From an optimization exercise on the open Yosys and OpenROAD flow, aimed at small area and a short achievable clock period; shortcuts taken in it are not production practice. In this exercise RTL edits were held to simulation tests only and were not proved equivalent to the original. The series may have gaps, and a smaller design here may also do less where the tests do not look.

==> design/flow/design.v <==
module fa (input logic a, b, c, output logic s, y);
	assign s = a ^ b ^ c;
	assign y = (a & b) | (a & c) | (b & c);
endmodule
module ha (input logic a, b, output logic s, y);
	assign s = a ^ b;
	assign y = a & b;
endmodule
module fa1 (input logic a, b, output logic s, y);
	assign s = ~(a ^ b);
	assign y = a | b;
endmodule
module Triangle_wave (freq, clk, out, reset, stop, volume);
	input  logic        clk, reset, stop;
	input  logic [11:0] freq;
	input  logic [3:0]  volume;
	output logic [23:0] out;
	logic [14:0] v;       
	logic        h;
	logic [14:0] a;
	logic ma_w1, ma_w2, ma_w4, ma_w5, ma_w7, ma_w8, ma_w10, ma_w11, ma_w13, ma_w14, ma_w16, ma_w17;
	logic ma_w19, ma_w20, ma_w22, ma_w23, ma_w25, ma_w26, ma_w28, ma_w29, ma_w31, ma_w32, ma_w34, ma_w35;
	logic ma_w37, ma_w38, ma_w40, ma_w41, ma_w43;
	ha ma_u3 (.a(v[0]), .b(freq[0]), .s(ma_w1), .y(ma_w2));
	fa ma_u6 (.a(v[1]), .b(freq[1]), .c(ma_w2), .s(ma_w4), .y(ma_w5));
	fa ma_u9 (.a(v[2]), .b(freq[2]), .c(ma_w5), .s(ma_w7), .y(ma_w8));
	fa ma_u12 (.a(v[3]), .b(freq[3]), .c(ma_w8), .s(ma_w10), .y(ma_w11));
	fa ma_u15 (.a(v[4]), .b(freq[4]), .c(ma_w11), .s(ma_w13), .y(ma_w14));
	fa ma_u18 (.a(v[5]), .b(freq[5]), .c(ma_w14), .s(ma_w16), .y(ma_w17));
	fa ma_u21 (.a(v[6]), .b(freq[6]), .c(ma_w17), .s(ma_w19), .y(ma_w20));
	fa ma_u24 (.a(v[7]), .b(freq[7]), .c(ma_w20), .s(ma_w22), .y(ma_w23));
	fa ma_u27 (.a(v[8]), .b(freq[8]), .c(ma_w23), .s(ma_w25), .y(ma_w26));
	fa ma_u30 (.a(v[9]), .b(freq[9]), .c(ma_w26), .s(ma_w28), .y(ma_w29));
	fa ma_u33 (.a(v[10]), .b(freq[10]), .c(ma_w29), .s(ma_w31), .y(ma_w32));
	fa ma_u36 (.a(v[11]), .b(freq[11]), .c(ma_w32), .s(ma_w34), .y(ma_w35));
	ha ma_u39 (.a(v[12]), .b(ma_w35), .s(ma_w37), .y(ma_w38));
	ha ma_u42 (.a(v[13]), .b(ma_w38), .s(ma_w40), .y(ma_w41));
	assign ma_w43 = v[14] ^ ma_w41;
	assign a = {ma_w43, ma_w40, ma_w37, ma_w34, ma_w31, ma_w28, ma_w25, ma_w22, ma_w19, ma_w16, ma_w13, ma_w10, ma_w7, ma_w4, ma_w1};
	logic turn;
	assign turn = ~a[14] & a[13] & (a[12] | (a[11] & a[10] & a[9] & (a[8] | (a[7] & a[6] & a[5]))));
	logic [12:0] lc;
	assign lc[0] = ~a[0];
	genvar i;
	generate
		for (i = 0; i < 12; i = i + 1) begin : le_
			assign lc[i+1] = (freq[i] & ~a[i+1]) | (lc[i] & (freq[i] | ~a[i+1]));
		end
	endgenerate
	logic park;
	assign park = stop & ~a[14] & ~a[13] & lc[12];
	logic [8:0] an;
	logic mt_w1, mt_w2, mt_w4, mt_w5, mt_w7, mt_w8, mt_w10, mt_w11, mt_w13, mt_w14, mt_w16, mt_w17;
	logic mt_w19, mt_w20, mt_w22, mt_w23, mt_w25;
	ha mt_u3 (.a(a[6]), .b(turn), .s(mt_w1), .y(mt_w2));
	ha mt_u6 (.a(a[7]), .b(mt_w2), .s(mt_w4), .y(mt_w5));
	ha mt_u9 (.a(a[8]), .b(mt_w5), .s(mt_w7), .y(mt_w8));
	fa mt_u12 (.a(a[9]), .b(turn), .c(mt_w8), .s(mt_w10), .y(mt_w11));
	ha mt_u15 (.a(a[10]), .b(mt_w11), .s(mt_w13), .y(mt_w14));
	ha mt_u18 (.a(a[11]), .b(mt_w14), .s(mt_w16), .y(mt_w17));
	ha mt_u21 (.a(a[12]), .b(mt_w17), .s(mt_w19), .y(mt_w20));
	fa mt_u24 (.a(a[13]), .b(turn), .c(mt_w20), .s(mt_w22), .y(mt_w23));
	assign mt_w25 = a[14] ^ mt_w23;
	assign an = {mt_w25, mt_w22, mt_w19, mt_w16, mt_w13, mt_w10, mt_w7, mt_w4, mt_w1};
	always_ff @(posedge clk) begin
		if (reset) begin
			v <= 15'b101_0001_0010_0000;    
			h <= 1'b0;
		end else if (park) begin
			v <= '0;
			h <= 1'b0;
		end else begin
			v <= {an, a[5:0]};
			h <= h ^ turn;
		end
	end
	logic [14:0] e, ef, nf;
	assign e  = v ^ {15{h}};
	assign ef = {~e[14], e[13:0]};
	assign nf = {e[14], ~e[13:0]};
	logic [21:0] q;
	logic mq_w1, mq_w2, mq_w4, mq_w5, mq_w7, mq_w8, mq_w10, mq_w11, mq_w13, mq_w14, mq_w16, mq_w17;
	logic mq_w19, mq_w20, mq_w22, mq_w23, mq_w25, mq_w26, mq_w28, mq_w29, mq_w31, mq_w32, mq_w34, mq_w35;
	logic mq_w37, mq_w38, mq_w40, mq_w41, mq_w43, mq_w44, mq_w46, mq_w47, mq_w49, mq_w50, mq_w52, mq_w53;
	logic mq_w55, mq_w56, mq_w58, mq_w59, mq_w61, mq_w62, mq_w64, mq_w65, mq_w67, mq_w68, mq_w70, mq_w71;
	logic mq_w73, mq_w74, mq_w76, mq_w77, mq_w79, mq_w80, mq_w82, mq_w83, mq_w85, mq_w86, mq_w88, mq_w89;
	logic mq_w91, mq_w92, mq_w94, mq_w95, mq_w97, mq_w98, mq_w100, mq_w101, mq_w103, mq_w104, mq_w106, mq_w107;
	logic mq_w109, mq_w110, mq_w112, mq_w113, mq_w115, mq_w116, mq_w118, mq_w119, mq_w121, mq_w122, mq_w124, mq_w125;
	logic mq_w127, mq_w128, mq_w130, mq_w131, mq_w133, mq_w134, mq_w136, mq_w137, mq_w139, mq_w140, mq_w142, mq_w143;
	logic mq_w145, mq_w146, mq_w148, mq_w149, mq_w151, mq_w152, mq_w154, mq_w155, mq_w157, mq_w158, mq_w160, mq_w161;
	logic mq_w163, mq_w164, mq_w166, mq_w167, mq_w169, mq_w170, mq_w172, mq_w173, mq_w175, mq_w176, mq_w178;
	fa1 mq_u3 (.a(nf[0]), .b(h), .s(mq_w1), .y(mq_w2));
	fa mq_u6 (.a(nf[1]), .b(h), .c(mq_w2), .s(mq_w4), .y(mq_w5));
	fa mq_u9 (.a(nf[2]), .b(h), .c(mq_w5), .s(mq_w7), .y(mq_w8));
	fa mq_u12 (.a(ef[0]), .b(nf[3]), .c(mq_w8), .s(mq_w10), .y(mq_w11));
	fa mq_u15 (.a(ef[0]), .b(ef[1]), .c(nf[4]), .s(mq_w13), .y(mq_w14));
	fa mq_u18 (.a(h), .b(mq_w13), .c(mq_w11), .s(mq_w16), .y(mq_w17));
	fa mq_u21 (.a(ef[1]), .b(ef[2]), .c(nf[5]), .s(mq_w19), .y(mq_w20));
	fa mq_u24 (.a(mq_w14), .b(mq_w19), .c(mq_w17), .s(mq_w22), .y(mq_w23));
	fa1 mq_u27 (.a(ef[0]), .b(ef[2]), .s(mq_w25), .y(mq_w26));
	fa mq_u30 (.a(ef[3]), .b(nf[6]), .c(h), .s(mq_w28), .y(mq_w29));
	fa mq_u33 (.a(mq_w20), .b(mq_w25), .c(mq_w28), .s(mq_w31), .y(mq_w32));
	fa1 mq_u36 (.a(ef[1]), .b(ef[3]), .s(mq_w34), .y(mq_w35));
	fa mq_u39 (.a(ef[4]), .b(nf[7]), .c(mq_w26), .s(mq_w37), .y(mq_w38));
	fa mq_u42 (.a(mq_w29), .b(mq_w34), .c(mq_w32), .s(mq_w40), .y(mq_w41));
	fa1 mq_u45 (.a(ef[2]), .b(ef[4]), .s(mq_w43), .y(mq_w44));
	fa mq_u48 (.a(ef[5]), .b(nf[8]), .c(mq_w35), .s(mq_w46), .y(mq_w47));
	fa mq_u51 (.a(mq_w43), .b(mq_w38), .c(mq_w46), .s(mq_w49), .y(mq_w50));
	fa mq_u54 (.a(ef[3]), .b(ef[5]), .c(ef[6]), .s(mq_w52), .y(mq_w53));
	fa mq_u57 (.a(nf[9]), .b(mq_w44), .c(mq_w52), .s(mq_w55), .y(mq_w56));
	fa mq_u60 (.a(mq_w47), .b(mq_w55), .c(mq_w50), .s(mq_w58), .y(mq_w59));
	fa1 mq_u63 (.a(ef[4]), .b(ef[6]), .s(mq_w61), .y(mq_w62));
	fa mq_u66 (.a(ef[7]), .b(nf[10]), .c(mq_w53), .s(mq_w64), .y(mq_w65));
	fa mq_u69 (.a(mq_w61), .b(mq_w56), .c(mq_w64), .s(mq_w67), .y(mq_w68));
	fa mq_u72 (.a(ef[5]), .b(ef[7]), .c(ef[8]), .s(mq_w70), .y(mq_w71));
	fa mq_u75 (.a(nf[11]), .b(mq_w62), .c(mq_w70), .s(mq_w73), .y(mq_w74));
	fa mq_u78 (.a(mq_w65), .b(mq_w73), .c(mq_w68), .s(mq_w76), .y(mq_w77));
	fa1 mq_u81 (.a(ef[6]), .b(ef[8]), .s(mq_w79), .y(mq_w80));
	fa mq_u84 (.a(ef[9]), .b(nf[12]), .c(mq_w71), .s(mq_w82), .y(mq_w83));
	fa mq_u87 (.a(mq_w79), .b(mq_w74), .c(mq_w82), .s(mq_w85), .y(mq_w86));
	fa mq_u90 (.a(ef[7]), .b(ef[9]), .c(ef[10]), .s(mq_w88), .y(mq_w89));
	fa mq_u93 (.a(nf[13]), .b(mq_w80), .c(mq_w88), .s(mq_w91), .y(mq_w92));
	fa mq_u96 (.a(mq_w83), .b(mq_w91), .c(mq_w86), .s(mq_w94), .y(mq_w95));
	fa1 mq_u99 (.a(ef[8]), .b(ef[10]), .s(mq_w97), .y(mq_w98));
	fa mq_u102 (.a(ef[11]), .b(nf[14]), .c(mq_w89), .s(mq_w100), .y(mq_w101));
	fa mq_u105 (.a(mq_w97), .b(mq_w92), .c(mq_w100), .s(mq_w103), .y(mq_w104));
	fa1 mq_u108 (.a(ef[9]), .b(ef[11]), .s(mq_w106), .y(mq_w107));
	fa mq_u111 (.a(ef[12]), .b(mq_w98), .c(mq_w106), .s(mq_w109), .y(mq_w110));
	fa mq_u114 (.a(mq_w101), .b(mq_w109), .c(mq_w104), .s(mq_w112), .y(mq_w113));
	fa1 mq_u117 (.a(ef[10]), .b(ef[12]), .s(mq_w115), .y(mq_w116));
	fa mq_u120 (.a(ef[13]), .b(mq_w107), .c(mq_w115), .s(mq_w118), .y(mq_w119));
	fa mq_u123 (.a(mq_w110), .b(mq_w118), .c(mq_w113), .s(mq_w121), .y(mq_w122));
	fa mq_u126 (.a(ef[11]), .b(ef[13]), .c(ef[14]), .s(mq_w124), .y(mq_w125));
	fa mq_u129 (.a(mq_w116), .b(mq_w124), .c(mq_w119), .s(mq_w127), .y(mq_w128));
	fa mq_u132 (.a(ef[12]), .b(ef[14]), .c(mq_w125), .s(mq_w130), .y(mq_w131));
	ha mq_u135 (.a(mq_w23), .b(mq_w31), .s(mq_w133), .y(mq_w134));
	fa mq_u138 (.a(mq_w37), .b(mq_w40), .c(mq_w134), .s(mq_w136), .y(mq_w137));
	fa mq_u141 (.a(mq_w41), .b(mq_w49), .c(mq_w137), .s(mq_w139), .y(mq_w140));
	ha mq_u144 (.a(mq_w58), .b(mq_w140), .s(mq_w142), .y(mq_w143));
	fa mq_u147 (.a(mq_w59), .b(mq_w67), .c(mq_w143), .s(mq_w145), .y(mq_w146));
	ha mq_u150 (.a(mq_w76), .b(mq_w146), .s(mq_w148), .y(mq_w149));
	fa mq_u153 (.a(mq_w77), .b(mq_w85), .c(mq_w149), .s(mq_w151), .y(mq_w152));
	ha mq_u156 (.a(mq_w94), .b(mq_w152), .s(mq_w154), .y(mq_w155));
	fa mq_u159 (.a(mq_w95), .b(mq_w103), .c(mq_w155), .s(mq_w157), .y(mq_w158));
	ha mq_u162 (.a(mq_w112), .b(mq_w158), .s(mq_w160), .y(mq_w161));
	ha mq_u165 (.a(mq_w121), .b(mq_w161), .s(mq_w163), .y(mq_w164));
	fa mq_u168 (.a(mq_w122), .b(mq_w127), .c(mq_w164), .s(mq_w166), .y(mq_w167));
	fa mq_u171 (.a(mq_w128), .b(mq_w130), .c(mq_w167), .s(mq_w169), .y(mq_w170));
	fa mq_u174 (.a(ef[13]), .b(mq_w131), .c(mq_w170), .s(mq_w172), .y(mq_w173));
	fa1 mq_u177 (.a(ef[14]), .b(mq_w173), .s(mq_w175), .y(mq_w176));
	assign mq_w178 = ~mq_w176;
	assign q = {mq_w178, mq_w175, mq_w172, mq_w169, mq_w166, mq_w163, mq_w160, mq_w157, mq_w154, mq_w151, mq_w148, mq_w145, mq_w142, mq_w139, mq_w136, mq_w133, mq_w22, mq_w16, mq_w10, mq_w7, mq_w4, mq_w1};
	logic [31:0] s;
	assign s = {{8{q[21]}}, q, 2'b00};
	assign out = s >> volume;
endmodule
module synth (reset, freqs, play, clk, out, volume);
	input  logic        reset, clk;
	input  logic [5:0]  play;
	input  logic [71:0] freqs;
	input  logic [23:0] volume;
	output logic [23:0] out;
	genvar n;
	logic [5:0][23:0] w;
	generate
		for (n = 0; n < 6; n = n + 1) begin : all_notes
			Triangle_wave tr_note (.freq(freqs[12*n +: 12]), .clk(clk), .out(w[n]), .reset(reset),
				.stop(~play[n]), .volume(volume[4*n +: 4]));
		end
	endgenerate
	logic [5:0][22:0] wm;
	logic [5:0]       wn;
	generate
		for (n = 0; n < 6; n = n + 1) begin : mask
			if (n < 5) begin : m
				assign wm[n] = w[n][22:0] & {23{play[n]}};
				assign wn[n] = ~(w[n][23] & play[n]);
			end else begin : m
				assign wm[n] = w[n][22:0];
				assign wn[n] = ~w[n][23];
			end
		end
	endgenerate
	logic [26:0] S, SA, SB;
	logic ms_w1, ms_w2, ms_w4, ms_w5, ms_w7, ms_w8, ms_w10, ms_w11, ms_w13, ms_w14, ms_w16, ms_w17;
	logic ms_w19, ms_w20, ms_w22, ms_w23, ms_w25, ms_w26, ms_w28, ms_w29, ms_w31, ms_w32, ms_w34, ms_w35;
	logic ms_w37, ms_w38, ms_w40, ms_w41, ms_w43, ms_w44, ms_w46, ms_w47, ms_w49, ms_w50, ms_w52, ms_w53;
	logic ms_w55, ms_w56, ms_w58, ms_w59, ms_w61, ms_w62, ms_w64, ms_w65, ms_w67, ms_w68, ms_w70, ms_w71;
	logic ms_w73, ms_w74, ms_w76, ms_w77, ms_w79, ms_w80, ms_w82, ms_w83, ms_w85, ms_w86, ms_w88, ms_w89;
	logic ms_w91, ms_w92, ms_w94, ms_w95, ms_w97, ms_w98, ms_w100, ms_w101, ms_w103, ms_w104, ms_w106, ms_w107;
	logic ms_w109, ms_w110, ms_w112, ms_w113, ms_w115, ms_w116, ms_w118, ms_w119, ms_w121, ms_w122, ms_w124, ms_w125;
	logic ms_w127, ms_w128, ms_w130, ms_w131, ms_w133, ms_w134, ms_w136, ms_w137, ms_w139, ms_w140, ms_w142, ms_w143;
	logic ms_w145, ms_w146, ms_w148, ms_w149, ms_w151, ms_w152, ms_w154, ms_w155, ms_w157, ms_w158, ms_w160, ms_w161;
	logic ms_w163, ms_w164, ms_w166, ms_w167, ms_w169, ms_w170, ms_w172, ms_w173, ms_w175, ms_w176, ms_w178, ms_w179;
	logic ms_w181, ms_w182, ms_w184, ms_w185, ms_w187, ms_w188, ms_w190, ms_w191, ms_w193, ms_w194, ms_w196, ms_w197;
	logic ms_w199, ms_w200, ms_w202, ms_w203, ms_w205, ms_w206, ms_w208, ms_w209, ms_w211, ms_w212, ms_w214, ms_w215;
	logic ms_w217, ms_w218, ms_w220, ms_w221, ms_w223, ms_w224, ms_w226, ms_w227, ms_w229, ms_w230, ms_w232, ms_w233;
	logic ms_w235, ms_w236, ms_w238, ms_w239, ms_w241, ms_w242, ms_w244, ms_w245, ms_w247, ms_w248, ms_w250, ms_w251;
	logic ms_w253, ms_w254, ms_w256, ms_w257, ms_w259, ms_w260, ms_w262, ms_w263, ms_w265, ms_w266, ms_w268, ms_w269;
	logic ms_w271, ms_w272, ms_w274, ms_w275, ms_w277, ms_w278, ms_w280, ms_w281, ms_w283, ms_w284;
	fa ms_u3 (.a(wm[0][0]), .b(wm[1][0]), .c(wm[2][0]), .s(ms_w1), .y(ms_w2));
	fa ms_u6 (.a(wm[3][0]), .b(wm[4][0]), .c(wm[5][0]), .s(ms_w4), .y(ms_w5));
	fa ms_u9 (.a(wm[0][1]), .b(wm[1][1]), .c(wm[2][1]), .s(ms_w7), .y(ms_w8));
	fa ms_u12 (.a(wm[3][1]), .b(wm[4][1]), .c(wm[5][1]), .s(ms_w10), .y(ms_w11));
	fa ms_u15 (.a(ms_w2), .b(ms_w5), .c(ms_w7), .s(ms_w13), .y(ms_w14));
	fa ms_u18 (.a(wm[0][2]), .b(wm[1][2]), .c(wm[2][2]), .s(ms_w16), .y(ms_w17));
	fa ms_u21 (.a(wm[3][2]), .b(wm[4][2]), .c(wm[5][2]), .s(ms_w19), .y(ms_w20));
	fa ms_u24 (.a(ms_w8), .b(ms_w11), .c(ms_w16), .s(ms_w22), .y(ms_w23));
	fa ms_u27 (.a(ms_w19), .b(ms_w14), .c(ms_w22), .s(ms_w25), .y(ms_w26));
	fa ms_u30 (.a(wm[0][3]), .b(wm[1][3]), .c(wm[2][3]), .s(ms_w28), .y(ms_w29));
	fa ms_u33 (.a(wm[3][3]), .b(wm[4][3]), .c(wm[5][3]), .s(ms_w31), .y(ms_w32));
	fa ms_u36 (.a(ms_w17), .b(ms_w20), .c(ms_w28), .s(ms_w34), .y(ms_w35));
	fa ms_u39 (.a(ms_w31), .b(ms_w23), .c(ms_w34), .s(ms_w37), .y(ms_w38));
	fa ms_u42 (.a(wm[0][4]), .b(wm[1][4]), .c(wm[2][4]), .s(ms_w40), .y(ms_w41));
	fa ms_u45 (.a(wm[3][4]), .b(wm[4][4]), .c(wm[5][4]), .s(ms_w43), .y(ms_w44));
	fa ms_u48 (.a(ms_w29), .b(ms_w32), .c(ms_w40), .s(ms_w46), .y(ms_w47));
	fa ms_u51 (.a(ms_w43), .b(ms_w35), .c(ms_w46), .s(ms_w49), .y(ms_w50));
	fa ms_u54 (.a(wm[0][5]), .b(wm[1][5]), .c(wm[2][5]), .s(ms_w52), .y(ms_w53));
	fa ms_u57 (.a(wm[3][5]), .b(wm[4][5]), .c(wm[5][5]), .s(ms_w55), .y(ms_w56));
	fa ms_u60 (.a(ms_w41), .b(ms_w44), .c(ms_w52), .s(ms_w58), .y(ms_w59));
	fa ms_u63 (.a(ms_w55), .b(ms_w47), .c(ms_w58), .s(ms_w61), .y(ms_w62));
	fa ms_u66 (.a(wm[0][6]), .b(wm[1][6]), .c(wm[2][6]), .s(ms_w64), .y(ms_w65));
	fa ms_u69 (.a(wm[3][6]), .b(wm[4][6]), .c(wm[5][6]), .s(ms_w67), .y(ms_w68));
	fa ms_u72 (.a(ms_w53), .b(ms_w56), .c(ms_w64), .s(ms_w70), .y(ms_w71));
	fa ms_u75 (.a(ms_w67), .b(ms_w59), .c(ms_w70), .s(ms_w73), .y(ms_w74));
	fa ms_u78 (.a(wm[0][7]), .b(wm[1][7]), .c(wm[2][7]), .s(ms_w76), .y(ms_w77));
	fa ms_u81 (.a(wm[3][7]), .b(wm[4][7]), .c(wm[5][7]), .s(ms_w79), .y(ms_w80));
	fa ms_u84 (.a(ms_w65), .b(ms_w68), .c(ms_w76), .s(ms_w82), .y(ms_w83));
	fa ms_u87 (.a(ms_w79), .b(ms_w71), .c(ms_w82), .s(ms_w85), .y(ms_w86));
	fa ms_u90 (.a(wm[0][8]), .b(wm[1][8]), .c(wm[2][8]), .s(ms_w88), .y(ms_w89));
	fa ms_u93 (.a(wm[3][8]), .b(wm[4][8]), .c(wm[5][8]), .s(ms_w91), .y(ms_w92));
	fa ms_u96 (.a(ms_w77), .b(ms_w80), .c(ms_w88), .s(ms_w94), .y(ms_w95));
	fa ms_u99 (.a(ms_w91), .b(ms_w83), .c(ms_w94), .s(ms_w97), .y(ms_w98));
	fa ms_u102 (.a(wm[0][9]), .b(wm[1][9]), .c(wm[2][9]), .s(ms_w100), .y(ms_w101));
	fa ms_u105 (.a(wm[3][9]), .b(wm[4][9]), .c(wm[5][9]), .s(ms_w103), .y(ms_w104));
	fa ms_u108 (.a(ms_w89), .b(ms_w92), .c(ms_w100), .s(ms_w106), .y(ms_w107));
	fa ms_u111 (.a(ms_w103), .b(ms_w95), .c(ms_w106), .s(ms_w109), .y(ms_w110));
	fa ms_u114 (.a(wm[0][10]), .b(wm[1][10]), .c(wm[2][10]), .s(ms_w112), .y(ms_w113));
	fa ms_u117 (.a(wm[3][10]), .b(wm[4][10]), .c(wm[5][10]), .s(ms_w115), .y(ms_w116));
	fa ms_u120 (.a(ms_w101), .b(ms_w104), .c(ms_w112), .s(ms_w118), .y(ms_w119));
	fa ms_u123 (.a(ms_w115), .b(ms_w107), .c(ms_w118), .s(ms_w121), .y(ms_w122));
	fa ms_u126 (.a(wm[0][11]), .b(wm[1][11]), .c(wm[2][11]), .s(ms_w124), .y(ms_w125));
	fa ms_u129 (.a(wm[3][11]), .b(wm[4][11]), .c(wm[5][11]), .s(ms_w127), .y(ms_w128));
	fa ms_u132 (.a(ms_w113), .b(ms_w116), .c(ms_w124), .s(ms_w130), .y(ms_w131));
	fa ms_u135 (.a(ms_w127), .b(ms_w119), .c(ms_w130), .s(ms_w133), .y(ms_w134));
	fa ms_u138 (.a(wm[0][12]), .b(wm[1][12]), .c(wm[2][12]), .s(ms_w136), .y(ms_w137));
	fa ms_u141 (.a(wm[3][12]), .b(wm[4][12]), .c(wm[5][12]), .s(ms_w139), .y(ms_w140));
	fa ms_u144 (.a(ms_w125), .b(ms_w128), .c(ms_w136), .s(ms_w142), .y(ms_w143));
	fa ms_u147 (.a(ms_w139), .b(ms_w131), .c(ms_w142), .s(ms_w145), .y(ms_w146));
	fa ms_u150 (.a(wm[0][13]), .b(wm[1][13]), .c(wm[2][13]), .s(ms_w148), .y(ms_w149));
	fa ms_u153 (.a(wm[3][13]), .b(wm[4][13]), .c(wm[5][13]), .s(ms_w151), .y(ms_w152));
	fa ms_u156 (.a(ms_w137), .b(ms_w140), .c(ms_w148), .s(ms_w154), .y(ms_w155));
	fa ms_u159 (.a(ms_w151), .b(ms_w143), .c(ms_w154), .s(ms_w157), .y(ms_w158));
	fa ms_u162 (.a(wm[0][14]), .b(wm[1][14]), .c(wm[2][14]), .s(ms_w160), .y(ms_w161));
	fa ms_u165 (.a(wm[3][14]), .b(wm[4][14]), .c(wm[5][14]), .s(ms_w163), .y(ms_w164));
	fa ms_u168 (.a(ms_w149), .b(ms_w152), .c(ms_w160), .s(ms_w166), .y(ms_w167));
	fa ms_u171 (.a(ms_w163), .b(ms_w155), .c(ms_w166), .s(ms_w169), .y(ms_w170));
	fa ms_u174 (.a(wm[0][15]), .b(wm[1][15]), .c(wm[2][15]), .s(ms_w172), .y(ms_w173));
	fa ms_u177 (.a(wm[3][15]), .b(wm[4][15]), .c(wm[5][15]), .s(ms_w175), .y(ms_w176));
	fa ms_u180 (.a(ms_w161), .b(ms_w164), .c(ms_w172), .s(ms_w178), .y(ms_w179));
	fa ms_u183 (.a(ms_w175), .b(ms_w167), .c(ms_w178), .s(ms_w181), .y(ms_w182));
	fa ms_u186 (.a(wm[0][16]), .b(wm[1][16]), .c(wm[2][16]), .s(ms_w184), .y(ms_w185));
	fa ms_u189 (.a(wm[3][16]), .b(wm[4][16]), .c(wm[5][16]), .s(ms_w187), .y(ms_w188));
	fa ms_u192 (.a(ms_w173), .b(ms_w176), .c(ms_w184), .s(ms_w190), .y(ms_w191));
	fa ms_u195 (.a(ms_w187), .b(ms_w179), .c(ms_w190), .s(ms_w193), .y(ms_w194));
	fa ms_u198 (.a(wm[0][17]), .b(wm[1][17]), .c(wm[2][17]), .s(ms_w196), .y(ms_w197));
	fa ms_u201 (.a(wm[3][17]), .b(wm[4][17]), .c(wm[5][17]), .s(ms_w199), .y(ms_w200));
	fa ms_u204 (.a(ms_w185), .b(ms_w188), .c(ms_w196), .s(ms_w202), .y(ms_w203));
	fa ms_u207 (.a(ms_w199), .b(ms_w191), .c(ms_w202), .s(ms_w205), .y(ms_w206));
	fa ms_u210 (.a(wm[0][18]), .b(wm[1][18]), .c(wm[2][18]), .s(ms_w208), .y(ms_w209));
	fa ms_u213 (.a(wm[3][18]), .b(wm[4][18]), .c(wm[5][18]), .s(ms_w211), .y(ms_w212));
	fa ms_u216 (.a(ms_w197), .b(ms_w200), .c(ms_w208), .s(ms_w214), .y(ms_w215));
	fa ms_u219 (.a(ms_w211), .b(ms_w203), .c(ms_w214), .s(ms_w217), .y(ms_w218));
	fa ms_u222 (.a(wm[0][19]), .b(wm[1][19]), .c(wm[2][19]), .s(ms_w220), .y(ms_w221));
	fa ms_u225 (.a(wm[3][19]), .b(wm[4][19]), .c(wm[5][19]), .s(ms_w223), .y(ms_w224));
	fa ms_u228 (.a(ms_w209), .b(ms_w212), .c(ms_w220), .s(ms_w226), .y(ms_w227));
	fa ms_u231 (.a(ms_w223), .b(ms_w215), .c(ms_w226), .s(ms_w229), .y(ms_w230));
	fa ms_u234 (.a(wm[0][20]), .b(wm[1][20]), .c(wm[2][20]), .s(ms_w232), .y(ms_w233));
	fa ms_u237 (.a(wm[3][20]), .b(wm[4][20]), .c(wm[5][20]), .s(ms_w235), .y(ms_w236));
	fa ms_u240 (.a(ms_w221), .b(ms_w224), .c(ms_w232), .s(ms_w238), .y(ms_w239));
	fa ms_u243 (.a(ms_w235), .b(ms_w227), .c(ms_w238), .s(ms_w241), .y(ms_w242));
	fa ms_u246 (.a(wm[0][21]), .b(wm[1][21]), .c(wm[2][21]), .s(ms_w244), .y(ms_w245));
	fa ms_u249 (.a(wm[3][21]), .b(wm[4][21]), .c(wm[5][21]), .s(ms_w247), .y(ms_w248));
	fa ms_u252 (.a(ms_w233), .b(ms_w236), .c(ms_w244), .s(ms_w250), .y(ms_w251));
	fa ms_u255 (.a(ms_w247), .b(ms_w239), .c(ms_w250), .s(ms_w253), .y(ms_w254));
	fa ms_u258 (.a(wm[0][22]), .b(wm[1][22]), .c(wm[2][22]), .s(ms_w256), .y(ms_w257));
	fa ms_u261 (.a(wm[3][22]), .b(wm[4][22]), .c(wm[5][22]), .s(ms_w259), .y(ms_w260));
	fa ms_u264 (.a(ms_w245), .b(ms_w248), .c(ms_w256), .s(ms_w262), .y(ms_w263));
	fa ms_u267 (.a(ms_w259), .b(ms_w251), .c(ms_w262), .s(ms_w265), .y(ms_w266));
	fa ms_u270 (.a(wn[0]), .b(wn[1]), .c(wn[2]), .s(ms_w268), .y(ms_w269));
	fa ms_u273 (.a(wn[3]), .b(wn[4]), .c(wn[5]), .s(ms_w271), .y(ms_w272));
	fa ms_u276 (.a(ms_w257), .b(ms_w260), .c(ms_w268), .s(ms_w274), .y(ms_w275));
	fa ms_u279 (.a(ms_w271), .b(ms_w263), .c(ms_w274), .s(ms_w277), .y(ms_w278));
	fa1 ms_u282 (.a(ms_w269), .b(ms_w272), .s(ms_w280), .y(ms_w281));
	fa ms_u285 (.a(ms_w275), .b(ms_w280), .c(ms_w278), .s(ms_w283), .y(ms_w284));
	assign SA = {1'b1, ms_w281, ms_w283, ms_w266, ms_w254, ms_w242, ms_w230, ms_w218, ms_w206, ms_w194, ms_w182, ms_w170, ms_w158, ms_w146, ms_w134, ms_w122, ms_w110, ms_w98, ms_w86, ms_w74, ms_w62, ms_w50, ms_w38, ms_w26, ms_w25, ms_w10, ms_w1};
	assign SB = {1'b0, ms_w284, 1'b0, ms_w277, ms_w265, ms_w253, ms_w241, ms_w229, ms_w217, ms_w205, ms_w193, ms_w181, ms_w169, ms_w157, ms_w145, ms_w133, ms_w121, ms_w109, ms_w97, ms_w85, ms_w73, ms_w61, ms_w49, ms_w37, 1'b0, ms_w13, ms_w4};
	logic [26:0] cpa_g, cpa_p;
	assign cpa_g = SA & SB;
	assign cpa_p = SA ^ SB;
	logic cpa_G1;
	assign cpa_G1 = cpa_g[1] | (cpa_p[1] & cpa_g[0]);
	logic cpa_G2, cpa_P2;
	assign cpa_G2 = cpa_g[3] | (cpa_p[3] & cpa_g[2]);
	assign cpa_P2 = cpa_p[3] & cpa_p[2];
	logic cpa_G3, cpa_P3;
	assign cpa_G3 = cpa_g[5] | (cpa_p[5] & cpa_g[4]);
	assign cpa_P3 = cpa_p[5] & cpa_p[4];
	logic cpa_G4, cpa_P4;
	assign cpa_G4 = cpa_g[7] | (cpa_p[7] & cpa_g[6]);
	assign cpa_P4 = cpa_p[7] & cpa_p[6];
	logic cpa_G5, cpa_P5;
	assign cpa_G5 = cpa_g[9] | (cpa_p[9] & cpa_g[8]);
	assign cpa_P5 = cpa_p[9] & cpa_p[8];
	logic cpa_G6, cpa_P6;
	assign cpa_G6 = cpa_g[11] | (cpa_p[11] & cpa_g[10]);
	assign cpa_P6 = cpa_p[11] & cpa_p[10];
	logic cpa_G7, cpa_P7;
	assign cpa_G7 = cpa_g[13] | (cpa_p[13] & cpa_g[12]);
	assign cpa_P7 = cpa_p[13] & cpa_p[12];
	logic cpa_G8, cpa_P8;
	assign cpa_G8 = cpa_g[15] | (cpa_p[15] & cpa_g[14]);
	assign cpa_P8 = cpa_p[15] & cpa_p[14];
	logic cpa_G9, cpa_P9;
	assign cpa_G9 = cpa_g[17] | (cpa_p[17] & cpa_g[16]);
	assign cpa_P9 = cpa_p[17] & cpa_p[16];
	logic cpa_G10, cpa_P10;
	assign cpa_G10 = cpa_g[19] | (cpa_p[19] & cpa_g[18]);
	assign cpa_P10 = cpa_p[19] & cpa_p[18];
	logic cpa_G11, cpa_P11;
	assign cpa_G11 = cpa_g[21] | (cpa_p[21] & cpa_g[20]);
	assign cpa_P11 = cpa_p[21] & cpa_p[20];
	logic cpa_G12, cpa_P12;
	assign cpa_G12 = cpa_g[23] | (cpa_p[23] & cpa_g[22]);
	assign cpa_P12 = cpa_p[23] & cpa_p[22];
	logic cpa_G13, cpa_P13;
	assign cpa_G13 = cpa_g[25] | (cpa_p[25] & cpa_g[24]);
	assign cpa_P13 = cpa_p[25] & cpa_p[24];
	logic cpa_G14;
	assign cpa_G14 = cpa_G2 | (cpa_P2 & cpa_G1);
	logic cpa_G15, cpa_P15;
	assign cpa_G15 = cpa_G4 | (cpa_P4 & cpa_G3);
	assign cpa_P15 = cpa_P4 & cpa_P3;
	logic cpa_G16, cpa_P16;
	assign cpa_G16 = cpa_G6 | (cpa_P6 & cpa_G5);
	assign cpa_P16 = cpa_P6 & cpa_P5;
	logic cpa_G17, cpa_P17;
	assign cpa_G17 = cpa_G8 | (cpa_P8 & cpa_G7);
	assign cpa_P17 = cpa_P8 & cpa_P7;
	logic cpa_G18, cpa_P18;
	assign cpa_G18 = cpa_G10 | (cpa_P10 & cpa_G9);
	assign cpa_P18 = cpa_P10 & cpa_P9;
	logic cpa_G19, cpa_P19;
	assign cpa_G19 = cpa_G12 | (cpa_P12 & cpa_G11);
	assign cpa_P19 = cpa_P12 & cpa_P11;
	logic cpa_G20;
	assign cpa_G20 = cpa_G15 | (cpa_P15 & cpa_G14);
	logic cpa_G21, cpa_P21;
	assign cpa_G21 = cpa_G17 | (cpa_P17 & cpa_G16);
	assign cpa_P21 = cpa_P17 & cpa_P16;
	logic cpa_G22, cpa_P22;
	assign cpa_G22 = cpa_G19 | (cpa_P19 & cpa_G18);
	assign cpa_P22 = cpa_P19 & cpa_P18;
	logic cpa_G23;
	assign cpa_G23 = cpa_G21 | (cpa_P21 & cpa_G20);
	logic cpa_G24;
	assign cpa_G24 = cpa_G22 | (cpa_P22 & cpa_G23);
	logic cpa_G25;
	assign cpa_G25 = cpa_G16 | (cpa_P16 & cpa_G20);
	logic cpa_G26;
	assign cpa_G26 = cpa_G18 | (cpa_P18 & cpa_G23);
	logic cpa_G27;
	assign cpa_G27 = cpa_G3 | (cpa_P3 & cpa_G14);
	logic cpa_G28;
	assign cpa_G28 = cpa_G5 | (cpa_P5 & cpa_G20);
	logic cpa_G29;
	assign cpa_G29 = cpa_G7 | (cpa_P7 & cpa_G25);
	logic cpa_G30;
	assign cpa_G30 = cpa_G9 | (cpa_P9 & cpa_G23);
	logic cpa_G31;
	assign cpa_G31 = cpa_G11 | (cpa_P11 & cpa_G26);
	logic cpa_G32;
	assign cpa_G32 = cpa_G13 | (cpa_P13 & cpa_G24);
	logic cpa_G33;
	assign cpa_G33 = cpa_g[2] | (cpa_p[2] & cpa_G1);
	logic cpa_G34;
	assign cpa_G34 = cpa_g[4] | (cpa_p[4] & cpa_G14);
	logic cpa_G35;
	assign cpa_G35 = cpa_g[6] | (cpa_p[6] & cpa_G27);
	logic cpa_G36;
	assign cpa_G36 = cpa_g[8] | (cpa_p[8] & cpa_G20);
	logic cpa_G37;
	assign cpa_G37 = cpa_g[10] | (cpa_p[10] & cpa_G28);
	logic cpa_G38;
	assign cpa_G38 = cpa_g[12] | (cpa_p[12] & cpa_G25);
	logic cpa_G39;
	assign cpa_G39 = cpa_g[14] | (cpa_p[14] & cpa_G29);
	logic cpa_G40;
	assign cpa_G40 = cpa_g[16] | (cpa_p[16] & cpa_G23);
	logic cpa_G41;
	assign cpa_G41 = cpa_g[18] | (cpa_p[18] & cpa_G30);
	logic cpa_G42;
	assign cpa_G42 = cpa_g[20] | (cpa_p[20] & cpa_G26);
	logic cpa_G43;
	assign cpa_G43 = cpa_g[22] | (cpa_p[22] & cpa_G31);
	logic cpa_G44;
	assign cpa_G44 = cpa_g[24] | (cpa_p[24] & cpa_G24);
	logic cpa_G45;
	assign cpa_G45 = cpa_g[26] | (cpa_p[26] & cpa_G32);
	assign S[0] = cpa_p[0];
	assign S[1] = cpa_p[1] ^ cpa_g[0];
	assign S[2] = cpa_p[2] ^ cpa_G1;
	assign S[3] = cpa_p[3] ^ cpa_G33;
	assign S[4] = cpa_p[4] ^ cpa_G14;
	assign S[5] = cpa_p[5] ^ cpa_G34;
	assign S[6] = cpa_p[6] ^ cpa_G27;
	assign S[7] = cpa_p[7] ^ cpa_G35;
	assign S[8] = cpa_p[8] ^ cpa_G20;
	assign S[9] = cpa_p[9] ^ cpa_G36;
	assign S[10] = cpa_p[10] ^ cpa_G28;
	assign S[11] = cpa_p[11] ^ cpa_G37;
	assign S[12] = cpa_p[12] ^ cpa_G25;
	assign S[13] = cpa_p[13] ^ cpa_G38;
	assign S[14] = cpa_p[14] ^ cpa_G29;
	assign S[15] = cpa_p[15] ^ cpa_G39;
	assign S[16] = cpa_p[16] ^ cpa_G23;
	assign S[17] = cpa_p[17] ^ cpa_G40;
	assign S[18] = cpa_p[18] ^ cpa_G30;
	assign S[19] = cpa_p[19] ^ cpa_G41;
	assign S[20] = cpa_p[20] ^ cpa_G26;
	assign S[21] = cpa_p[21] ^ cpa_G42;
	assign S[22] = cpa_p[22] ^ cpa_G31;
	assign S[23] = cpa_p[23] ^ cpa_G43;
	assign S[24] = cpa_p[24] ^ cpa_G24;
	assign S[25] = cpa_p[25] ^ cpa_G44;
	assign S[26] = cpa_p[26] ^ cpa_G32;
	logic [2:0] cnt;
	assign cnt = play[0] + play[1] + play[2] + play[3] + play[4];
	logic m3, m5;
	logic [1:0] k;
	always_comb begin
		m3 = 0; m5 = 0; k = 0;
		case (cnt)
			3'd1: k = 1;
			3'd2: m3 = 1;
			3'd3: k = 2;
			3'd4: m5 = 1;
			3'd5: begin m3 = 1; k = 1; end
			default: ;
		endcase
	end
	logic [25:0] Q3, Q5;
	logic [1:0]  r3 [27];
	logic [4:0]  R5 [27];
	assign r3[26] = {S[26], 1'b0};
	assign R5[26] = S[26] ? 5'b10000 : 5'b00001;
	generate
		for (n = 25; n >= 0; n = n - 1) begin : div
			logic b;
			logic [1:0] p3;
			logic [4:0] p5;
			assign b  = S[n];
			assign p3 = r3[n+1];
			assign p5 = R5[n+1];
			assign Q3[n] = p3[1] | (p3[0] & b);
			assign r3[n] = {b ? p3[1] : p3[0], b ? ~(p3[1] | p3[0]) : p3[1]};
			assign Q5[n] = p5[4] | p5[3] | (p5[2] & b);
			assign R5[n] = b ? {p5[4], p5[1], p5[3], p5[0], p5[2]} : {p5[2], p5[4], p5[1], p5[3], p5[0]};
		end
	endgenerate
	logic s1, s2, s4, s3, s6, s5;
	assign s1 = (cnt == 3'd0);
	assign s2 = (cnt == 3'd1);
	assign s3 = (cnt == 3'd2);
	assign s4 = (cnt == 3'd3);
	assign s5 = (cnt == 3'd4);
	assign s6 = (cnt == 3'd5);
	logic [23:0] Qs;
	assign Qs = ({24{s1}} & S[23:0]) | ({24{s2}} & S[24:1]) | ({24{s4}} & S[25:2])
	          | ({24{s3}} & Q3[23:0]) | ({24{s6}} & Q3[24:1]) | ({24{s5}} & Q5[23:0]);
	logic inexact;
	assign inexact = (s2 & S[0]) | (s4 & (S[1] | S[0])) | (s3 & r3[0] != 0) | (s6 & ((r3[0] != 0) | Q3[0]))
	               | (s5 & ~R5[0][0]);
	logic [23:0] ones;
	assign ones[0] = S[26] & inexact;
	generate
		for (n = 1; n < 24; n = n + 1) begin : inc
			assign ones[n] = ones[0] & (&Qs[n-1:0]);
		end
	endgenerate
	assign out = Qs ^ ones;
endmodule
==> design/flow/flow/run.sh <==
#!/bin/bash
# The standard layout (standard.sh) with three changes:
#  - synthesis keeps the fa and ha modules (one full or half adder each) whole
#    until the end, so that each maps to one adder cell, and skips the quick
#    ABC pass inside Yosys's synth (the flow's own ABC mapping still runs);
#  - plain buffers (buf_2) on the ports instead of the default delay cells;
#  - timing repair aims for 61 ns of setup slack (a 59 ns period), not 0.
# The final netlist is flattened by synth_recipe.tcl as usual.
set -euo pipefail
export SYNTH_KEEP_MODULES="fa ha"
export SYNTH_ARGS="-noabc"
export BUFFER_PORTS_ARGS="-buffer_cell sky130_fd_sc_hd__buf_2"
export SETUP_SLACK_MARGIN=61
bash standard.sh > standard.log 2>&1
==> design/flow/standard.sh <==
#!/bin/bash
# synth_recipe.tcl (not shown) runs the flow's synth.tcl, then flattens the netlist and writes it again
# the make line also repeats each setting of config.mk as NAME=value (left out here)
make -C /OpenROAD-flow-scripts/flow DESIGN_CONFIG=/design/flow/config.mk WORK_HOME=/design/flow/orfs CLKGATE_MAP_FILE= SYNTH_SCRIPT=/design/flow/synth_recipe.tcl "${@:-finish}"
==> design/flow/config.mk <==
export PLATFORM = sky130hd
export DESIGN_NAME = synth
export DESIGN_NICKNAME = synth
export VERILOG_FILES = /design/flow/design.v
export SDC_FILE = /design/flow/constraint.sdc
export NUM_CORES = 4
export LEC_CHECK = 0
export ABC_AREA = 1
export CAP_MARGIN = 20
export CORE_MARGIN = 2
export CORE_UTILIZATION = 65
export SLEW_MARGIN = 20
==> design/flow/constraint.sdc <==
create_clock -name core_clock -period 120.0 [get_ports {clk}]
set_input_delay 24.0000 -clock core_clock [delete_from_list [all_inputs] [get_ports {clk}]]
set_output_delay 24.0000 -clock core_clock [all_outputs]
set_load 0.01 [all_outputs]
==> metrics.log, run 1 <==
[metrics] part of the cycle the worst path needs: 0.487
[metrics] final total negative setup slack: 0 ns
[metrics] post-route clock skew: 0.00332 ns
[metrics] first-pass iteration count of the detailed router: 13
[metrics] critical path launch point type: primary input
[metrics] number of antenna-violating nets in the routed design: 0
[metrics] count of clock tree sinks: 96
[metrics] run status: complete, no violations
[metrics] placed wire-length estimate after detailed placement: 62,200 um
[metrics] worst-path maximum fanout: 26
[metrics] required time of the worst setup path: 96.00 ns
[metrics] part of the Yosys area used for sequential elements: 0.0701
[metrics] first-iteration detailed-routing DRC count: 2,272
[metrics] critical hold path startpoint: all_notes[4].tr_note.v[0]
[metrics] Area growth syn-to-layout: 8.13%
[metrics] synth top area cells: fa_1 32%, nand2_1 13%, ha_1 8.4%
[metrics] endpoint of the worst hold path: all_notes[4].tr_note.v[0]
[metrics] slew of the pin with the lowest slew margin: 1.08 ns
[metrics] Worst Setup SP: volume[8]
[metrics] number of global-route vias before repair: 25,162
[metrics] worst hold margin: 0.655 ns
[metrics] Yosys reg bits: 96
[metrics] worst reg2reg setup slack: between 100 and 150 ns
[metrics] proportion of layout cells with a drive suffix above 1: 0.114
[metrics] RSZ-0062 raised after global routing: no
-- run 1: flip-flops by register name (all words and copies together) (netlist names) --
name / count
all_notes.tr_note.v: 90
all_notes.tr_note.h: 6
-- run 1: logic make-up after synthesis --
family	count (synthesis)	share of synthesized area
AND/OR/NAND/NOR	1618	0.256
AO/OA/AOI/OAI	619	0.131
adder cells (fa/ha/maj)	630	0.409
buffers and inverters	654	0.0930
flip-flops	96	0.0701
multiplexers	18	0.00658
XOR/XNOR	108	0.0345
-- run 1: cell type report --
cell class,instances,area [um^2],area share
Multi-Input combinational cell,2994,23300,0.788
Inverter,497,1960,0.0662
Sequential cell,96,1920,0.0649
Timing Repair Buffer,188,1280,0.0431
Tap cell,539,674,0.0228
Clock buffer,9,225,0.00760
Timing Repair inverter,21,148,0.00498
Clock inverter,7,71.3,0.00241
-- run 1: routing by layer --
layer / vias to the layer above / global-route usage / routed length [um]
met2: 1006 / 0.578 / 36500
li1: 12385 / - / -
met1: 12387 / 0.462 / 31800
met5: - / 0 / 0
met3: 163 / 0.0465 / 4670
met4: 0 / 0.120 / 2590
run_1/final_all.png
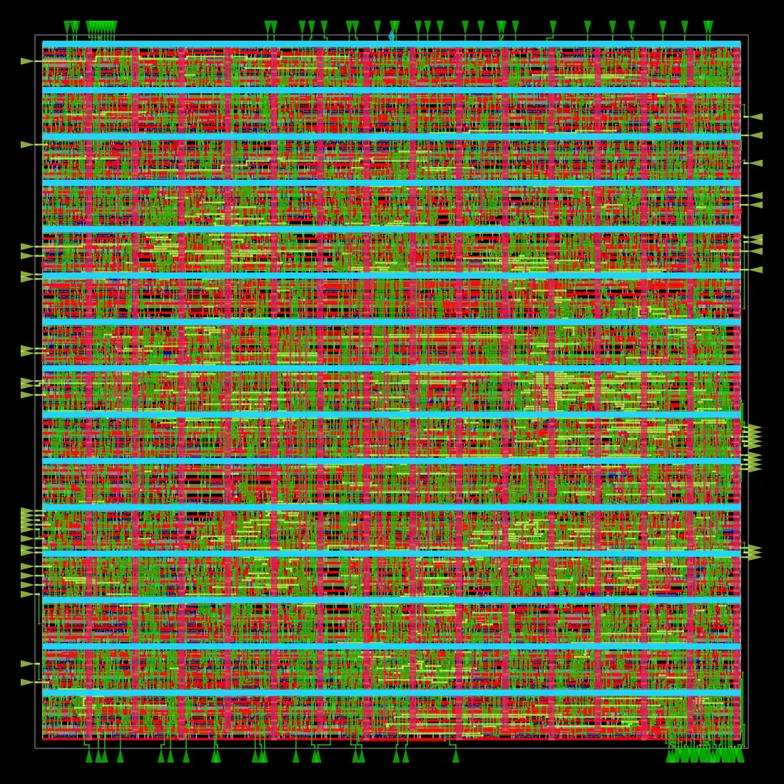
total wire length after detailed routing: 75,500 um
cell area after layout: 29,600 um^2
Die Y-Extent: 209 um
final core utilization: 0.710

run_1/registers.png
Other cells in gray.
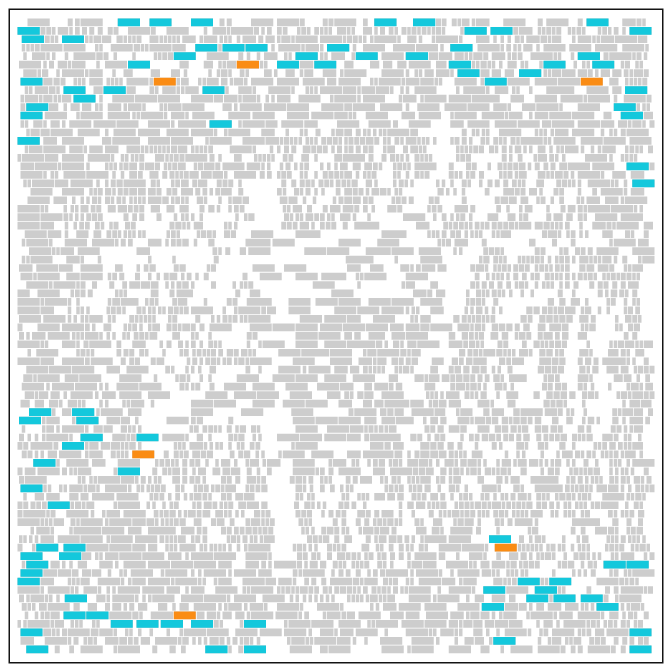
`all_notes.tr_note.v`: drawn in cyan, placed flops 90, where spread over the die. `all_notes.tr_note.h`: drawn in orange, placed flops 6, where spread over the die.
sequential cell area: 1920 um^2

run_1/metal_stack.png
Only two layers are drawn.
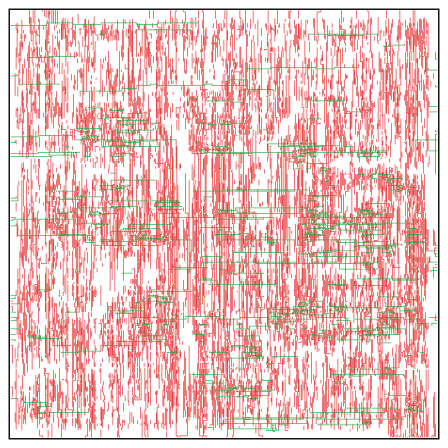
met3: drawn in green, wire length 4,670 um. met2: drawn in red, wire length 36.5 mm.
Total GRT Usage: 0.345
WL per Instance: 17.4 um
via count: 25,941

run_1/met1.png
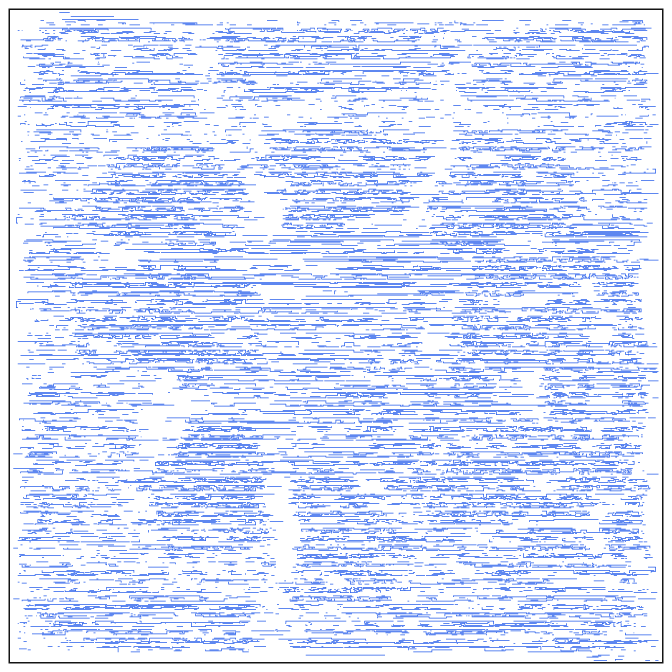
The wires run mostly horizontal. 4,293 nets have wire on it.
routing usage on met1: 0.462

run_1/pins.png
Pins as bars across the die edge, other pins in gray.
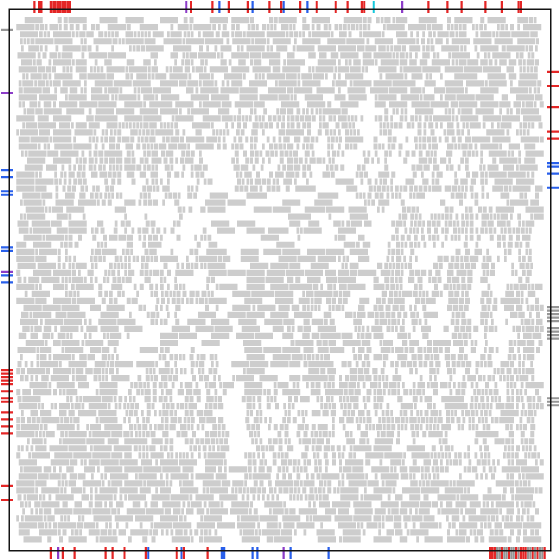

==> run 2: changes to the inputs <==
--- a/design/flow/design.v
+++ b/design/flow/design.v
@@ -79,6 +79,8 @@
 	assign ef = {~e[14], e[13:0]};
 	assign nf = {e[14], ~e[13:0]};
 	logic [21:0] q;
+	logic        hn;
+	assign hn = ~h;
 	logic mq_w1, mq_w2, mq_w4, mq_w5, mq_w7, mq_w8, mq_w10, mq_w11, mq_w13, mq_w14, mq_w16, mq_w17;
 	logic mq_w19, mq_w20, mq_w22, mq_w23, mq_w25, mq_w26, mq_w28, mq_w29, mq_w31, mq_w32, mq_w34, mq_w35;
 	logic mq_w37, mq_w38, mq_w40, mq_w41, mq_w43, mq_w44, mq_w46, mq_w47, mq_w49, mq_w50, mq_w52, mq_w53;
@@ -295,145 +297,7 @@
 	fa ms_u285 (.a(ms_w275), .b(ms_w280), .c(ms_w278), .s(ms_w283), .y(ms_w284));
 	assign SA = {1'b1, ms_w281, ms_w283, ms_w266, ms_w254, ms_w242, ms_w230, ms_w218, ms_w206, ms_w194, ms_w182, ms_w170, ms_w158, ms_w146, ms_w134, ms_w122, ms_w110, ms_w98, ms_w86, ms_w74, ms_w62, ms_w50, ms_w38, ms_w26, ms_w25, ms_w10, ms_w1};
 	assign SB = {1'b0, ms_w284, 1'b0, ms_w277, ms_w265, ms_w253, ms_w241, ms_w229, ms_w217, ms_w205, ms_w193, ms_w181, ms_w169, ms_w157, ms_w145, ms_w133, ms_w121, ms_w109, ms_w97, ms_w85, ms_w73, ms_w61, ms_w49, ms_w37, 1'b0, ms_w13, ms_w4};
-	logic [26:0] cpa_g, cpa_p;
-	assign cpa_g = SA & SB;
-	assign cpa_p = SA ^ SB;
-	logic cpa_G1;
-	assign cpa_G1 = cpa_g[1] | (cpa_p[1] & cpa_g[0]);
-	logic cpa_G2, cpa_P2;
-	assign cpa_G2 = cpa_g[3] | (cpa_p[3] & cpa_g[2]);
-	assign cpa_P2 = cpa_p[3] & cpa_p[2];
-	logic cpa_G3, cpa_P3;
-	assign cpa_G3 = cpa_g[5] | (cpa_p[5] & cpa_g[4]);
-	assign cpa_P3 = cpa_p[5] & cpa_p[4];
-	logic cpa_G4, cpa_P4;
-	assign cpa_G4 = cpa_g[7] | (cpa_p[7] & cpa_g[6]);
-	assign cpa_P4 = cpa_p[7] & cpa_p[6];
-	logic cpa_G5, cpa_P5;
-	assign cpa_G5 = cpa_g[9] | (cpa_p[9] & cpa_g[8]);
-	assign cpa_P5 = cpa_p[9] & cpa_p[8];
-	logic cpa_G6, cpa_P6;
-	assign cpa_G6 = cpa_g[11] | (cpa_p[11] & cpa_g[10]);
-	assign cpa_P6 = cpa_p[11] & cpa_p[10];
-	logic cpa_G7, cpa_P7;
-	assign cpa_G7 = cpa_g[13] | (cpa_p[13] & cpa_g[12]);
-	assign cpa_P7 = cpa_p[13] & cpa_p[12];
-	logic cpa_G8, cpa_P8;
-	assign cpa_G8 = cpa_g[15] | (cpa_p[15] & cpa_g[14]);
-	assign cpa_P8 = cpa_p[15] & cpa_p[14];
-	logic cpa_G9, cpa_P9;
-	assign cpa_G9 = cpa_g[17] | (cpa_p[17] & cpa_g[16]);
-	assign cpa_P9 = cpa_p[17] & cpa_p[16];
-	logic cpa_G10, cpa_P10;
-	assign cpa_G10 = cpa_g[19] | (cpa_p[19] & cpa_g[18]);
-	assign cpa_P10 = cpa_p[19] & cpa_p[18];
-	logic cpa_G11, cpa_P11;
-	assign cpa_G11 = cpa_g[21] | (cpa_p[21] & cpa_g[20]);
-	assign cpa_P11 = cpa_p[21] & cpa_p[20];
-	logic cpa_G12, cpa_P12;
-	assign cpa_G12 = cpa_g[23] | (cpa_p[23] & cpa_g[22]);
-	assign cpa_P12 = cpa_p[23] & cpa_p[22];
-	logic cpa_G13, cpa_P13;
-	assign cpa_G13 = cpa_g[25] | (cpa_p[25] & cpa_g[24]);
-	assign cpa_P13 = cpa_p[25] & cpa_p[24];
-	logic cpa_G14;
-	assign cpa_G14 = cpa_G2 | (cpa_P2 & cpa_G1);
-	logic cpa_G15, cpa_P15;
-	assign cpa_G15 = cpa_G4 | (cpa_P4 & cpa_G3);
-	assign cpa_P15 = cpa_P4 & cpa_P3;
-	logic cpa_G16, cpa_P16;
-	assign cpa_G16 = cpa_G6 | (cpa_P6 & cpa_G5);
-	assign cpa_P16 = cpa_P6 & cpa_P5;
-	logic cpa_G17, cpa_P17;
-	assign cpa_G17 = cpa_G8 | (cpa_P8 & cpa_G7);
-	assign cpa_P17 = cpa_P8 & cpa_P7;
-	logic cpa_G18, cpa_P18;
-	assign cpa_G18 = cpa_G10 | (cpa_P10 & cpa_G9);
-	assign cpa_P18 = cpa_P10 & cpa_P9;
-	logic cpa_G19, cpa_P19;
-	assign cpa_G19 = cpa_G12 | (cpa_P12 & cpa_G11);
-	assign cpa_P19 = cpa_P12 & cpa_P11;
-	logic cpa_G20;
-	assign cpa_G20 = cpa_G15 | (cpa_P15 & cpa_G14);
-	logic cpa_G21, cpa_P21;
-	assign cpa_G21 = cpa_G17 | (cpa_P17 & cpa_G16);
-	assign cpa_P21 = cpa_P17 & cpa_P16;
-	logic cpa_G22, cpa_P22;
-	assign cpa_G22 = cpa_G19 | (cpa_P19 & cpa_G18);
-	assign cpa_P22 = cpa_P19 & cpa_P18;
-	logic cpa_G23;
-	assign cpa_G23 = cpa_G21 | (cpa_P21 & cpa_G20);
-	logic cpa_G24;
-	assign cpa_G24 = cpa_G22 | (cpa_P22 & cpa_G23);
-	logic cpa_G25;
-	assign cpa_G25 = cpa_G16 | (cpa_P16 & cpa_G20);
-	logic cpa_G26;
-	assign cpa_G26 = cpa_G18 | (cpa_P18 & cpa_G23);
-	logic cpa_G27;
-	assign cpa_G27 = cpa_G3 | (cpa_P3 & cpa_G14);
-	logic cpa_G28;
-	assign cpa_G28 = cpa_G5 | (cpa_P5 & cpa_G20);
-	logic cpa_G29;
-	assign cpa_G29 = cpa_G7 | (cpa_P7 & cpa_G25);
-	logic cpa_G30;
-	assign cpa_G30 = cpa_G9 | (cpa_P9 & cpa_G23);
-	logic cpa_G31;
-	assign cpa_G31 = cpa_G11 | (cpa_P11 & cpa_G26);
-	logic cpa_G32;
-	assign cpa_G32 = cpa_G13 | (cpa_P13 & cpa_G24);
-	logic cpa_G33;
-	assign cpa_G33 = cpa_g[2] | (cpa_p[2] & cpa_G1);
-	logic cpa_G34;
-	assign cpa_G34 = cpa_g[4] | (cpa_p[4] & cpa_G14);
-	logic cpa_G35;
-	assign cpa_G35 = cpa_g[6] | (cpa_p[6] & cpa_G27);
-	logic cpa_G36;
-	assign cpa_G36 = cpa_g[8] | (cpa_p[8] & cpa_G20);
-	logic cpa_G37;
-	assign cpa_G37 = cpa_g[10] | (cpa_p[10] & cpa_G28);
-	logic cpa_G38;
-	assign cpa_G38 = cpa_g[12] | (cpa_p[12] & cpa_G25);
-	logic cpa_G39;
-	assign cpa_G39 = cpa_g[14] | (cpa_p[14] & cpa_G29);
-	logic cpa_G40;
-	assign cpa_G40 = cpa_g[16] | (cpa_p[16] & cpa_G23);
-	logic cpa_G41;
-	assign cpa_G41 = cpa_g[18] | (cpa_p[18] & cpa_G30);
-	logic cpa_G42;
-	assign cpa_G42 = cpa_g[20] | (cpa_p[20] & cpa_G26);
-	logic cpa_G43;
-	assign cpa_G43 = cpa_g[22] | (cpa_p[22] & cpa_G31);
-	logic cpa_G44;
-	assign cpa_G44 = cpa_g[24] | (cpa_p[24] & cpa_G24);
-	logic cpa_G45;
-	assign cpa_G45 = cpa_g[26] | (cpa_p[26] & cpa_G32);
-	assign S[0] = cpa_p[0];
-	assign S[1] = cpa_p[1] ^ cpa_g[0];
-	assign S[2] = cpa_p[2] ^ cpa_G1;
-	assign S[3] = cpa_p[3] ^ cpa_G33;
-	assign S[4] = cpa_p[4] ^ cpa_G14;
-	assign S[5] = cpa_p[5] ^ cpa_G34;
-	assign S[6] = cpa_p[6] ^ cpa_G27;
-	assign S[7] = cpa_p[7] ^ cpa_G35;
-	assign S[8] = cpa_p[8] ^ cpa_G20;
-	assign S[9] = cpa_p[9] ^ cpa_G36;
-	assign S[10] = cpa_p[10] ^ cpa_G28;
-	assign S[11] = cpa_p[11] ^ cpa_G37;
-	assign S[12] = cpa_p[12] ^ cpa_G25;
-	assign S[13] = cpa_p[13] ^ cpa_G38;
-	assign S[14] = cpa_p[14] ^ cpa_G29;
-	assign S[15] = cpa_p[15] ^ cpa_G39;
-	assign S[16] = cpa_p[16] ^ cpa_G23;
-	assign S[17] = cpa_p[17] ^ cpa_G40;
-	assign S[18] = cpa_p[18] ^ cpa_G30;
-	assign S[19] = cpa_p[19] ^ cpa_G41;
-	assign S[20] = cpa_p[20] ^ cpa_G26;
-	assign S[21] = cpa_p[21] ^ cpa_G42;
-	assign S[22] = cpa_p[22] ^ cpa_G31;
-	assign S[23] = cpa_p[23] ^ cpa_G43;
-	assign S[24] = cpa_p[24] ^ cpa_G24;
-	assign S[25] = cpa_p[25] ^ cpa_G44;
-	assign S[26] = cpa_p[26] ^ cpa_G32;
+	assign S = SA + SB;
 	logic [2:0] cnt;
 	assign cnt = play[0] + play[1] + play[2] + play[3] + play[4];
 	logic m3, m5;
@@ -450,37 +314,37 @@
 		endcase
 	end
 	logic [25:0] Q3, Q5;
-	logic [1:0]  r3 [27];
+	logic [2:0]  R3 [27];
 	logic [4:0]  R5 [27];
-	assign r3[26] = {S[26], 1'b0};
+	assign R3[26] = S[26] ? 3'b100 : 3'b001;
 	assign R5[26] = S[26] ? 5'b10000 : 5'b00001;
 	generate
 		for (n = 25; n >= 0; n = n - 1) begin : div
 			logic b;
-			logic [1:0] p3;
+			logic [2:0] p3;
 			logic [4:0] p5;
 			assign b  = S[n];
-			assign p3 = r3[n+1];
+			assign p3 = R3[n+1];
 			assign p5 = R5[n+1];
-			assign Q3[n] = p3[1] | (p3[0] & b);
-			assign r3[n] = {b ? p3[1] : p3[0], b ? ~(p3[1] | p3[0]) : p3[1]};
+			assign Q3[n] = p3[2] | (p3[1] & b);
+			assign R3[n] = b ? {p3[2], p3[0], p3[1]} : {p3[1], p3[2], p3[0]};
 			assign Q5[n] = p5[4] | p5[3] | (p5[2] & b);
 			assign R5[n] = b ? {p5[4], p5[1], p5[3], p5[0], p5[2]} : {p5[2], p5[4], p5[1], p5[3], p5[0]};
 		end
 	endgenerate
-	logic s1, s2, s4, s3, s6, s5;
-	assign s1 = (cnt == 3'd0);
-	assign s2 = (cnt == 3'd1);
-	assign s3 = (cnt == 3'd2);
-	assign s4 = (cnt == 3'd3);
-	assign s5 = (cnt == 3'd4);
-	assign s6 = (cnt == 3'd5);
+	logic [25:0] Q;
+	logic        rnz;
+	assign Q   = m5 ? Q5 : m3 ? Q3 : S[25:0];
+	assign rnz = m5 ? ~R5[0][0] : m3 ? ~R3[0][0] : 1'b0;
 	logic [23:0] Qs;
-	assign Qs = ({24{s1}} & S[23:0]) | ({24{s2}} & S[24:1]) | ({24{s4}} & S[25:2])
-	          | ({24{s3}} & Q3[23:0]) | ({24{s6}} & Q3[24:1]) | ({24{s5}} & Q5[23:0]);
-	logic inexact;
-	assign inexact = (s2 & S[0]) | (s4 & (S[1] | S[0])) | (s3 & r3[0] != 0) | (s6 & ((r3[0] != 0) | Q3[0]))
-	               | (s5 & ~R5[0][0]);
+	logic        inexact;
+	always_comb begin
+		case (k)
+			2'd1: begin Qs = Q[24:1]; inexact = rnz | Q[0]; end
+			2'd2: begin Qs = Q[25:2]; inexact = rnz | (Q[1:0] != 0); end
+			default: begin Qs = Q[23:0]; inexact = rnz; end
+		endcase
+	end
 	logic [23:0] ones;
 	assign ones[0] = S[26] & inexact;
 	generate
==> design/flow/flow/run.sh (replaced) <==
#!/bin/bash
# The standard layout (standard.sh) with three changes:
#  - synthesis keeps the fa and ha modules (one full or half adder each) whole
#    until the end, so that each maps to one adder cell, and skips the quick
#    ABC pass inside Yosys's synth (the flow's own ABC mapping still runs);
#  - plain buffers (buf_2) on the ports instead of the default delay cells.
# The final netlist is flattened by synth_recipe.tcl as usual.
set -euo pipefail
export SYNTH_KEEP_MODULES="fa ha"
export SYNTH_ARGS="-noabc"
export BUFFER_PORTS_ARGS="-buffer_cell sky130_fd_sc_hd__buf_2"
bash standard.sh > standard.log 2>&1
run_2/pins.png
Pins as bars across the die edge, other pins in gray.
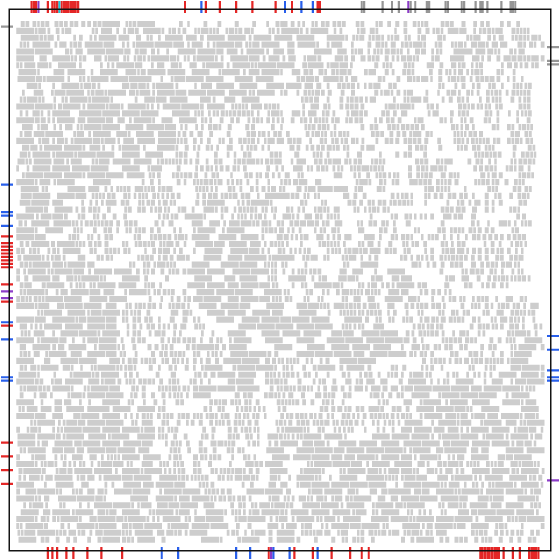
`volume`: drawn in blue, pins 24, direction input, edge 8 west, 7 south, 5 east, 4 north. `reset`: drawn in cyan, pins 1, direction input, edge north. `play`: drawn in purple, pins 6, direction input, edge 2 west, 2 north, 1 south, 1 east. `freqs`: drawn in red, pins 72, direction input, edge 32 south, 24 north, 16 west.
number of buffers added on ports: 127
Die Y-Extent: 214 um
horizontal die dimension: 214 um

run_2/met1.png
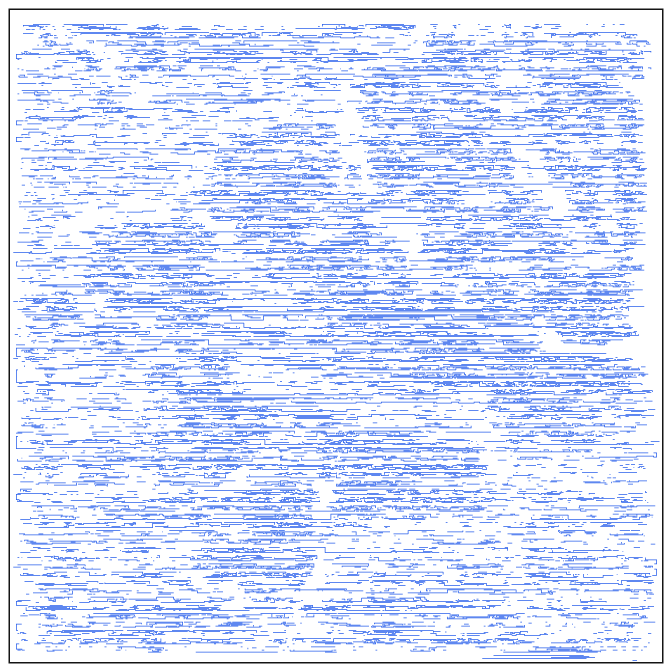
The layer carries 32.0 mm of wire. The layer holds 44% of the routed length. The longest straight run is 55.7 um. 4,505 nets have wire on it. The wires run mostly horizontal.
routing usage on met1: 0.450
via count: 26,653

run_2/final_placement.png
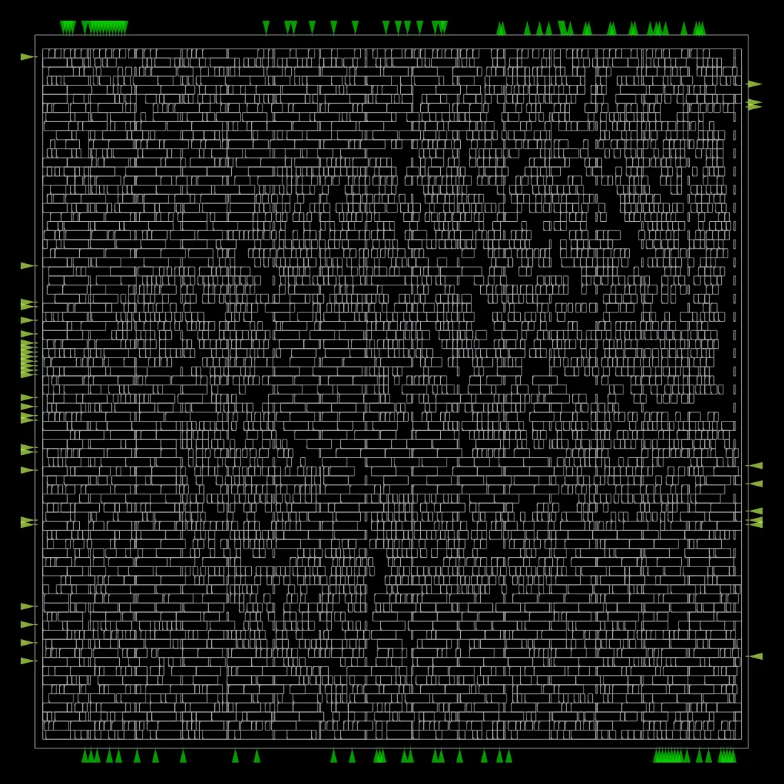
Filler cells: 3,981
core outline area: 43,300 um^2

run_2/registers.png
Other cells in gray.
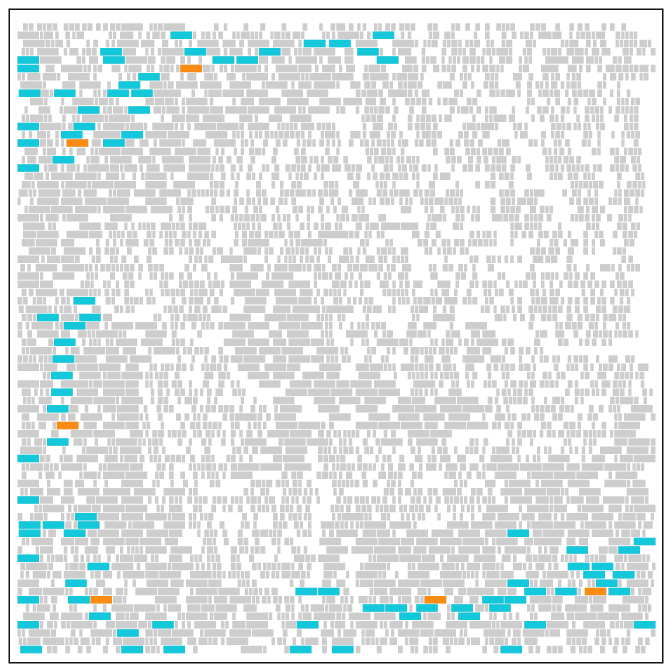
`all_notes.tr_note.v`: drawn in cyan, placed flops 90, where spread over the die. `all_notes.tr_note.h`: drawn in orange, placed flops 6, where spread over the die.
share of the final layout cell area in sequential cells: 0.0647
final core utilization: 0.686

==> run 2 against run 1 <==
Compared with the run above: final area rose by 0.21%; global-route usage fell by 1.8 points; synthesized cell count is 9.0% higher; die area rose by 4.2%; utilization shrank 2.3 points; flip-flop and latch count stayed put; first-iteration DRC count decreased by 2.1%; critical path depth is 6 lower; critical path type unchanged; critical endpoint is now out[12]; highest routed layer is now met5.
==> metrics.log, run 2 <==
[metrics] DRT met1 WL: 32,000 um
[metrics] part of the cycle the worst path needs: 0.487
[metrics] part of the Yosys area used for sequential elements: 0.0673
[metrics] total wire length after detailed routing: 72,200 um
[metrics] Commonest cells post-synth: 1,089 x nand2_1, 495 x inv_1, 446 x nand3_1
[metrics] simple-gate share of the synthesized area: 0.287
[metrics] synth top area cells: fa_1 30%, nand2_1 14%, ha_1 8.1%
[metrics] routing layer with the top usage in global route: met2
[metrics] adder and majority gate portion of the synthesized area: 0.386
[metrics] footprint of the multi-input gates: 24,000 um^2
[metrics] full die area: about 46,000 um^2
[metrics] first-pass iteration count of the detailed router: 8
[metrics] register with the most flip-flops: all_notes.tr_note.v
[metrics] xor/xnor share of the synthesized area: 0.0365
[metrics] critical hold path startpoint: all_notes[5].tr_note.v[0]
[metrics] largest registers: all_notes.tr_note.v (90), all_notes.tr_note.h (6)
[metrics] placed wire-length estimate after detailed placement: approximately 60,000 um
[metrics] largest family of logic cells by synthesized area: adder cells
[metrics] WL per Instance: 15.5 um
[metrics] cell area after layout: between 20,000 and 30,000 um^2
[metrics] number of global-route vias before repair: 25,088
[metrics] number of antenna-violating nets in the routed design: 0
[metrics] setup slack of the critical path after layout: 61.54 ns
[metrics] M2 GR Usage: 0.543
[metrics] run status: complete, no violations
[metrics] endpoint of the worst hold path: all_notes[5].tr_note.v[0]
[metrics] fraction of met3 tracks used by global routing: 0.0413
[metrics] first-iteration detailed-routing DRC count: 2,225
[metrics] portion of netlist area occupied by mux cells: 0.00421
[metrics] worst hold margin: 0.662 ns
[metrics] Detail Route met3 WL: between 4000 and 5000 um
[metrics] flip-flop count of the largest register, all copies and words added: 90
[metrics] proportion of layout cells with a drive suffix above 1: 0.0601
[metrics] share of the synthesized area in compound gates (AO/OA/AOI/OAI): 0.127
[metrics] sequential cell area: between 1500 and 2000 um^2
[metrics] count of clock tree sinks: 96
[metrics] met2 WL post-DR: 34,100 um
[metrics] worst-path maximum fanout: 29
[metrics] required time of the worst setup path: approximately 96 ns
[metrics] top routing layer in use: met5
[metrics] Area growth syn-to-layout: 3.96%
[metrics] Crit path top cell by count: nand2_1
[metrics] Yosys reg bits: 96
[metrics] worst reg2reg setup slack: 111.97 ns
[run 2: cell count changes in the layout (fill, tap and decap cells not counted), moves of 44 or more]
cell	delta
inv_1	+50
o21ai_0	+113
o21ai_1	-68
nor2_1	+44
nand3_1	+148
nand2_1	+177
[run 2: worst max-delay path, delay by kind of cell]
kind | cells | cell delay [ns]
xor+xnor | 1 | 0.70
compound gates | 6 | 1.63
fa+ha+maj | 4 | 1.86
buf+inv | 5 | 1.30
simple gates | 44 | 4.94
[run 2: how the worst max path moves through the flow]
| stage | start | end | slack [ns] |
|---|---|---|---|
| CTS | volume[20] | out[12] | 61.79 |
| finish | volume[20] | out[12] | 61.54 |
| floorplan | volume[0] | out[1] | 64.10 |
| global placement | volume[8] | out[12] | 61.84 |
| global route | volume[20] | out[12] | 60.13 |
| detailed placement | volume[20] | out[12] | 61.81 |
[run 2: layout make-up]
| class | count | share of cell area |
|---|---|---|
| multi-input cells | 3301 | 0.810 |
| inverters | 524 | 0.0664 |
| flip-flops and latches | 96 | 0.0647 |
| repair buffers | 141 | 0.0249 |
| well taps | 585 | 0.0247 |
| clock buffers | 10 | 0.00771 |
| clock inverters | 6 | 0.00181 |
| diodes | 2 | 0.000169 |
run_2/final_all.png
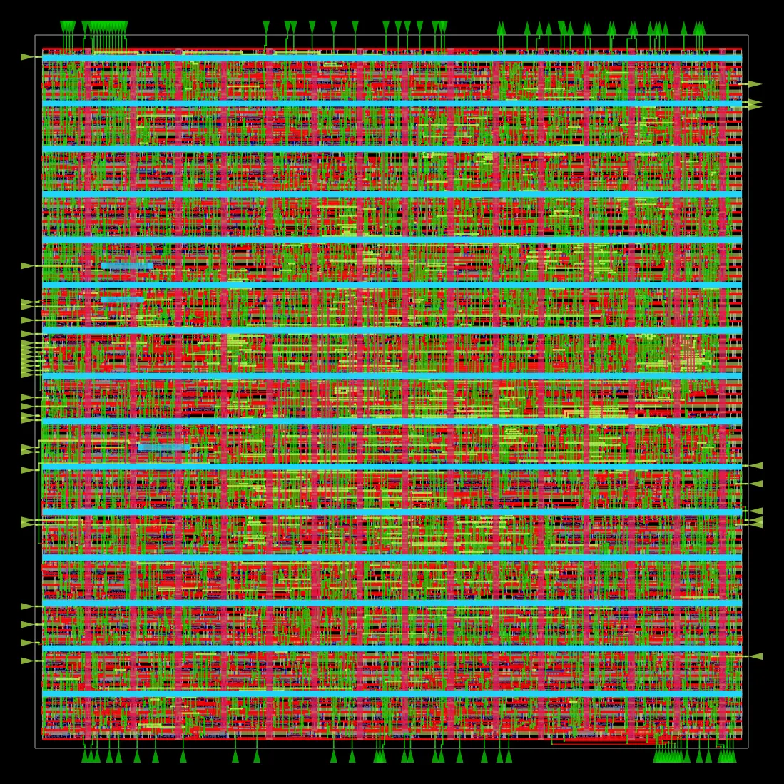

==> run 3: changes to the inputs <==
--- a/design/flow/design.v
+++ b/design/flow/design.v
@@ -297,7 +297,190 @@
 	fa ms_u285 (.a(ms_w275), .b(ms_w280), .c(ms_w278), .s(ms_w283), .y(ms_w284));
 	assign SA = {1'b1, ms_w281, ms_w283, ms_w266, ms_w254, ms_w242, ms_w230, ms_w218, ms_w206, ms_w194, ms_w182, ms_w170, ms_w158, ms_w146, ms_w134, ms_w122, ms_w110, ms_w98, ms_w86, ms_w74, ms_w62, ms_w50, ms_w38, ms_w26, ms_w25, ms_w10, ms_w1};
 	assign SB = {1'b0, ms_w284, 1'b0, ms_w277, ms_w265, ms_w253, ms_w241, ms_w229, ms_w217, ms_w205, ms_w193, ms_w181, ms_w169, ms_w157, ms_w145, ms_w133, ms_w121, ms_w109, ms_w97, ms_w85, ms_w73, ms_w61, ms_w49, ms_w37, 1'b0, ms_w13, ms_w4};
-	assign S = SA + SB;
+	logic [26:0] cpa_g, cpa_p;
+	assign cpa_g = SA & SB;
+	assign cpa_p = SA ^ SB;
+	logic cpa_G1;
+	assign cpa_G1 = cpa_g[1] | (cpa_p[1] & cpa_g[0]);
+	logic cpa_G2, cpa_P2;
+	assign cpa_G2 = cpa_g[3] | (cpa_p[3] & cpa_g[2]);
+	assign cpa_P2 = cpa_p[3] & cpa_p[2];
+	logic cpa_G3, cpa_P3;
+	assign cpa_G3 = cpa_g[5] | (cpa_p[5] & cpa_g[4]);
+	assign cpa_P3 = cpa_p[5] & cpa_p[4];
+	logic cpa_G4, cpa_P4;
+	assign cpa_G4 = cpa_g[7] | (cpa_p[7] & cpa_g[6]);
+	assign cpa_P4 = cpa_p[7] & cpa_p[6];
+	logic cpa_G5, cpa_P5;
+	assign cpa_G5 = cpa_g[9] | (cpa_p[9] & cpa_g[8]);
+	assign cpa_P5 = cpa_p[9] & cpa_p[8];
+	logic cpa_G6, cpa_P6;
+	assign cpa_G6 = cpa_g[11] | (cpa_p[11] & cpa_g[10]);
+	assign cpa_P6 = cpa_p[11] & cpa_p[10];
+	logic cpa_G7, cpa_P7;
+	assign cpa_G7 = cpa_g[13] | (cpa_p[13] & cpa_g[12]);
+	assign cpa_P7 = cpa_p[13] & cpa_p[12];
+	logic cpa_G8, cpa_P8;
+	assign cpa_G8 = cpa_g[15] | (cpa_p[15] & cpa_g[14]);
+	assign cpa_P8 = cpa_p[15] & cpa_p[14];
+	logic cpa_G9, cpa_P9;
+	assign cpa_G9 = cpa_g[17] | (cpa_p[17] & cpa_g[16]);
+	assign cpa_P9 = cpa_p[17] & cpa_p[16];
+	logic cpa_G10, cpa_P10;
+	assign cpa_G10 = cpa_g[19] | (cpa_p[19] & cpa_g[18]);
+	assign cpa_P10 = cpa_p[19] & cpa_p[18];
+	logic cpa_G11, cpa_P11;
+	assign cpa_G11 = cpa_g[21] | (cpa_p[21] & cpa_g[20]);
+	assign cpa_P11 = cpa_p[21] & cpa_p[20];
+	logic cpa_G12, cpa_P12;
+	assign cpa_G12 = cpa_g[23] | (cpa_p[23] & cpa_g[22]);
+	assign cpa_P12 = cpa_p[23] & cpa_p[22];
+	logic cpa_G13, cpa_P13;
+	assign cpa_G13 = cpa_g[25] | (cpa_p[25] & cpa_g[24]);
+	assign cpa_P13 = cpa_p[25] & cpa_p[24];
+	logic cpa_G14;
+	assign cpa_G14 = cpa_g[2] | (cpa_p[2] & cpa_G1);
+	logic cpa_G15;
+	assign cpa_G15 = cpa_G2 | (cpa_P2 & cpa_G1);
+	logic cpa_G16, cpa_P16;
+	assign cpa_G16 = cpa_g[6] | (cpa_p[6] & cpa_G3);
+	assign cpa_P16 = cpa_p[6] & cpa_P3;
+	logic cpa_G17, cpa_P17;
+	assign cpa_G17 = cpa_G4 | (cpa_P4 & cpa_G3);
+	assign cpa_P17 = cpa_P4 & cpa_P3;
+	logic cpa_G18, cpa_P18;
+	assign cpa_G18 = cpa_g[10] | (cpa_p[10] & cpa_G5);
+	assign cpa_P18 = cpa_p[10] & cpa_P5;
+	logic cpa_G19, cpa_P19;
+	assign cpa_G19 = cpa_G6 | (cpa_P6 & cpa_G5);
+	assign cpa_P19 = cpa_P6 & cpa_P5;
+	logic cpa_G20, cpa_P20;
+	assign cpa_G20 = cpa_g[14] | (cpa_p[14] & cpa_G7);
+	assign cpa_P20 = cpa_p[14] & cpa_P7;
+	logic cpa_G21, cpa_P21;
+	assign cpa_G21 = cpa_G8 | (cpa_P8 & cpa_G7);
+	assign cpa_P21 = cpa_P8 & cpa_P7;
+	logic cpa_G22, cpa_P22;
+	assign cpa_G22 = cpa_g[18] | (cpa_p[18] & cpa_G9);
+	assign cpa_P22 = cpa_p[18] & cpa_P9;
+	logic cpa_G23, cpa_P23;
+	assign cpa_G23 = cpa_G10 | (cpa_P10 & cpa_G9);
+	assign cpa_P23 = cpa_P10 & cpa_P9;
+	logic cpa_G24, cpa_P24;
+	assign cpa_G24 = cpa_g[22] | (cpa_p[22] & cpa_G11);
+	assign cpa_P24 = cpa_p[22] & cpa_P11;
+	logic cpa_G25, cpa_P25;
+	assign cpa_G25 = cpa_G12 | (cpa_P12 & cpa_G11);
+	assign cpa_P25 = cpa_P12 & cpa_P11;
+	logic cpa_G26, cpa_P26;
+	assign cpa_G26 = cpa_g[26] | (cpa_p[26] & cpa_G13);
+	assign cpa_P26 = cpa_p[26] & cpa_P13;
+	logic cpa_G27;
+	assign cpa_G27 = cpa_g[4] | (cpa_p[4] & cpa_G15);
+	logic cpa_G28;
+	assign cpa_G28 = cpa_G3 | (cpa_P3 & cpa_G15);
+	logic cpa_G29;
+	assign cpa_G29 = cpa_G16 | (cpa_P16 & cpa_G15);
+	logic cpa_G30;
+	assign cpa_G30 = cpa_G17 | (cpa_P17 & cpa_G15);
+	logic cpa_G31, cpa_P31;
+	assign cpa_G31 = cpa_g[12] | (cpa_p[12] & cpa_G19);
+	assign cpa_P31 = cpa_p[12] & cpa_P19;
+	logic cpa_G32, cpa_P32;
+	assign cpa_G32 = cpa_G7 | (cpa_P7 & cpa_G19);
+	assign cpa_P32 = cpa_P7 & cpa_P19;
+	logic cpa_G33, cpa_P33;
+	assign cpa_G33 = cpa_G20 | (cpa_P20 & cpa_G19);
+	assign cpa_P33 = cpa_P20 & cpa_P19;
+	logic cpa_G34, cpa_P34;
+	assign cpa_G34 = cpa_G21 | (cpa_P21 & cpa_G19);
+	assign cpa_P34 = cpa_P21 & cpa_P19;
+	logic cpa_G35, cpa_P35;
+	assign cpa_G35 = cpa_g[20] | (cpa_p[20] & cpa_G23);
+	assign cpa_P35 = cpa_p[20] & cpa_P23;
+	logic cpa_G36, cpa_P36;
+	assign cpa_G36 = cpa_G11 | (cpa_P11 & cpa_G23);
+	assign cpa_P36 = cpa_P11 & cpa_P23;
+	logic cpa_G37, cpa_P37;
+	assign cpa_G37 = cpa_G24 | (cpa_P24 & cpa_G23);
+	assign cpa_P37 = cpa_P24 & cpa_P23;
+	logic cpa_G38, cpa_P38;
+	assign cpa_G38 = cpa_G25 | (cpa_P25 & cpa_G23);
+	assign cpa_P38 = cpa_P25 & cpa_P23;
+	logic cpa_G39;
+	assign cpa_G39 = cpa_g[8] | (cpa_p[8] & cpa_G30);
+	logic cpa_G40;
+	assign cpa_G40 = cpa_G5 | (cpa_P5 & cpa_G30);
+	logic cpa_G41;
+	assign cpa_G41 = cpa_G18 | (cpa_P18 & cpa_G30);
+	logic cpa_G42;
+	assign cpa_G42 = cpa_G19 | (cpa_P19 & cpa_G30);
+	logic cpa_G43;
+	assign cpa_G43 = cpa_G31 | (cpa_P31 & cpa_G30);
+	logic cpa_G44;
+	assign cpa_G44 = cpa_G32 | (cpa_P32 & cpa_G30);
+	logic cpa_G45;
+	assign cpa_G45 = cpa_G33 | (cpa_P33 & cpa_G30);
+	logic cpa_G46;
+	assign cpa_G46 = cpa_G34 | (cpa_P34 & cpa_G30);
+	logic cpa_G47, cpa_P47;
+	assign cpa_G47 = cpa_g[24] | (cpa_p[24] & cpa_G38);
+	assign cpa_P47 = cpa_p[24] & cpa_P38;
+	logic cpa_G48, cpa_P48;
+	assign cpa_G48 = cpa_G13 | (cpa_P13 & cpa_G38);
+	assign cpa_P48 = cpa_P13 & cpa_P38;
+	logic cpa_G49, cpa_P49;
+	assign cpa_G49 = cpa_G26 | (cpa_P26 & cpa_G38);
+	assign cpa_P49 = cpa_P26 & cpa_P38;
+	logic cpa_G50;
+	assign cpa_G50 = cpa_g[16] | (cpa_p[16] & cpa_G46);
+	logic cpa_G51;
+	assign cpa_G51 = cpa_G9 | (cpa_P9 & cpa_G46);
+	logic cpa_G52;
+	assign cpa_G52 = cpa_G22 | (cpa_P22 & cpa_G46);
+	logic cpa_G53;
+	assign cpa_G53 = cpa_G23 | (cpa_P23 & cpa_G46);
+	logic cpa_G54;
+	assign cpa_G54 = cpa_G35 | (cpa_P35 & cpa_G46);
+	logic cpa_G55;
+	assign cpa_G55 = cpa_G36 | (cpa_P36 & cpa_G46);
+	logic cpa_G56;
+	assign cpa_G56 = cpa_G37 | (cpa_P37 & cpa_G46);
+	logic cpa_G57;
+	assign cpa_G57 = cpa_G38 | (cpa_P38 & cpa_G46);
+	logic cpa_G58;
+	assign cpa_G58 = cpa_G47 | (cpa_P47 & cpa_G46);
+	logic cpa_G59;
+	assign cpa_G59 = cpa_G48 | (cpa_P48 & cpa_G46);
+	logic cpa_G60;
+	assign cpa_G60 = cpa_G49 | (cpa_P49 & cpa_G46);
+	assign S[0] = cpa_p[0];
+	assign S[1] = cpa_p[1] ^ cpa_g[0];
+	assign S[2] = cpa_p[2] ^ cpa_G1;
+	assign S[3] = cpa_p[3] ^ cpa_G14;
+	assign S[4] = cpa_p[4] ^ cpa_G15;
+	assign S[5] = cpa_p[5] ^ cpa_G27;
+	assign S[6] = cpa_p[6] ^ cpa_G28;
+	assign S[7] = cpa_p[7] ^ cpa_G29;
+	assign S[8] = cpa_p[8] ^ cpa_G30;
+	assign S[9] = cpa_p[9] ^ cpa_G39;
+	assign S[10] = cpa_p[10] ^ cpa_G40;
+	assign S[11] = cpa_p[11] ^ cpa_G41;
+	assign S[12] = cpa_p[12] ^ cpa_G42;
+	assign S[13] = cpa_p[13] ^ cpa_G43;
+	assign S[14] = cpa_p[14] ^ cpa_G44;
+	assign S[15] = cpa_p[15] ^ cpa_G45;
+	assign S[16] = cpa_p[16] ^ cpa_G46;
+	assign S[17] = cpa_p[17] ^ cpa_G50;
+	assign S[18] = cpa_p[18] ^ cpa_G51;
+	assign S[19] = cpa_p[19] ^ cpa_G52;
+	assign S[20] = cpa_p[20] ^ cpa_G53;
+	assign S[21] = cpa_p[21] ^ cpa_G54;
+	assign S[22] = cpa_p[22] ^ cpa_G55;
+	assign S[23] = cpa_p[23] ^ cpa_G56;
+	assign S[24] = cpa_p[24] ^ cpa_G57;
+	assign S[25] = cpa_p[25] ^ cpa_G58;
+	assign S[26] = cpa_p[26] ^ cpa_G59;
 	logic [2:0] cnt;
 	assign cnt = play[0] + play[1] + play[2] + play[3] + play[4];
 	logic m3, m5;
@@ -314,37 +497,37 @@
 		endcase
 	end
 	logic [25:0] Q3, Q5;
-	logic [2:0]  R3 [27];
+	logic [1:0]  r3 [27];
 	logic [4:0]  R5 [27];
-	assign R3[26] = S[26] ? 3'b100 : 3'b001;
+	assign r3[26] = {S[26], 1'b0};
 	assign R5[26] = S[26] ? 5'b10000 : 5'b00001;
 	generate
 		for (n = 25; n >= 0; n = n - 1) begin : div
 			logic b;
-			logic [2:0] p3;
+			logic [1:0] p3;
 			logic [4:0] p5;
 			assign b  = S[n];
-			assign p3 = R3[n+1];
+			assign p3 = r3[n+1];
 			assign p5 = R5[n+1];
-			assign Q3[n] = p3[2] | (p3[1] & b);
-			assign R3[n] = b ? {p3[2], p3[0], p3[1]} : {p3[1], p3[2], p3[0]};
+			assign Q3[n] = p3[1] | (p3[0] & b);
+			assign r3[n] = {b ? p3[1] : p3[0], b ? ~(p3[1] | p3[0]) : p3[1]};
 			assign Q5[n] = p5[4] | p5[3] | (p5[2] & b);
 			assign R5[n] = b ? {p5[4], p5[1], p5[3], p5[0], p5[2]} : {p5[2], p5[4], p5[1], p5[3], p5[0]};
 		end
 	endgenerate
-	logic [25:0] Q;
-	logic        rnz;
-	assign Q   = m5 ? Q5 : m3 ? Q3 : S[25:0];
-	assign rnz = m5 ? ~R5[0][0] : m3 ? ~R3[0][0] : 1'b0;
+	logic s1, s2, s4, s3, s6, s5;
+	assign s1 = (cnt == 3'd0);
+	assign s2 = (cnt == 3'd1);
+	assign s3 = (cnt == 3'd2);
+	assign s4 = (cnt == 3'd3);
+	assign s5 = (cnt == 3'd4);
+	assign s6 = (cnt == 3'd5);
 	logic [23:0] Qs;
-	logic        inexact;
-	always_comb begin
-		case (k)
-			2'd1: begin Qs = Q[24:1]; inexact = rnz | Q[0]; end
-			2'd2: begin Qs = Q[25:2]; inexact = rnz | (Q[1:0] != 0); end
-			default: begin Qs = Q[23:0]; inexact = rnz; end
-		endcase
-	end
+	assign Qs = ({24{s1}} & S[23:0]) | ({24{s2}} & S[24:1]) | ({24{s4}} & S[25:2])
+	          | ({24{s3}} & Q3[23:0]) | ({24{s6}} & Q3[24:1]) | ({24{s5}} & Q5[23:0]);
+	logic inexact;
+	assign inexact = (s2 & S[0]) | (s4 & (S[1] | S[0])) | (s3 & r3[0] != 0) | (s6 & ((r3[0] != 0) | Q3[0]))
+	               | (s5 & ~R5[0][0]);
 	logic [23:0] ones;
 	assign ones[0] = S[26] & inexact;
 	generate
run_3/final_all.png
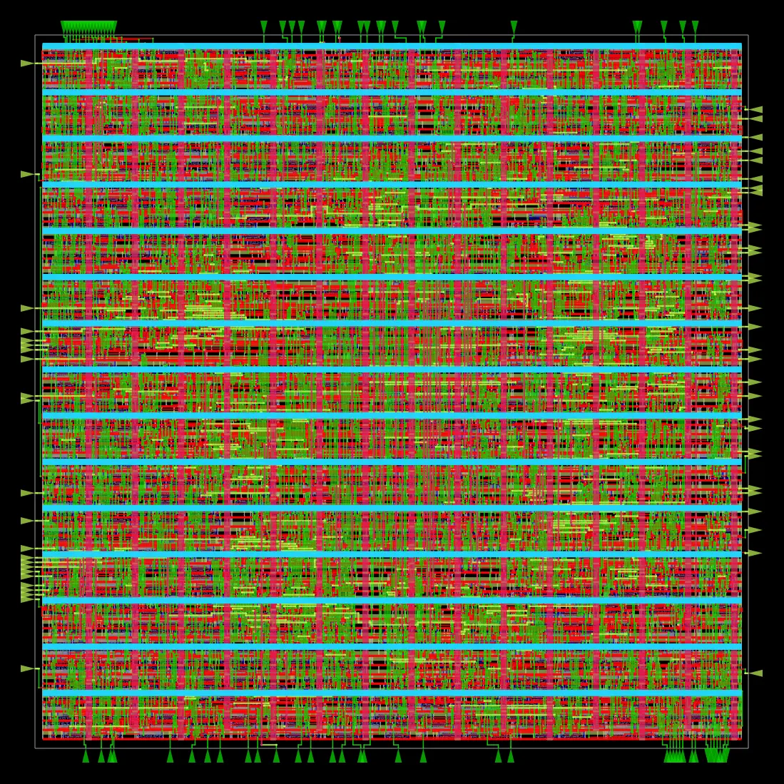
Die Y-Extent: 210 um
post-route insts no fill: 4,373
number of primary I/O pins: 128

run_3/pins.png
Pins as bars across the die edge, other pins in gray.
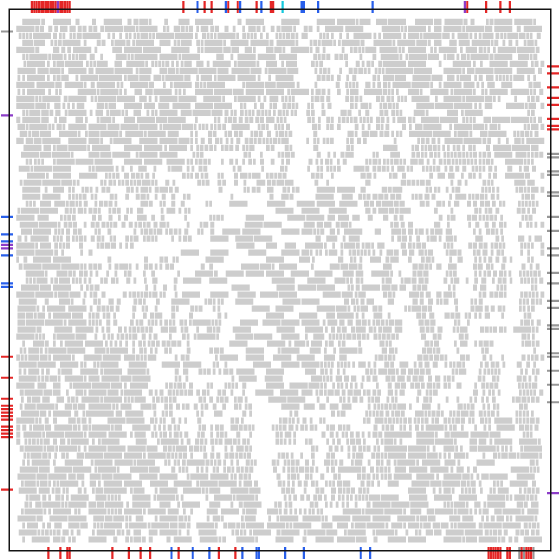
`reset`: drawn in cyan, pins 1, direction input, edge north. `freqs`: drawn in red, pins 72, direction input, edge 28 north, 23 south, 13 west, 8 east. `volume`: drawn in blue, pins 24, direction input, edge 10 south, 8 north, 6 west. `play`: drawn in purple, pins 6, direction input, edge 3 west, 2 north, 1 east.
All pins by edge: 39 north, 36 south, 30 east, 23 west.
horizontal die dimension: 210 um

==> run 3 against run 2 <==
Compared with the run above: flip-flop and latch count unchanged; clock skew increased by 0.0014 ns; sequential share of layout area is 0.22 points higher; final area shrank 3.3%; via count is 3.4% lower; synthesized cell count fell by 6.0%; routed wire length increased by 2.0%; register-to-register slack got worse by 0.15 ns; highest routed layer is now met4.
==> metrics.log, run 3 <==
[metrics] worst-path maximum fanout: 36
[metrics] Detail Route met3 WL: between 3000 and 4000 um
[metrics] number of antenna-violating nets in the routed design: 0
[metrics] WL per Instance: 16.8 um
[metrics] first-iteration detailed-routing DRC count: ~2,200
[metrics] Crit path top cell by count: nand2_2
[metrics] placed wire-length estimate after detailed placement: 62,500 um
[metrics] final total negative setup slack: 0 ns
[metrics] flip-flop count of the largest register, all copies and words added: 90
[metrics] post-route clock skew: 0.0199 ns
[metrics] cell area reported after detailed placement: 28,300 um^2
[metrics] slew of the pin with the lowest slew margin: 1.02 ns
[metrics] DRT met1 WL: 31,700 um
[metrics] worst hold margin: around 0.65 ns
[metrics] Commonest cells post-synth: 982 x nand2_1, 490 x inv_1, 436 x fa_1
[metrics] endpoint of the worst hold path: all_notes[0].tr_note.v[0]
[metrics] top routing layer in use: met4
[metrics] worst reg2reg setup slack: 111.82 ns
[metrics] via count: 25,756
[metrics] setup slack of the critical path after layout: between 60 and 70 ns
[metrics] critical hold path startpoint: all_notes[0].tr_note.v[0]
[metrics] M2 GR Usage: 0.580
[metrics] full die area: 44,100 um^2
[metrics] critical path launch point type: primary input
[metrics] required time of the worst setup path: 96.00 ns
[metrics] worst reg-to-reg path cell count: 31
[metrics] end point of the critical path: out[1]
[metrics] first-pass iteration count of the detailed router: 6
[metrics] run status: complete, no violations
[metrics] number of buffers added on ports: 127
[metrics] proportion of layout cells with a drive suffix above 1: 0.0689
[metrics] part of the cycle the worst path needs: 0.493
[metrics] Total GRT Usage: 0.343
[metrics] Yosys reg bits: 96
[metrics] number of global-route vias before repair: roughly 25,000
[metrics] Area growth syn-to-layout: 4.08%
[metrics] synth top area cells: fa_1 32%, nand2_1 13%, ha_1 8.3%
[metrics] initial standard-cell utilization of the core: 0.657
[metrics] register with the most flip-flops: all_notes.tr_note.v
[metrics] number of gates on the worst path with buffers counted: 72
[metrics] Buf/Inv on CP: 5
[metrics] met2 WL post-DR: 35,400 um
run_3/final_placement.png
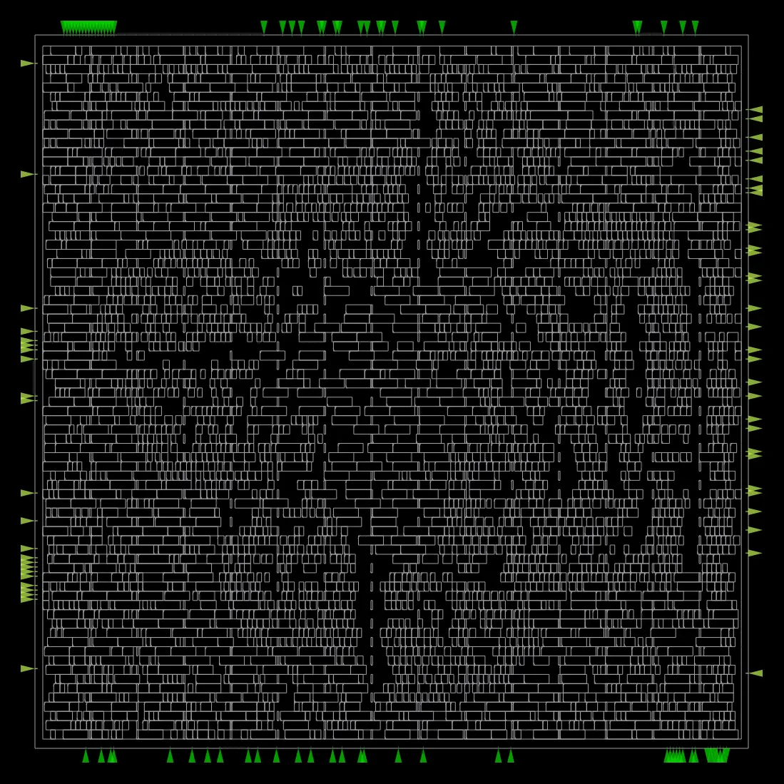
standard-cell row count: 75
Filler cells: 3,537
final core utilization: 0.684
sequential cell count of the final layout: 96
core outline area: 41,900 um^2

run_3/met1.png
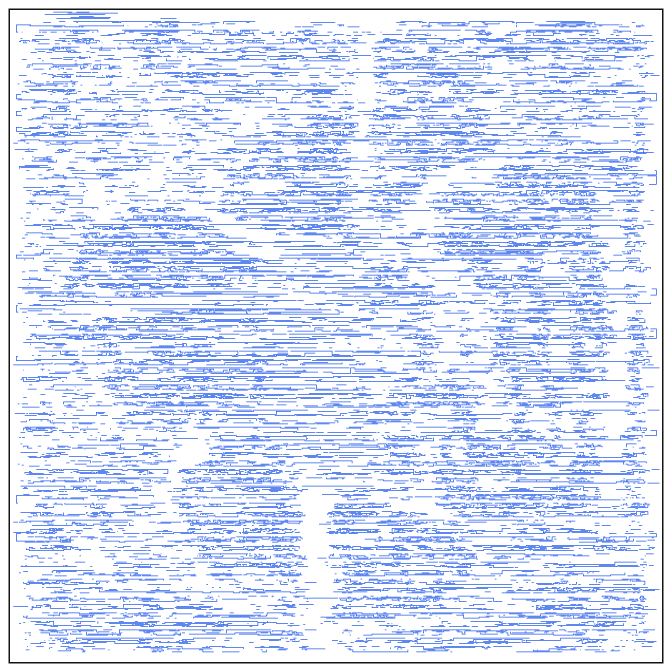
The layer carries 31.7 mm of wire. The wires run mostly horizontal. The layer holds 43% of the routed length.
routing usage on met1: 0.455
total wire length after detailed routing: 73,600 um

[run 3: cell types whose count changed after synthesis, sizes merged, moves of 8 or more]
cell   before   now
a21oi     136   125
a22oi      15     7
nand2    1118  1041
nand3     469   308
nand4      41    71
nor2      242   229
o21ai     347   326
o22ai      16    27
xnor2      14     4
[run 3: kinds of logic (layout without fill, tap and decap cells)]
group           after synthesis  after routing  synth area share
simple gates               1707           1707             0.268
buf+inv                     668            666            0.0931
fa+ha+maj                   623            623             0.401
compound gates              615            615             0.127
xor+xnor                    107            107            0.0340
flops                        96             96            0.0697
mux                          19             19           0.00690
other cells                   0              1                 0
[run 3: layout make-up]
cell class	instances	area [um^2]	area share
timing repair buffer	138	718	0.0250
tap	539	674	0.0235
clock buffer	11	253	0.00881
multi-input combinational	3071	23100	0.805
inverter	512	1920	0.0670
sequential	96	1920	0.0670
antenna	1	2.50	0.0000872
clock inverter	5	108	0.00375
[run 3: per-module statistics from Yosys, one instance, submodules excluded]
module,cell area (um^2),flops+latches
fa,20.0,0
ha,12.5,0
synth,17800,96
run_3/registers.png
Other cells in gray.
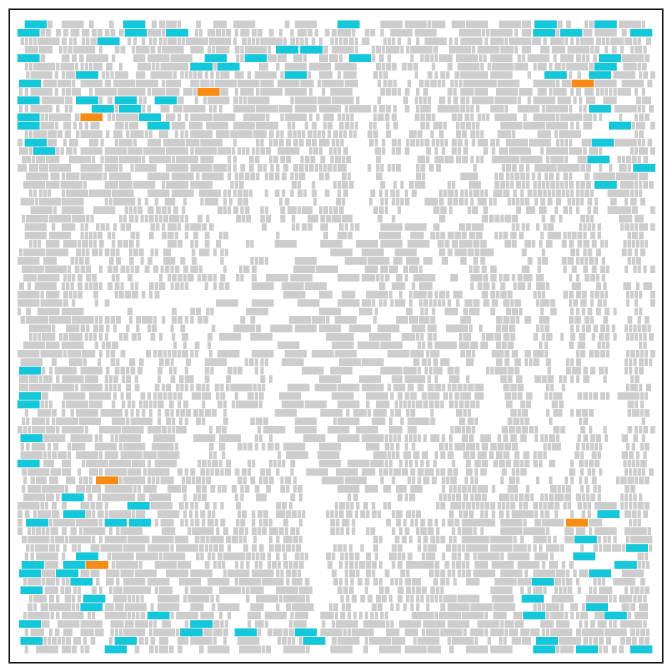

==> run 4: changes to the inputs <==
--- a/design/flow/design.v
+++ b/design/flow/design.v
@@ -10,10 +10,11 @@
 	assign s = ~(a ^ b);
 	assign y = a | b;
 endmodule
-module Triangle_wave (freq, clk, out, reset, stop, volume);
+module Triangle_wave (freq, clk, out, reset, stop, volume, en);
 	input  logic        clk, reset, stop;
 	input  logic [11:0] freq;
 	input  logic [3:0]  volume;
+	input  logic        en;       
 	output logic [23:0] out;
 	logic [14:0] v;       
 	logic        h;
@@ -154,7 +155,12 @@
 	assign q = {mq_w178, mq_w175, mq_w172, mq_w169, mq_w166, mq_w163, mq_w160, mq_w157, mq_w154, mq_w151, mq_w148, mq_w145, mq_w142, mq_w139, mq_w136, mq_w133, mq_w22, mq_w16, mq_w10, mq_w7, mq_w4, mq_w1};
 	logic [31:0] s;
 	assign s = {{8{q[21]}}, q, 2'b00};
-	assign out = s >> volume;
+	logic [24:0] y;
+	assign y = 25'(s >> {volume[3:1], 1'b0});
+	logic k0, k1;
+	assign k0 = en & ~volume[0];
+	assign k1 = en & volume[0];
+	assign out = (y[23:0] & {24{k0}}) | (y[24:1] & {24{k1}});
 endmodule
 module synth (reset, freqs, play, clk, out, volume);
 	input  logic        reset, clk;
@@ -167,7 +173,7 @@
 	generate
 		for (n = 0; n < 6; n = n + 1) begin : all_notes
 			Triangle_wave tr_note (.freq(freqs[12*n +: 12]), .clk(clk), .out(w[n]), .reset(reset),
-				.stop(~play[n]), .volume(volume[4*n +: 4]));
+				.stop(~play[n]), .volume(volume[4*n +: 4]), .en(n < 5 ? play[n] : 1'b1));
 		end
 	endgenerate
 	logic [5:0][22:0] wm;
@@ -175,8 +181,8 @@
 	generate
 		for (n = 0; n < 6; n = n + 1) begin : mask
 			if (n < 5) begin : m
-				assign wm[n] = w[n][22:0] & {23{play[n]}};
-				assign wn[n] = ~(w[n][23] & play[n]);
+				assign wm[n] = w[n][22:0];
+				assign wn[n] = ~w[n][23];
 			end else begin : m
 				assign wm[n] = w[n][22:0];
 				assign wn[n] = ~w[n][23];
run_4/registers.png
Other cells in gray.
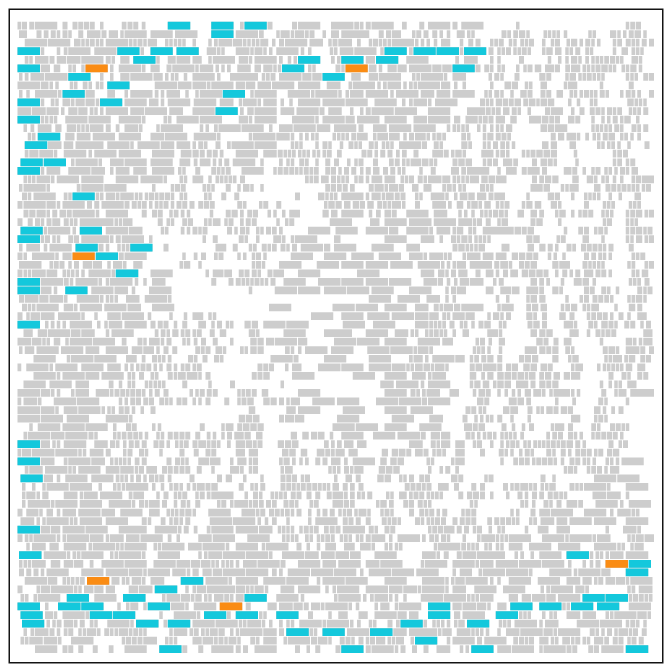
`all_notes.tr_note.v`: drawn in cyan, placed flops 90, where spread over the die. `all_notes.tr_note.h`: drawn in orange, placed flops 6, where spread over the die.
final core utilization: 0.689
share of the final layout cell area in sequential cells: 0.0684

run_4/metal_stack.png
Only two layers are drawn.
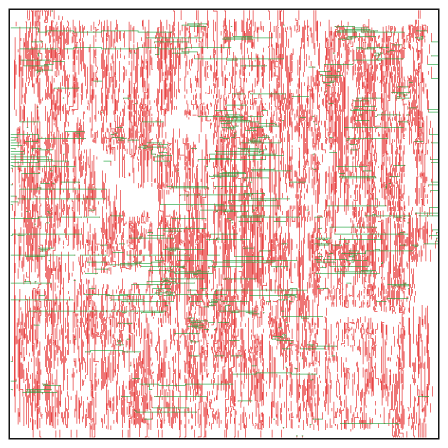
met3: drawn in green, wire length 4,200 um. met2: drawn in red, wire length 34.8 mm.
total wire length after detailed routing: 71,500 um
Total GRT Usage: 0.340
via count: 24,688
WL per Instance: 17.1 um

run_4/final_all.png
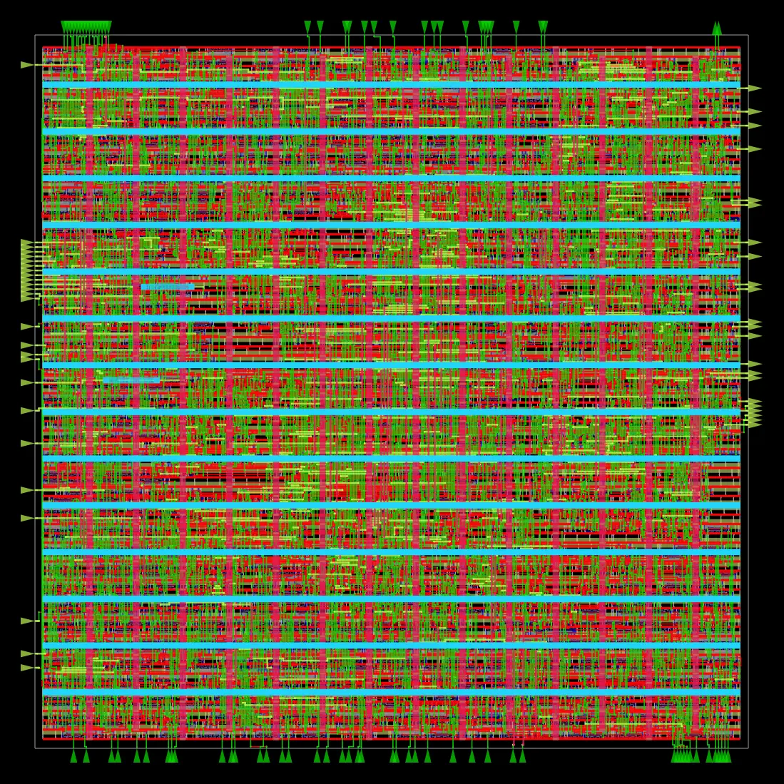
post-route insts no fill: 4,178
cell area after layout: 28,100 um^2

run_4/met1.png
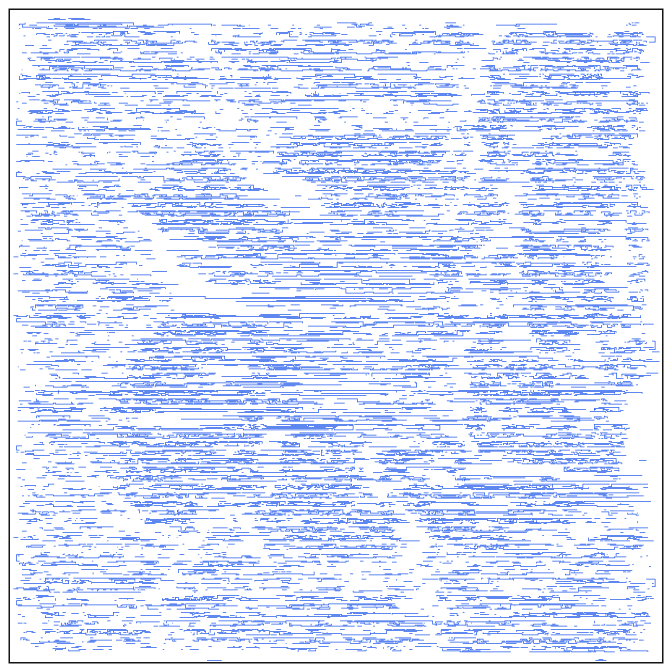
The layer carries 30.1 mm of wire. The longest straight run is 51.3 um.
routing usage on met1: 0.444

==> run 4 against run 3 <==
Compared with the run above: clock-buffer cell count shrank 2; flip-flop and latch count unchanged; area after synthesis shrank 2.3%; routed wire length shrank 2.9%; final area fell by 2.0%; register-to-register slack got worse by 0.02 ns; utilization is 0.44 points higher; worst setup slack improved by 0.56 ns; critical path depth increased by 1; still clean on timing, DRC and antenna; critical endpoint is now out[3]; via count fell by 4.1%; critical path type unchanged.
==> metrics.log, run 4 <==
[metrics] run status: complete, no violations
[metrics] part of the cycle the worst path needs: 0.488
[metrics] number of primary I/O pins: about 130
[metrics] Die Y-Extent: between 200 and 250 um
[metrics] Commonest cells post-synth: 893 x nand2_1, 504 x inv_1, 436 x fa_1
[metrics] Finish-stage setup viols: 0
[metrics] top routing layer in use: met5
[metrics] Detail Route met3 WL: around 4200 um
[metrics] RSZ-0062 raised after global routing: no
[metrics] met2 WL post-DR: 34,800 um
[metrics] DRT met1 WL: 30,100 um
[metrics] critical path launch point type: primary input
[metrics] required time of the worst setup path: 96.00 ns
[metrics] number of antenna-violating nets in the routed design: 0
[metrics] proportion of layout cells with a drive suffix above 1: 0.0697
[metrics] slew of the pin with the lowest slew margin: 1.07 ns
[metrics] number of global-route vias before repair: 24,760
[metrics] cell area reported after detailed placement: 27,800 um^2
[metrics] Buf/Inv on CP: 5
[metrics] highest-count cells in the layout ignoring fill and taps: 893 x nand2_1, 504 x inv_1, 436 x fa_1
[metrics] fraction of met3 tracks used by global routing: 0.0466
[metrics] core outline area: 40,800 um^2
[metrics] standard-cell row count: 74
[metrics] part of the Yosys area used for sequential elements: 0.0713
[metrics] M2 GR Usage: 0.579
[metrics] number of buffers added on ports: 127
[metrics] initial standard-cell utilization of the core: 0.660
[metrics] setup slack of the critical path after layout: between 60 and 70 ns
[metrics] flip-flop count of the largest register, all copies and words added: 90
[metrics] final estimated routing congestion in global placement: 1.01
[metrics] horizontal die dimension: roughly 210 um
[metrics] placed wire-length estimate after detailed placement: 61,600 um
[metrics] first-pass iteration count of the detailed router: 6
[metrics] largest registers: all_notes.tr_note.v (90), all_notes.tr_note.h (6)
[metrics] Area growth syn-to-layout: 4.34%
[metrics] first-iteration detailed-routing DRC count: 2,023
[metrics] data arrival time of the worst path: between 30 and 40 ns
[metrics] Yosys reg bits: 96
==> run 4: cell count changes in the layout (fill, tap and decap cells not counted), sizes merged, moves of 16 or more <==
cell	change
mux2i	+21
a21oi	-49
o22ai	+64
a31oi	-32
nand2	-89
nor2	-108
a22o	+30
nand3	-33
clkinv	+16
==> run 4: cell families after synthesis <==
logic type      count (synthesis)  synth area share
simple gates                 1467             0.238
buf+inv                       668            0.0949
compound gates                620             0.136
fa+ha+maj                     621             0.410
flops                          96            0.0713
mux                            40            0.0149
xor+xnor                      108            0.0361
==> run 4: final cells by class <==
cell class                 instances  area, um^2
fill                            3445       12700
multi-input combinational       2856       22500
tap                              532         666
timing repair buffer             139         726
antenna                            2        5.00
clock inverter                     6        68.8
inverter                         538        2020
clock buffer                       9         225
sequential                        96        1920
==> run 4: path summary, 6_finish.rpt <==
path / startpoint / endpoint / slack, ns / depth (start not counted)
max: volume[1] / out[3] / 61.39 / 73
min: all_notes[4].tr_note.v[0] / all_notes[4].tr_note.v[0] / 0.65 / 3
max reg2reg: all_notes[1].tr_note.v[0] / all_notes[1].tr_note.v[14] / 111.80 / 31
min reg2reg: all_notes[4].tr_note.v[0] / all_notes[4].tr_note.v[0] / 0.65 / 3
run_4/final_placement.png
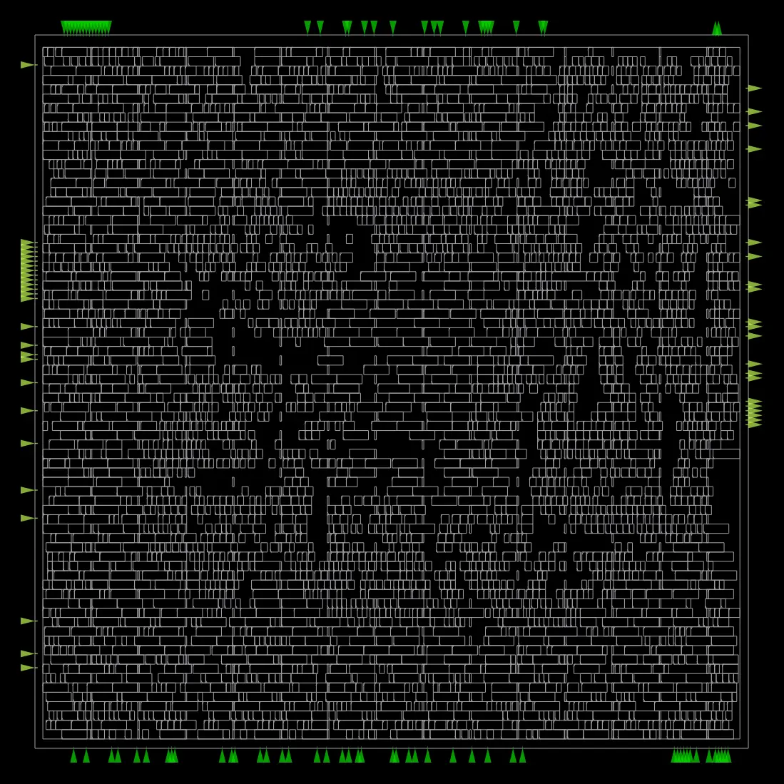

==> run 5: changes to the inputs <==
--- a/design/flow/design.v
+++ b/design/flow/design.v
@@ -80,8 +80,6 @@
 	assign ef = {~e[14], e[13:0]};
 	assign nf = {e[14], ~e[13:0]};
 	logic [21:0] q;
-	logic        hn;
-	assign hn = ~h;
 	logic mq_w1, mq_w2, mq_w4, mq_w5, mq_w7, mq_w8, mq_w10, mq_w11, mq_w13, mq_w14, mq_w16, mq_w17;
 	logic mq_w19, mq_w20, mq_w22, mq_w23, mq_w25, mq_w26, mq_w28, mq_w29, mq_w31, mq_w32, mq_w34, mq_w35;
 	logic mq_w37, mq_w38, mq_w40, mq_w41, mq_w43, mq_w44, mq_w46, mq_w47, mq_w49, mq_w50, mq_w52, mq_w53;
@@ -180,13 +178,8 @@
 	logic [5:0]       wn;
 	generate
 		for (n = 0; n < 6; n = n + 1) begin : mask
-			if (n < 5) begin : m
-				assign wm[n] = w[n][22:0];
-				assign wn[n] = ~w[n][23];
-			end else begin : m
-				assign wm[n] = w[n][22:0];
-				assign wn[n] = ~w[n][23];
-			end
+			assign wm[n] = w[n][22:0];
+			assign wn[n] = ~w[n][23];
 		end
 	endgenerate
 	logic [26:0] S, SA, SB;
@@ -489,19 +482,6 @@
 	assign S[26] = cpa_p[26] ^ cpa_G59;
 	logic [2:0] cnt;
 	assign cnt = play[0] + play[1] + play[2] + play[3] + play[4];
-	logic m3, m5;
-	logic [1:0] k;
-	always_comb begin
-		m3 = 0; m5 = 0; k = 0;
-		case (cnt)
-			3'd1: k = 1;
-			3'd2: m3 = 1;
-			3'd3: k = 2;
-			3'd4: m5 = 1;
-			3'd5: begin m3 = 1; k = 1; end
-			default: ;
-		endcase
-	end
 	logic [25:0] Q3, Q5;
 	logic [1:0]  r3 [27];
 	logic [4:0]  R5 [27];
@@ -532,7 +512,7 @@
 	assign Qs = ({24{s1}} & S[23:0]) | ({24{s2}} & S[24:1]) | ({24{s4}} & S[25:2])
 	          | ({24{s3}} & Q3[23:0]) | ({24{s6}} & Q3[24:1]) | ({24{s5}} & Q5[23:0]);
 	logic inexact;
-	assign inexact = (s2 & S[0]) | (s4 & (S[1] | S[0])) | (s3 & r3[0] != 0) | (s6 & ((r3[0] != 0) | Q3[0]))
+	assign inexact = (s2 & S[0]) | (s4 & (S[1] | S[0])) | (s3 & (r3[0] != 0)) | (s6 & ((r3[0] != 0) | Q3[0]))
 	               | (s5 & ~R5[0][0]);
 	logic [23:0] ones;
 	assign ones[0] = S[26] & inexact;
==> design/flow/flow/run.sh (replaced) <==
#!/bin/bash
# The standard layout (standard.sh), with two changes:
#  - synthesis keeps the fa and ha modules (one full or half adder each) whole
#    until the end, so that each maps to one adder cell, and skips the quick
#    ABC pass inside Yosys's synth (the flow's own ABC mapping still runs);
#  - plain buffers (buf_2) on the ports instead of the default delay cells.
# synth_recipe.tcl still flattens the final netlist, so the registers and their
# names are those of the standard synthesis.
set -euo pipefail
export SYNTH_KEEP_MODULES="fa ha"
export SYNTH_ARGS="-noabc"
export BUFFER_PORTS_ARGS="-buffer_cell sky130_fd_sc_hd__buf_2"
bash standard.sh > standard.log 2>&1
run_5/final_placement.png
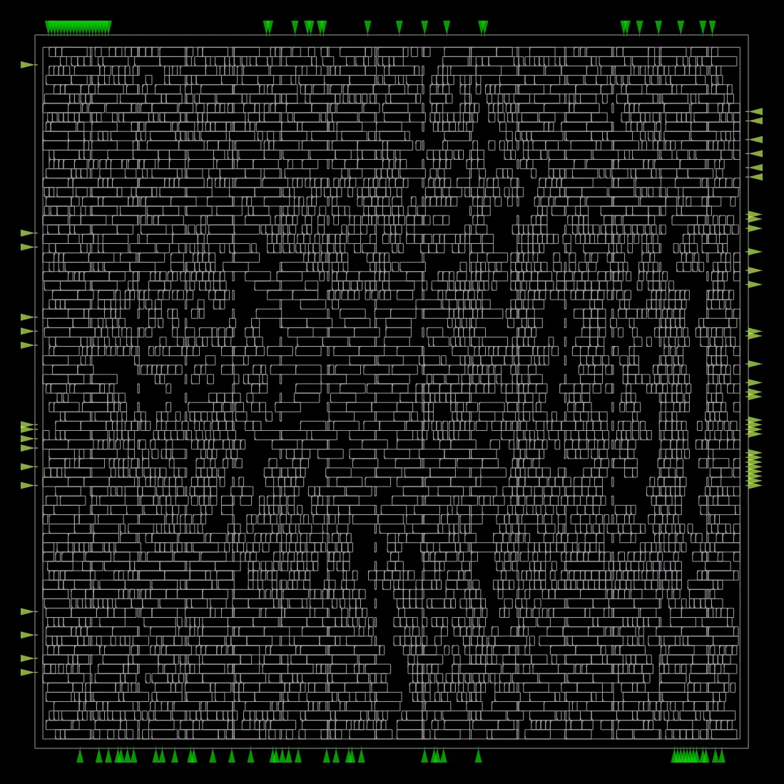
post-route insts no fill: 4,181
standard-cell row count: 74
core outline area: 40,800 um^2

run_5/metal_stack.png
Only two layers are drawn.
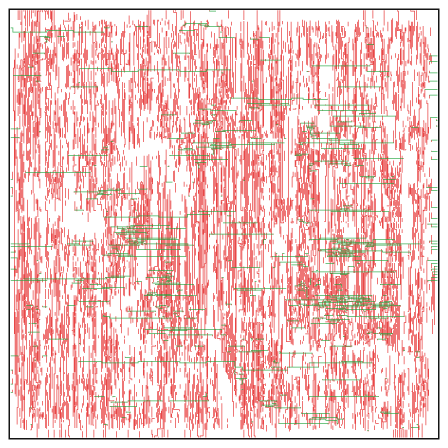
met3: drawn in green, wire length 3,640 um. met2: drawn in red, wire length 35.1 mm.
total wire length after detailed routing: 71,400 um
WL per Instance: 17.1 um
Total GRT Usage: 0.338

run_5/registers.png
Other cells in gray.
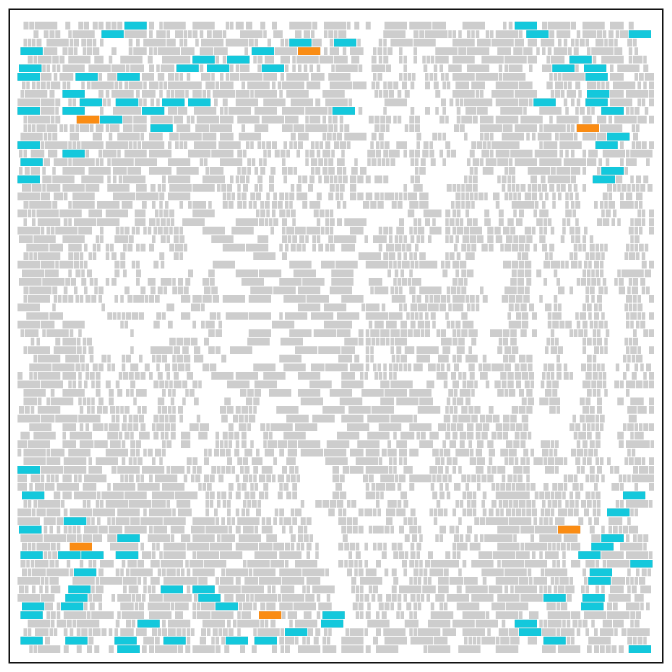
`all_notes.tr_note.h`: drawn in orange, placed flops 6, where spread over the die. `all_notes.tr_note.v`: drawn in cyan, placed flops 90, where spread over the die.
final core utilization: 0.689
share of the final layout cell area in sequential cells: 0.0683

run_5/final_all.png
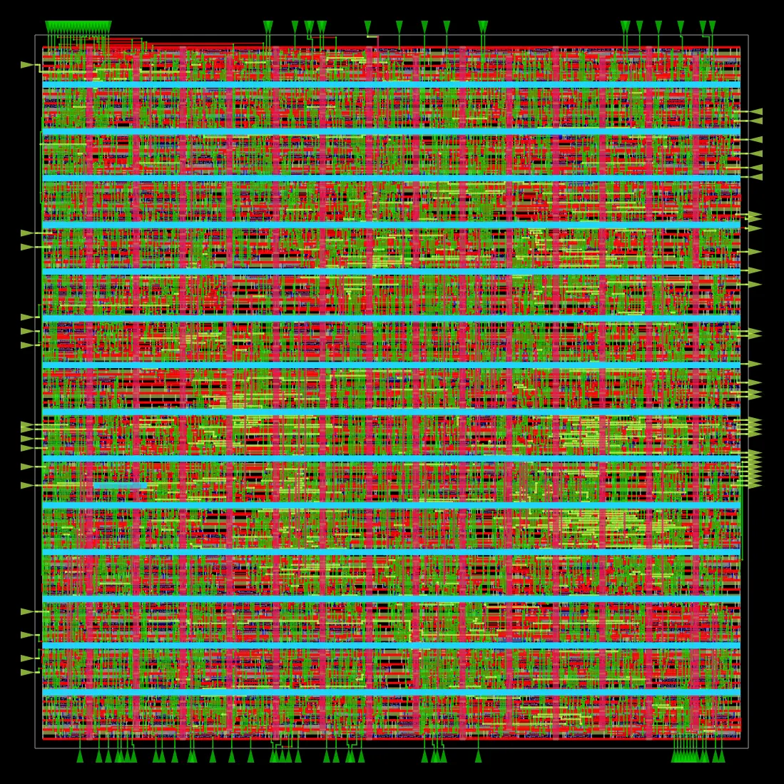
horizontal die dimension: 208 um
cell area after layout: 28,100 um^2
full die area: 43,100 um^2
Die Y-Extent: 208 um

==> run 5 against run 4 <==
Compared with the run above: still clean on timing, DRC and antenna; routed wire length down 0.17%; sequential share of layout area about the same; clock-buffer cell count unchanged; utilization up 0.055 points; first-iteration DRC count down 6.2%; synthesized cell count up 0.17%; global-route usage down 0.16 points; area after synthesis about the same; critical path depth down 3; critical endpoint is now out[1].
==> metrics.log, run 5 <==
[metrics] cell area reported after detailed placement: roughly 28,000 um^2
[metrics] number of buffers outside the clock class in the layout: 137
[metrics] worst hold margin: about 0.66 ns
[metrics] number of gates on the worst path with buffers counted: 70
[metrics] Finish-stage setup viols: 0
[metrics] sequential cell area: 1920 um^2
[metrics] multi-input gate share of the layout cell area: 0.798
[metrics] Ant. Diodes: 3
[metrics] simple-gate share of the synthesized area: 0.237
[metrics] critical path launch point type: primary input
[metrics] RSZ-0062 raised after global routing: no
[metrics] data arrival time of the worst path: 34.75 ns
[metrics] proportion of layout cells with a drive suffix above 1: 0.0688
[metrics] worst hold path stage count: 3
[metrics] first-iteration detailed-routing DRC count: 1,898
[metrics] Commonest cells post-synth: 887 x nand2_1, 504 x inv_1, 436 x fa_1
[metrics] largest family of logic cells by synthesized area: adder cells
[metrics] largest registers: all_notes.tr_note.v (90), all_notes.tr_note.h (6)
[metrics] initial standard-cell utilization of the core: 0.660
[metrics] Largest delay share family, worst path: simple AND/OR/NAND/NOR gates
[metrics] Crit path top cell by count: nand2_2
[metrics] xor/xnor share of the synthesized area: 0.0357
[metrics] R2R Path Start: all_notes[1].tr_note.v[0]
[metrics] run status: complete, no violations
[metrics] Worst Setup SP: volume[18]
[metrics] Clock buffer cells: 9
[metrics] endpoint of the worst hold path: all_notes[0].tr_note.v[0]
[metrics] final total negative setup slack: 0 ns
[metrics] Buf/Inv on CP: 6
[metrics] number of buffers added on ports: 127
[metrics] required time of the worst setup path: 96.00 ns
[metrics] Yosys reg bits: 96
[metrics] number of logic inverters in the finished layout: 540
[metrics] highest-count cells in the layout ignoring fill and taps: 887 x nand2_1, 504 x inv_1, 436 x fa_1
[metrics] critical hold path startpoint: all_notes[0].tr_note.v[0]
[metrics] portion of netlist area occupied by mux cells: 0.0149
[run 5: per-module statistics from Yosys (local to each module, per instance)]
module  flip-flops and latches  times used  cell area [um^2]  cells inside
fa                           0         430              20.0             1
ha                           0          90              12.5             1
synth                       96           1             17200          3106
[run 5: per-stage QoR]
stage	util	cells	setup slack (ns)
after floorplan	-	3626	63.36
after global placement	0.681	4163	61.89
after detailed placement	0.681	4163	61.45
after CTS	0.689	4178	61.46
after global routing	0.689	4181	60.08
final	0.689	4181	61.25
[run 5: per-layer routing]
metal,global-route usage,share of wire,vias up
met1,0.447,0.42,11728
li1,-,-,11881
met2,0.577,0.49,791
met4,0.120,0.032,2
met5,0,0.00018,-
met3,0.0395,0.051,136

==> re-timing with driven ports <==
The flow's constraints put no driver on any port. The routed layouts listed below were extracted and timed again, unchanged, in two steps.
Step 1: set_driving_cell puts a clkbuf_16 on clk and a buf_2 on each other input, an assumption about the parent block.
Step 2 times the ports against the registers' clock, not the clock port: input delays grow and output delays shrink by t, the midpoint of the rising clock arrivals with the driver on.
Three values: ideal ports, drivers, drivers and shift; two values: the first two.
run | t, ns | setup slack, ns | worst hold slack (ns) | latest minus earliest clock arrival (ns) | cell pins on the clock port's net
run 1 | 0.455 | 61.502 / 61.467 / 61.467 | 0.655 / 0.655 / 0.655 | 0.008 / 0.008 | 1
run 2 | 0.450 | 61.540 / 61.509 / 61.509 | 0.662 / 0.662 / 0.662 | 0.020 / 0.020 | 1
run 3 | 0.462 | 60.825 / 60.803 / 60.803 | 0.646 / 0.646 / 0.646 | 0.020 / 0.020 | 1
run 4 | 0.450 | 61.389 / 61.348 / 61.348 | 0.645 / 0.645 / 0.645 | 0.012 / 0.012 | 1
run 5 | 0.455 | 61.247 / 61.208 / 61.208 | 0.662 / 0.662 / 0.662 | 0.019 / 0.019 | 1
After both steps setup and hold are still met in every run listed. The setup slack of run 4, which loses most, moves by -0.041 ns with the drivers and by -0.041 ns with both steps.
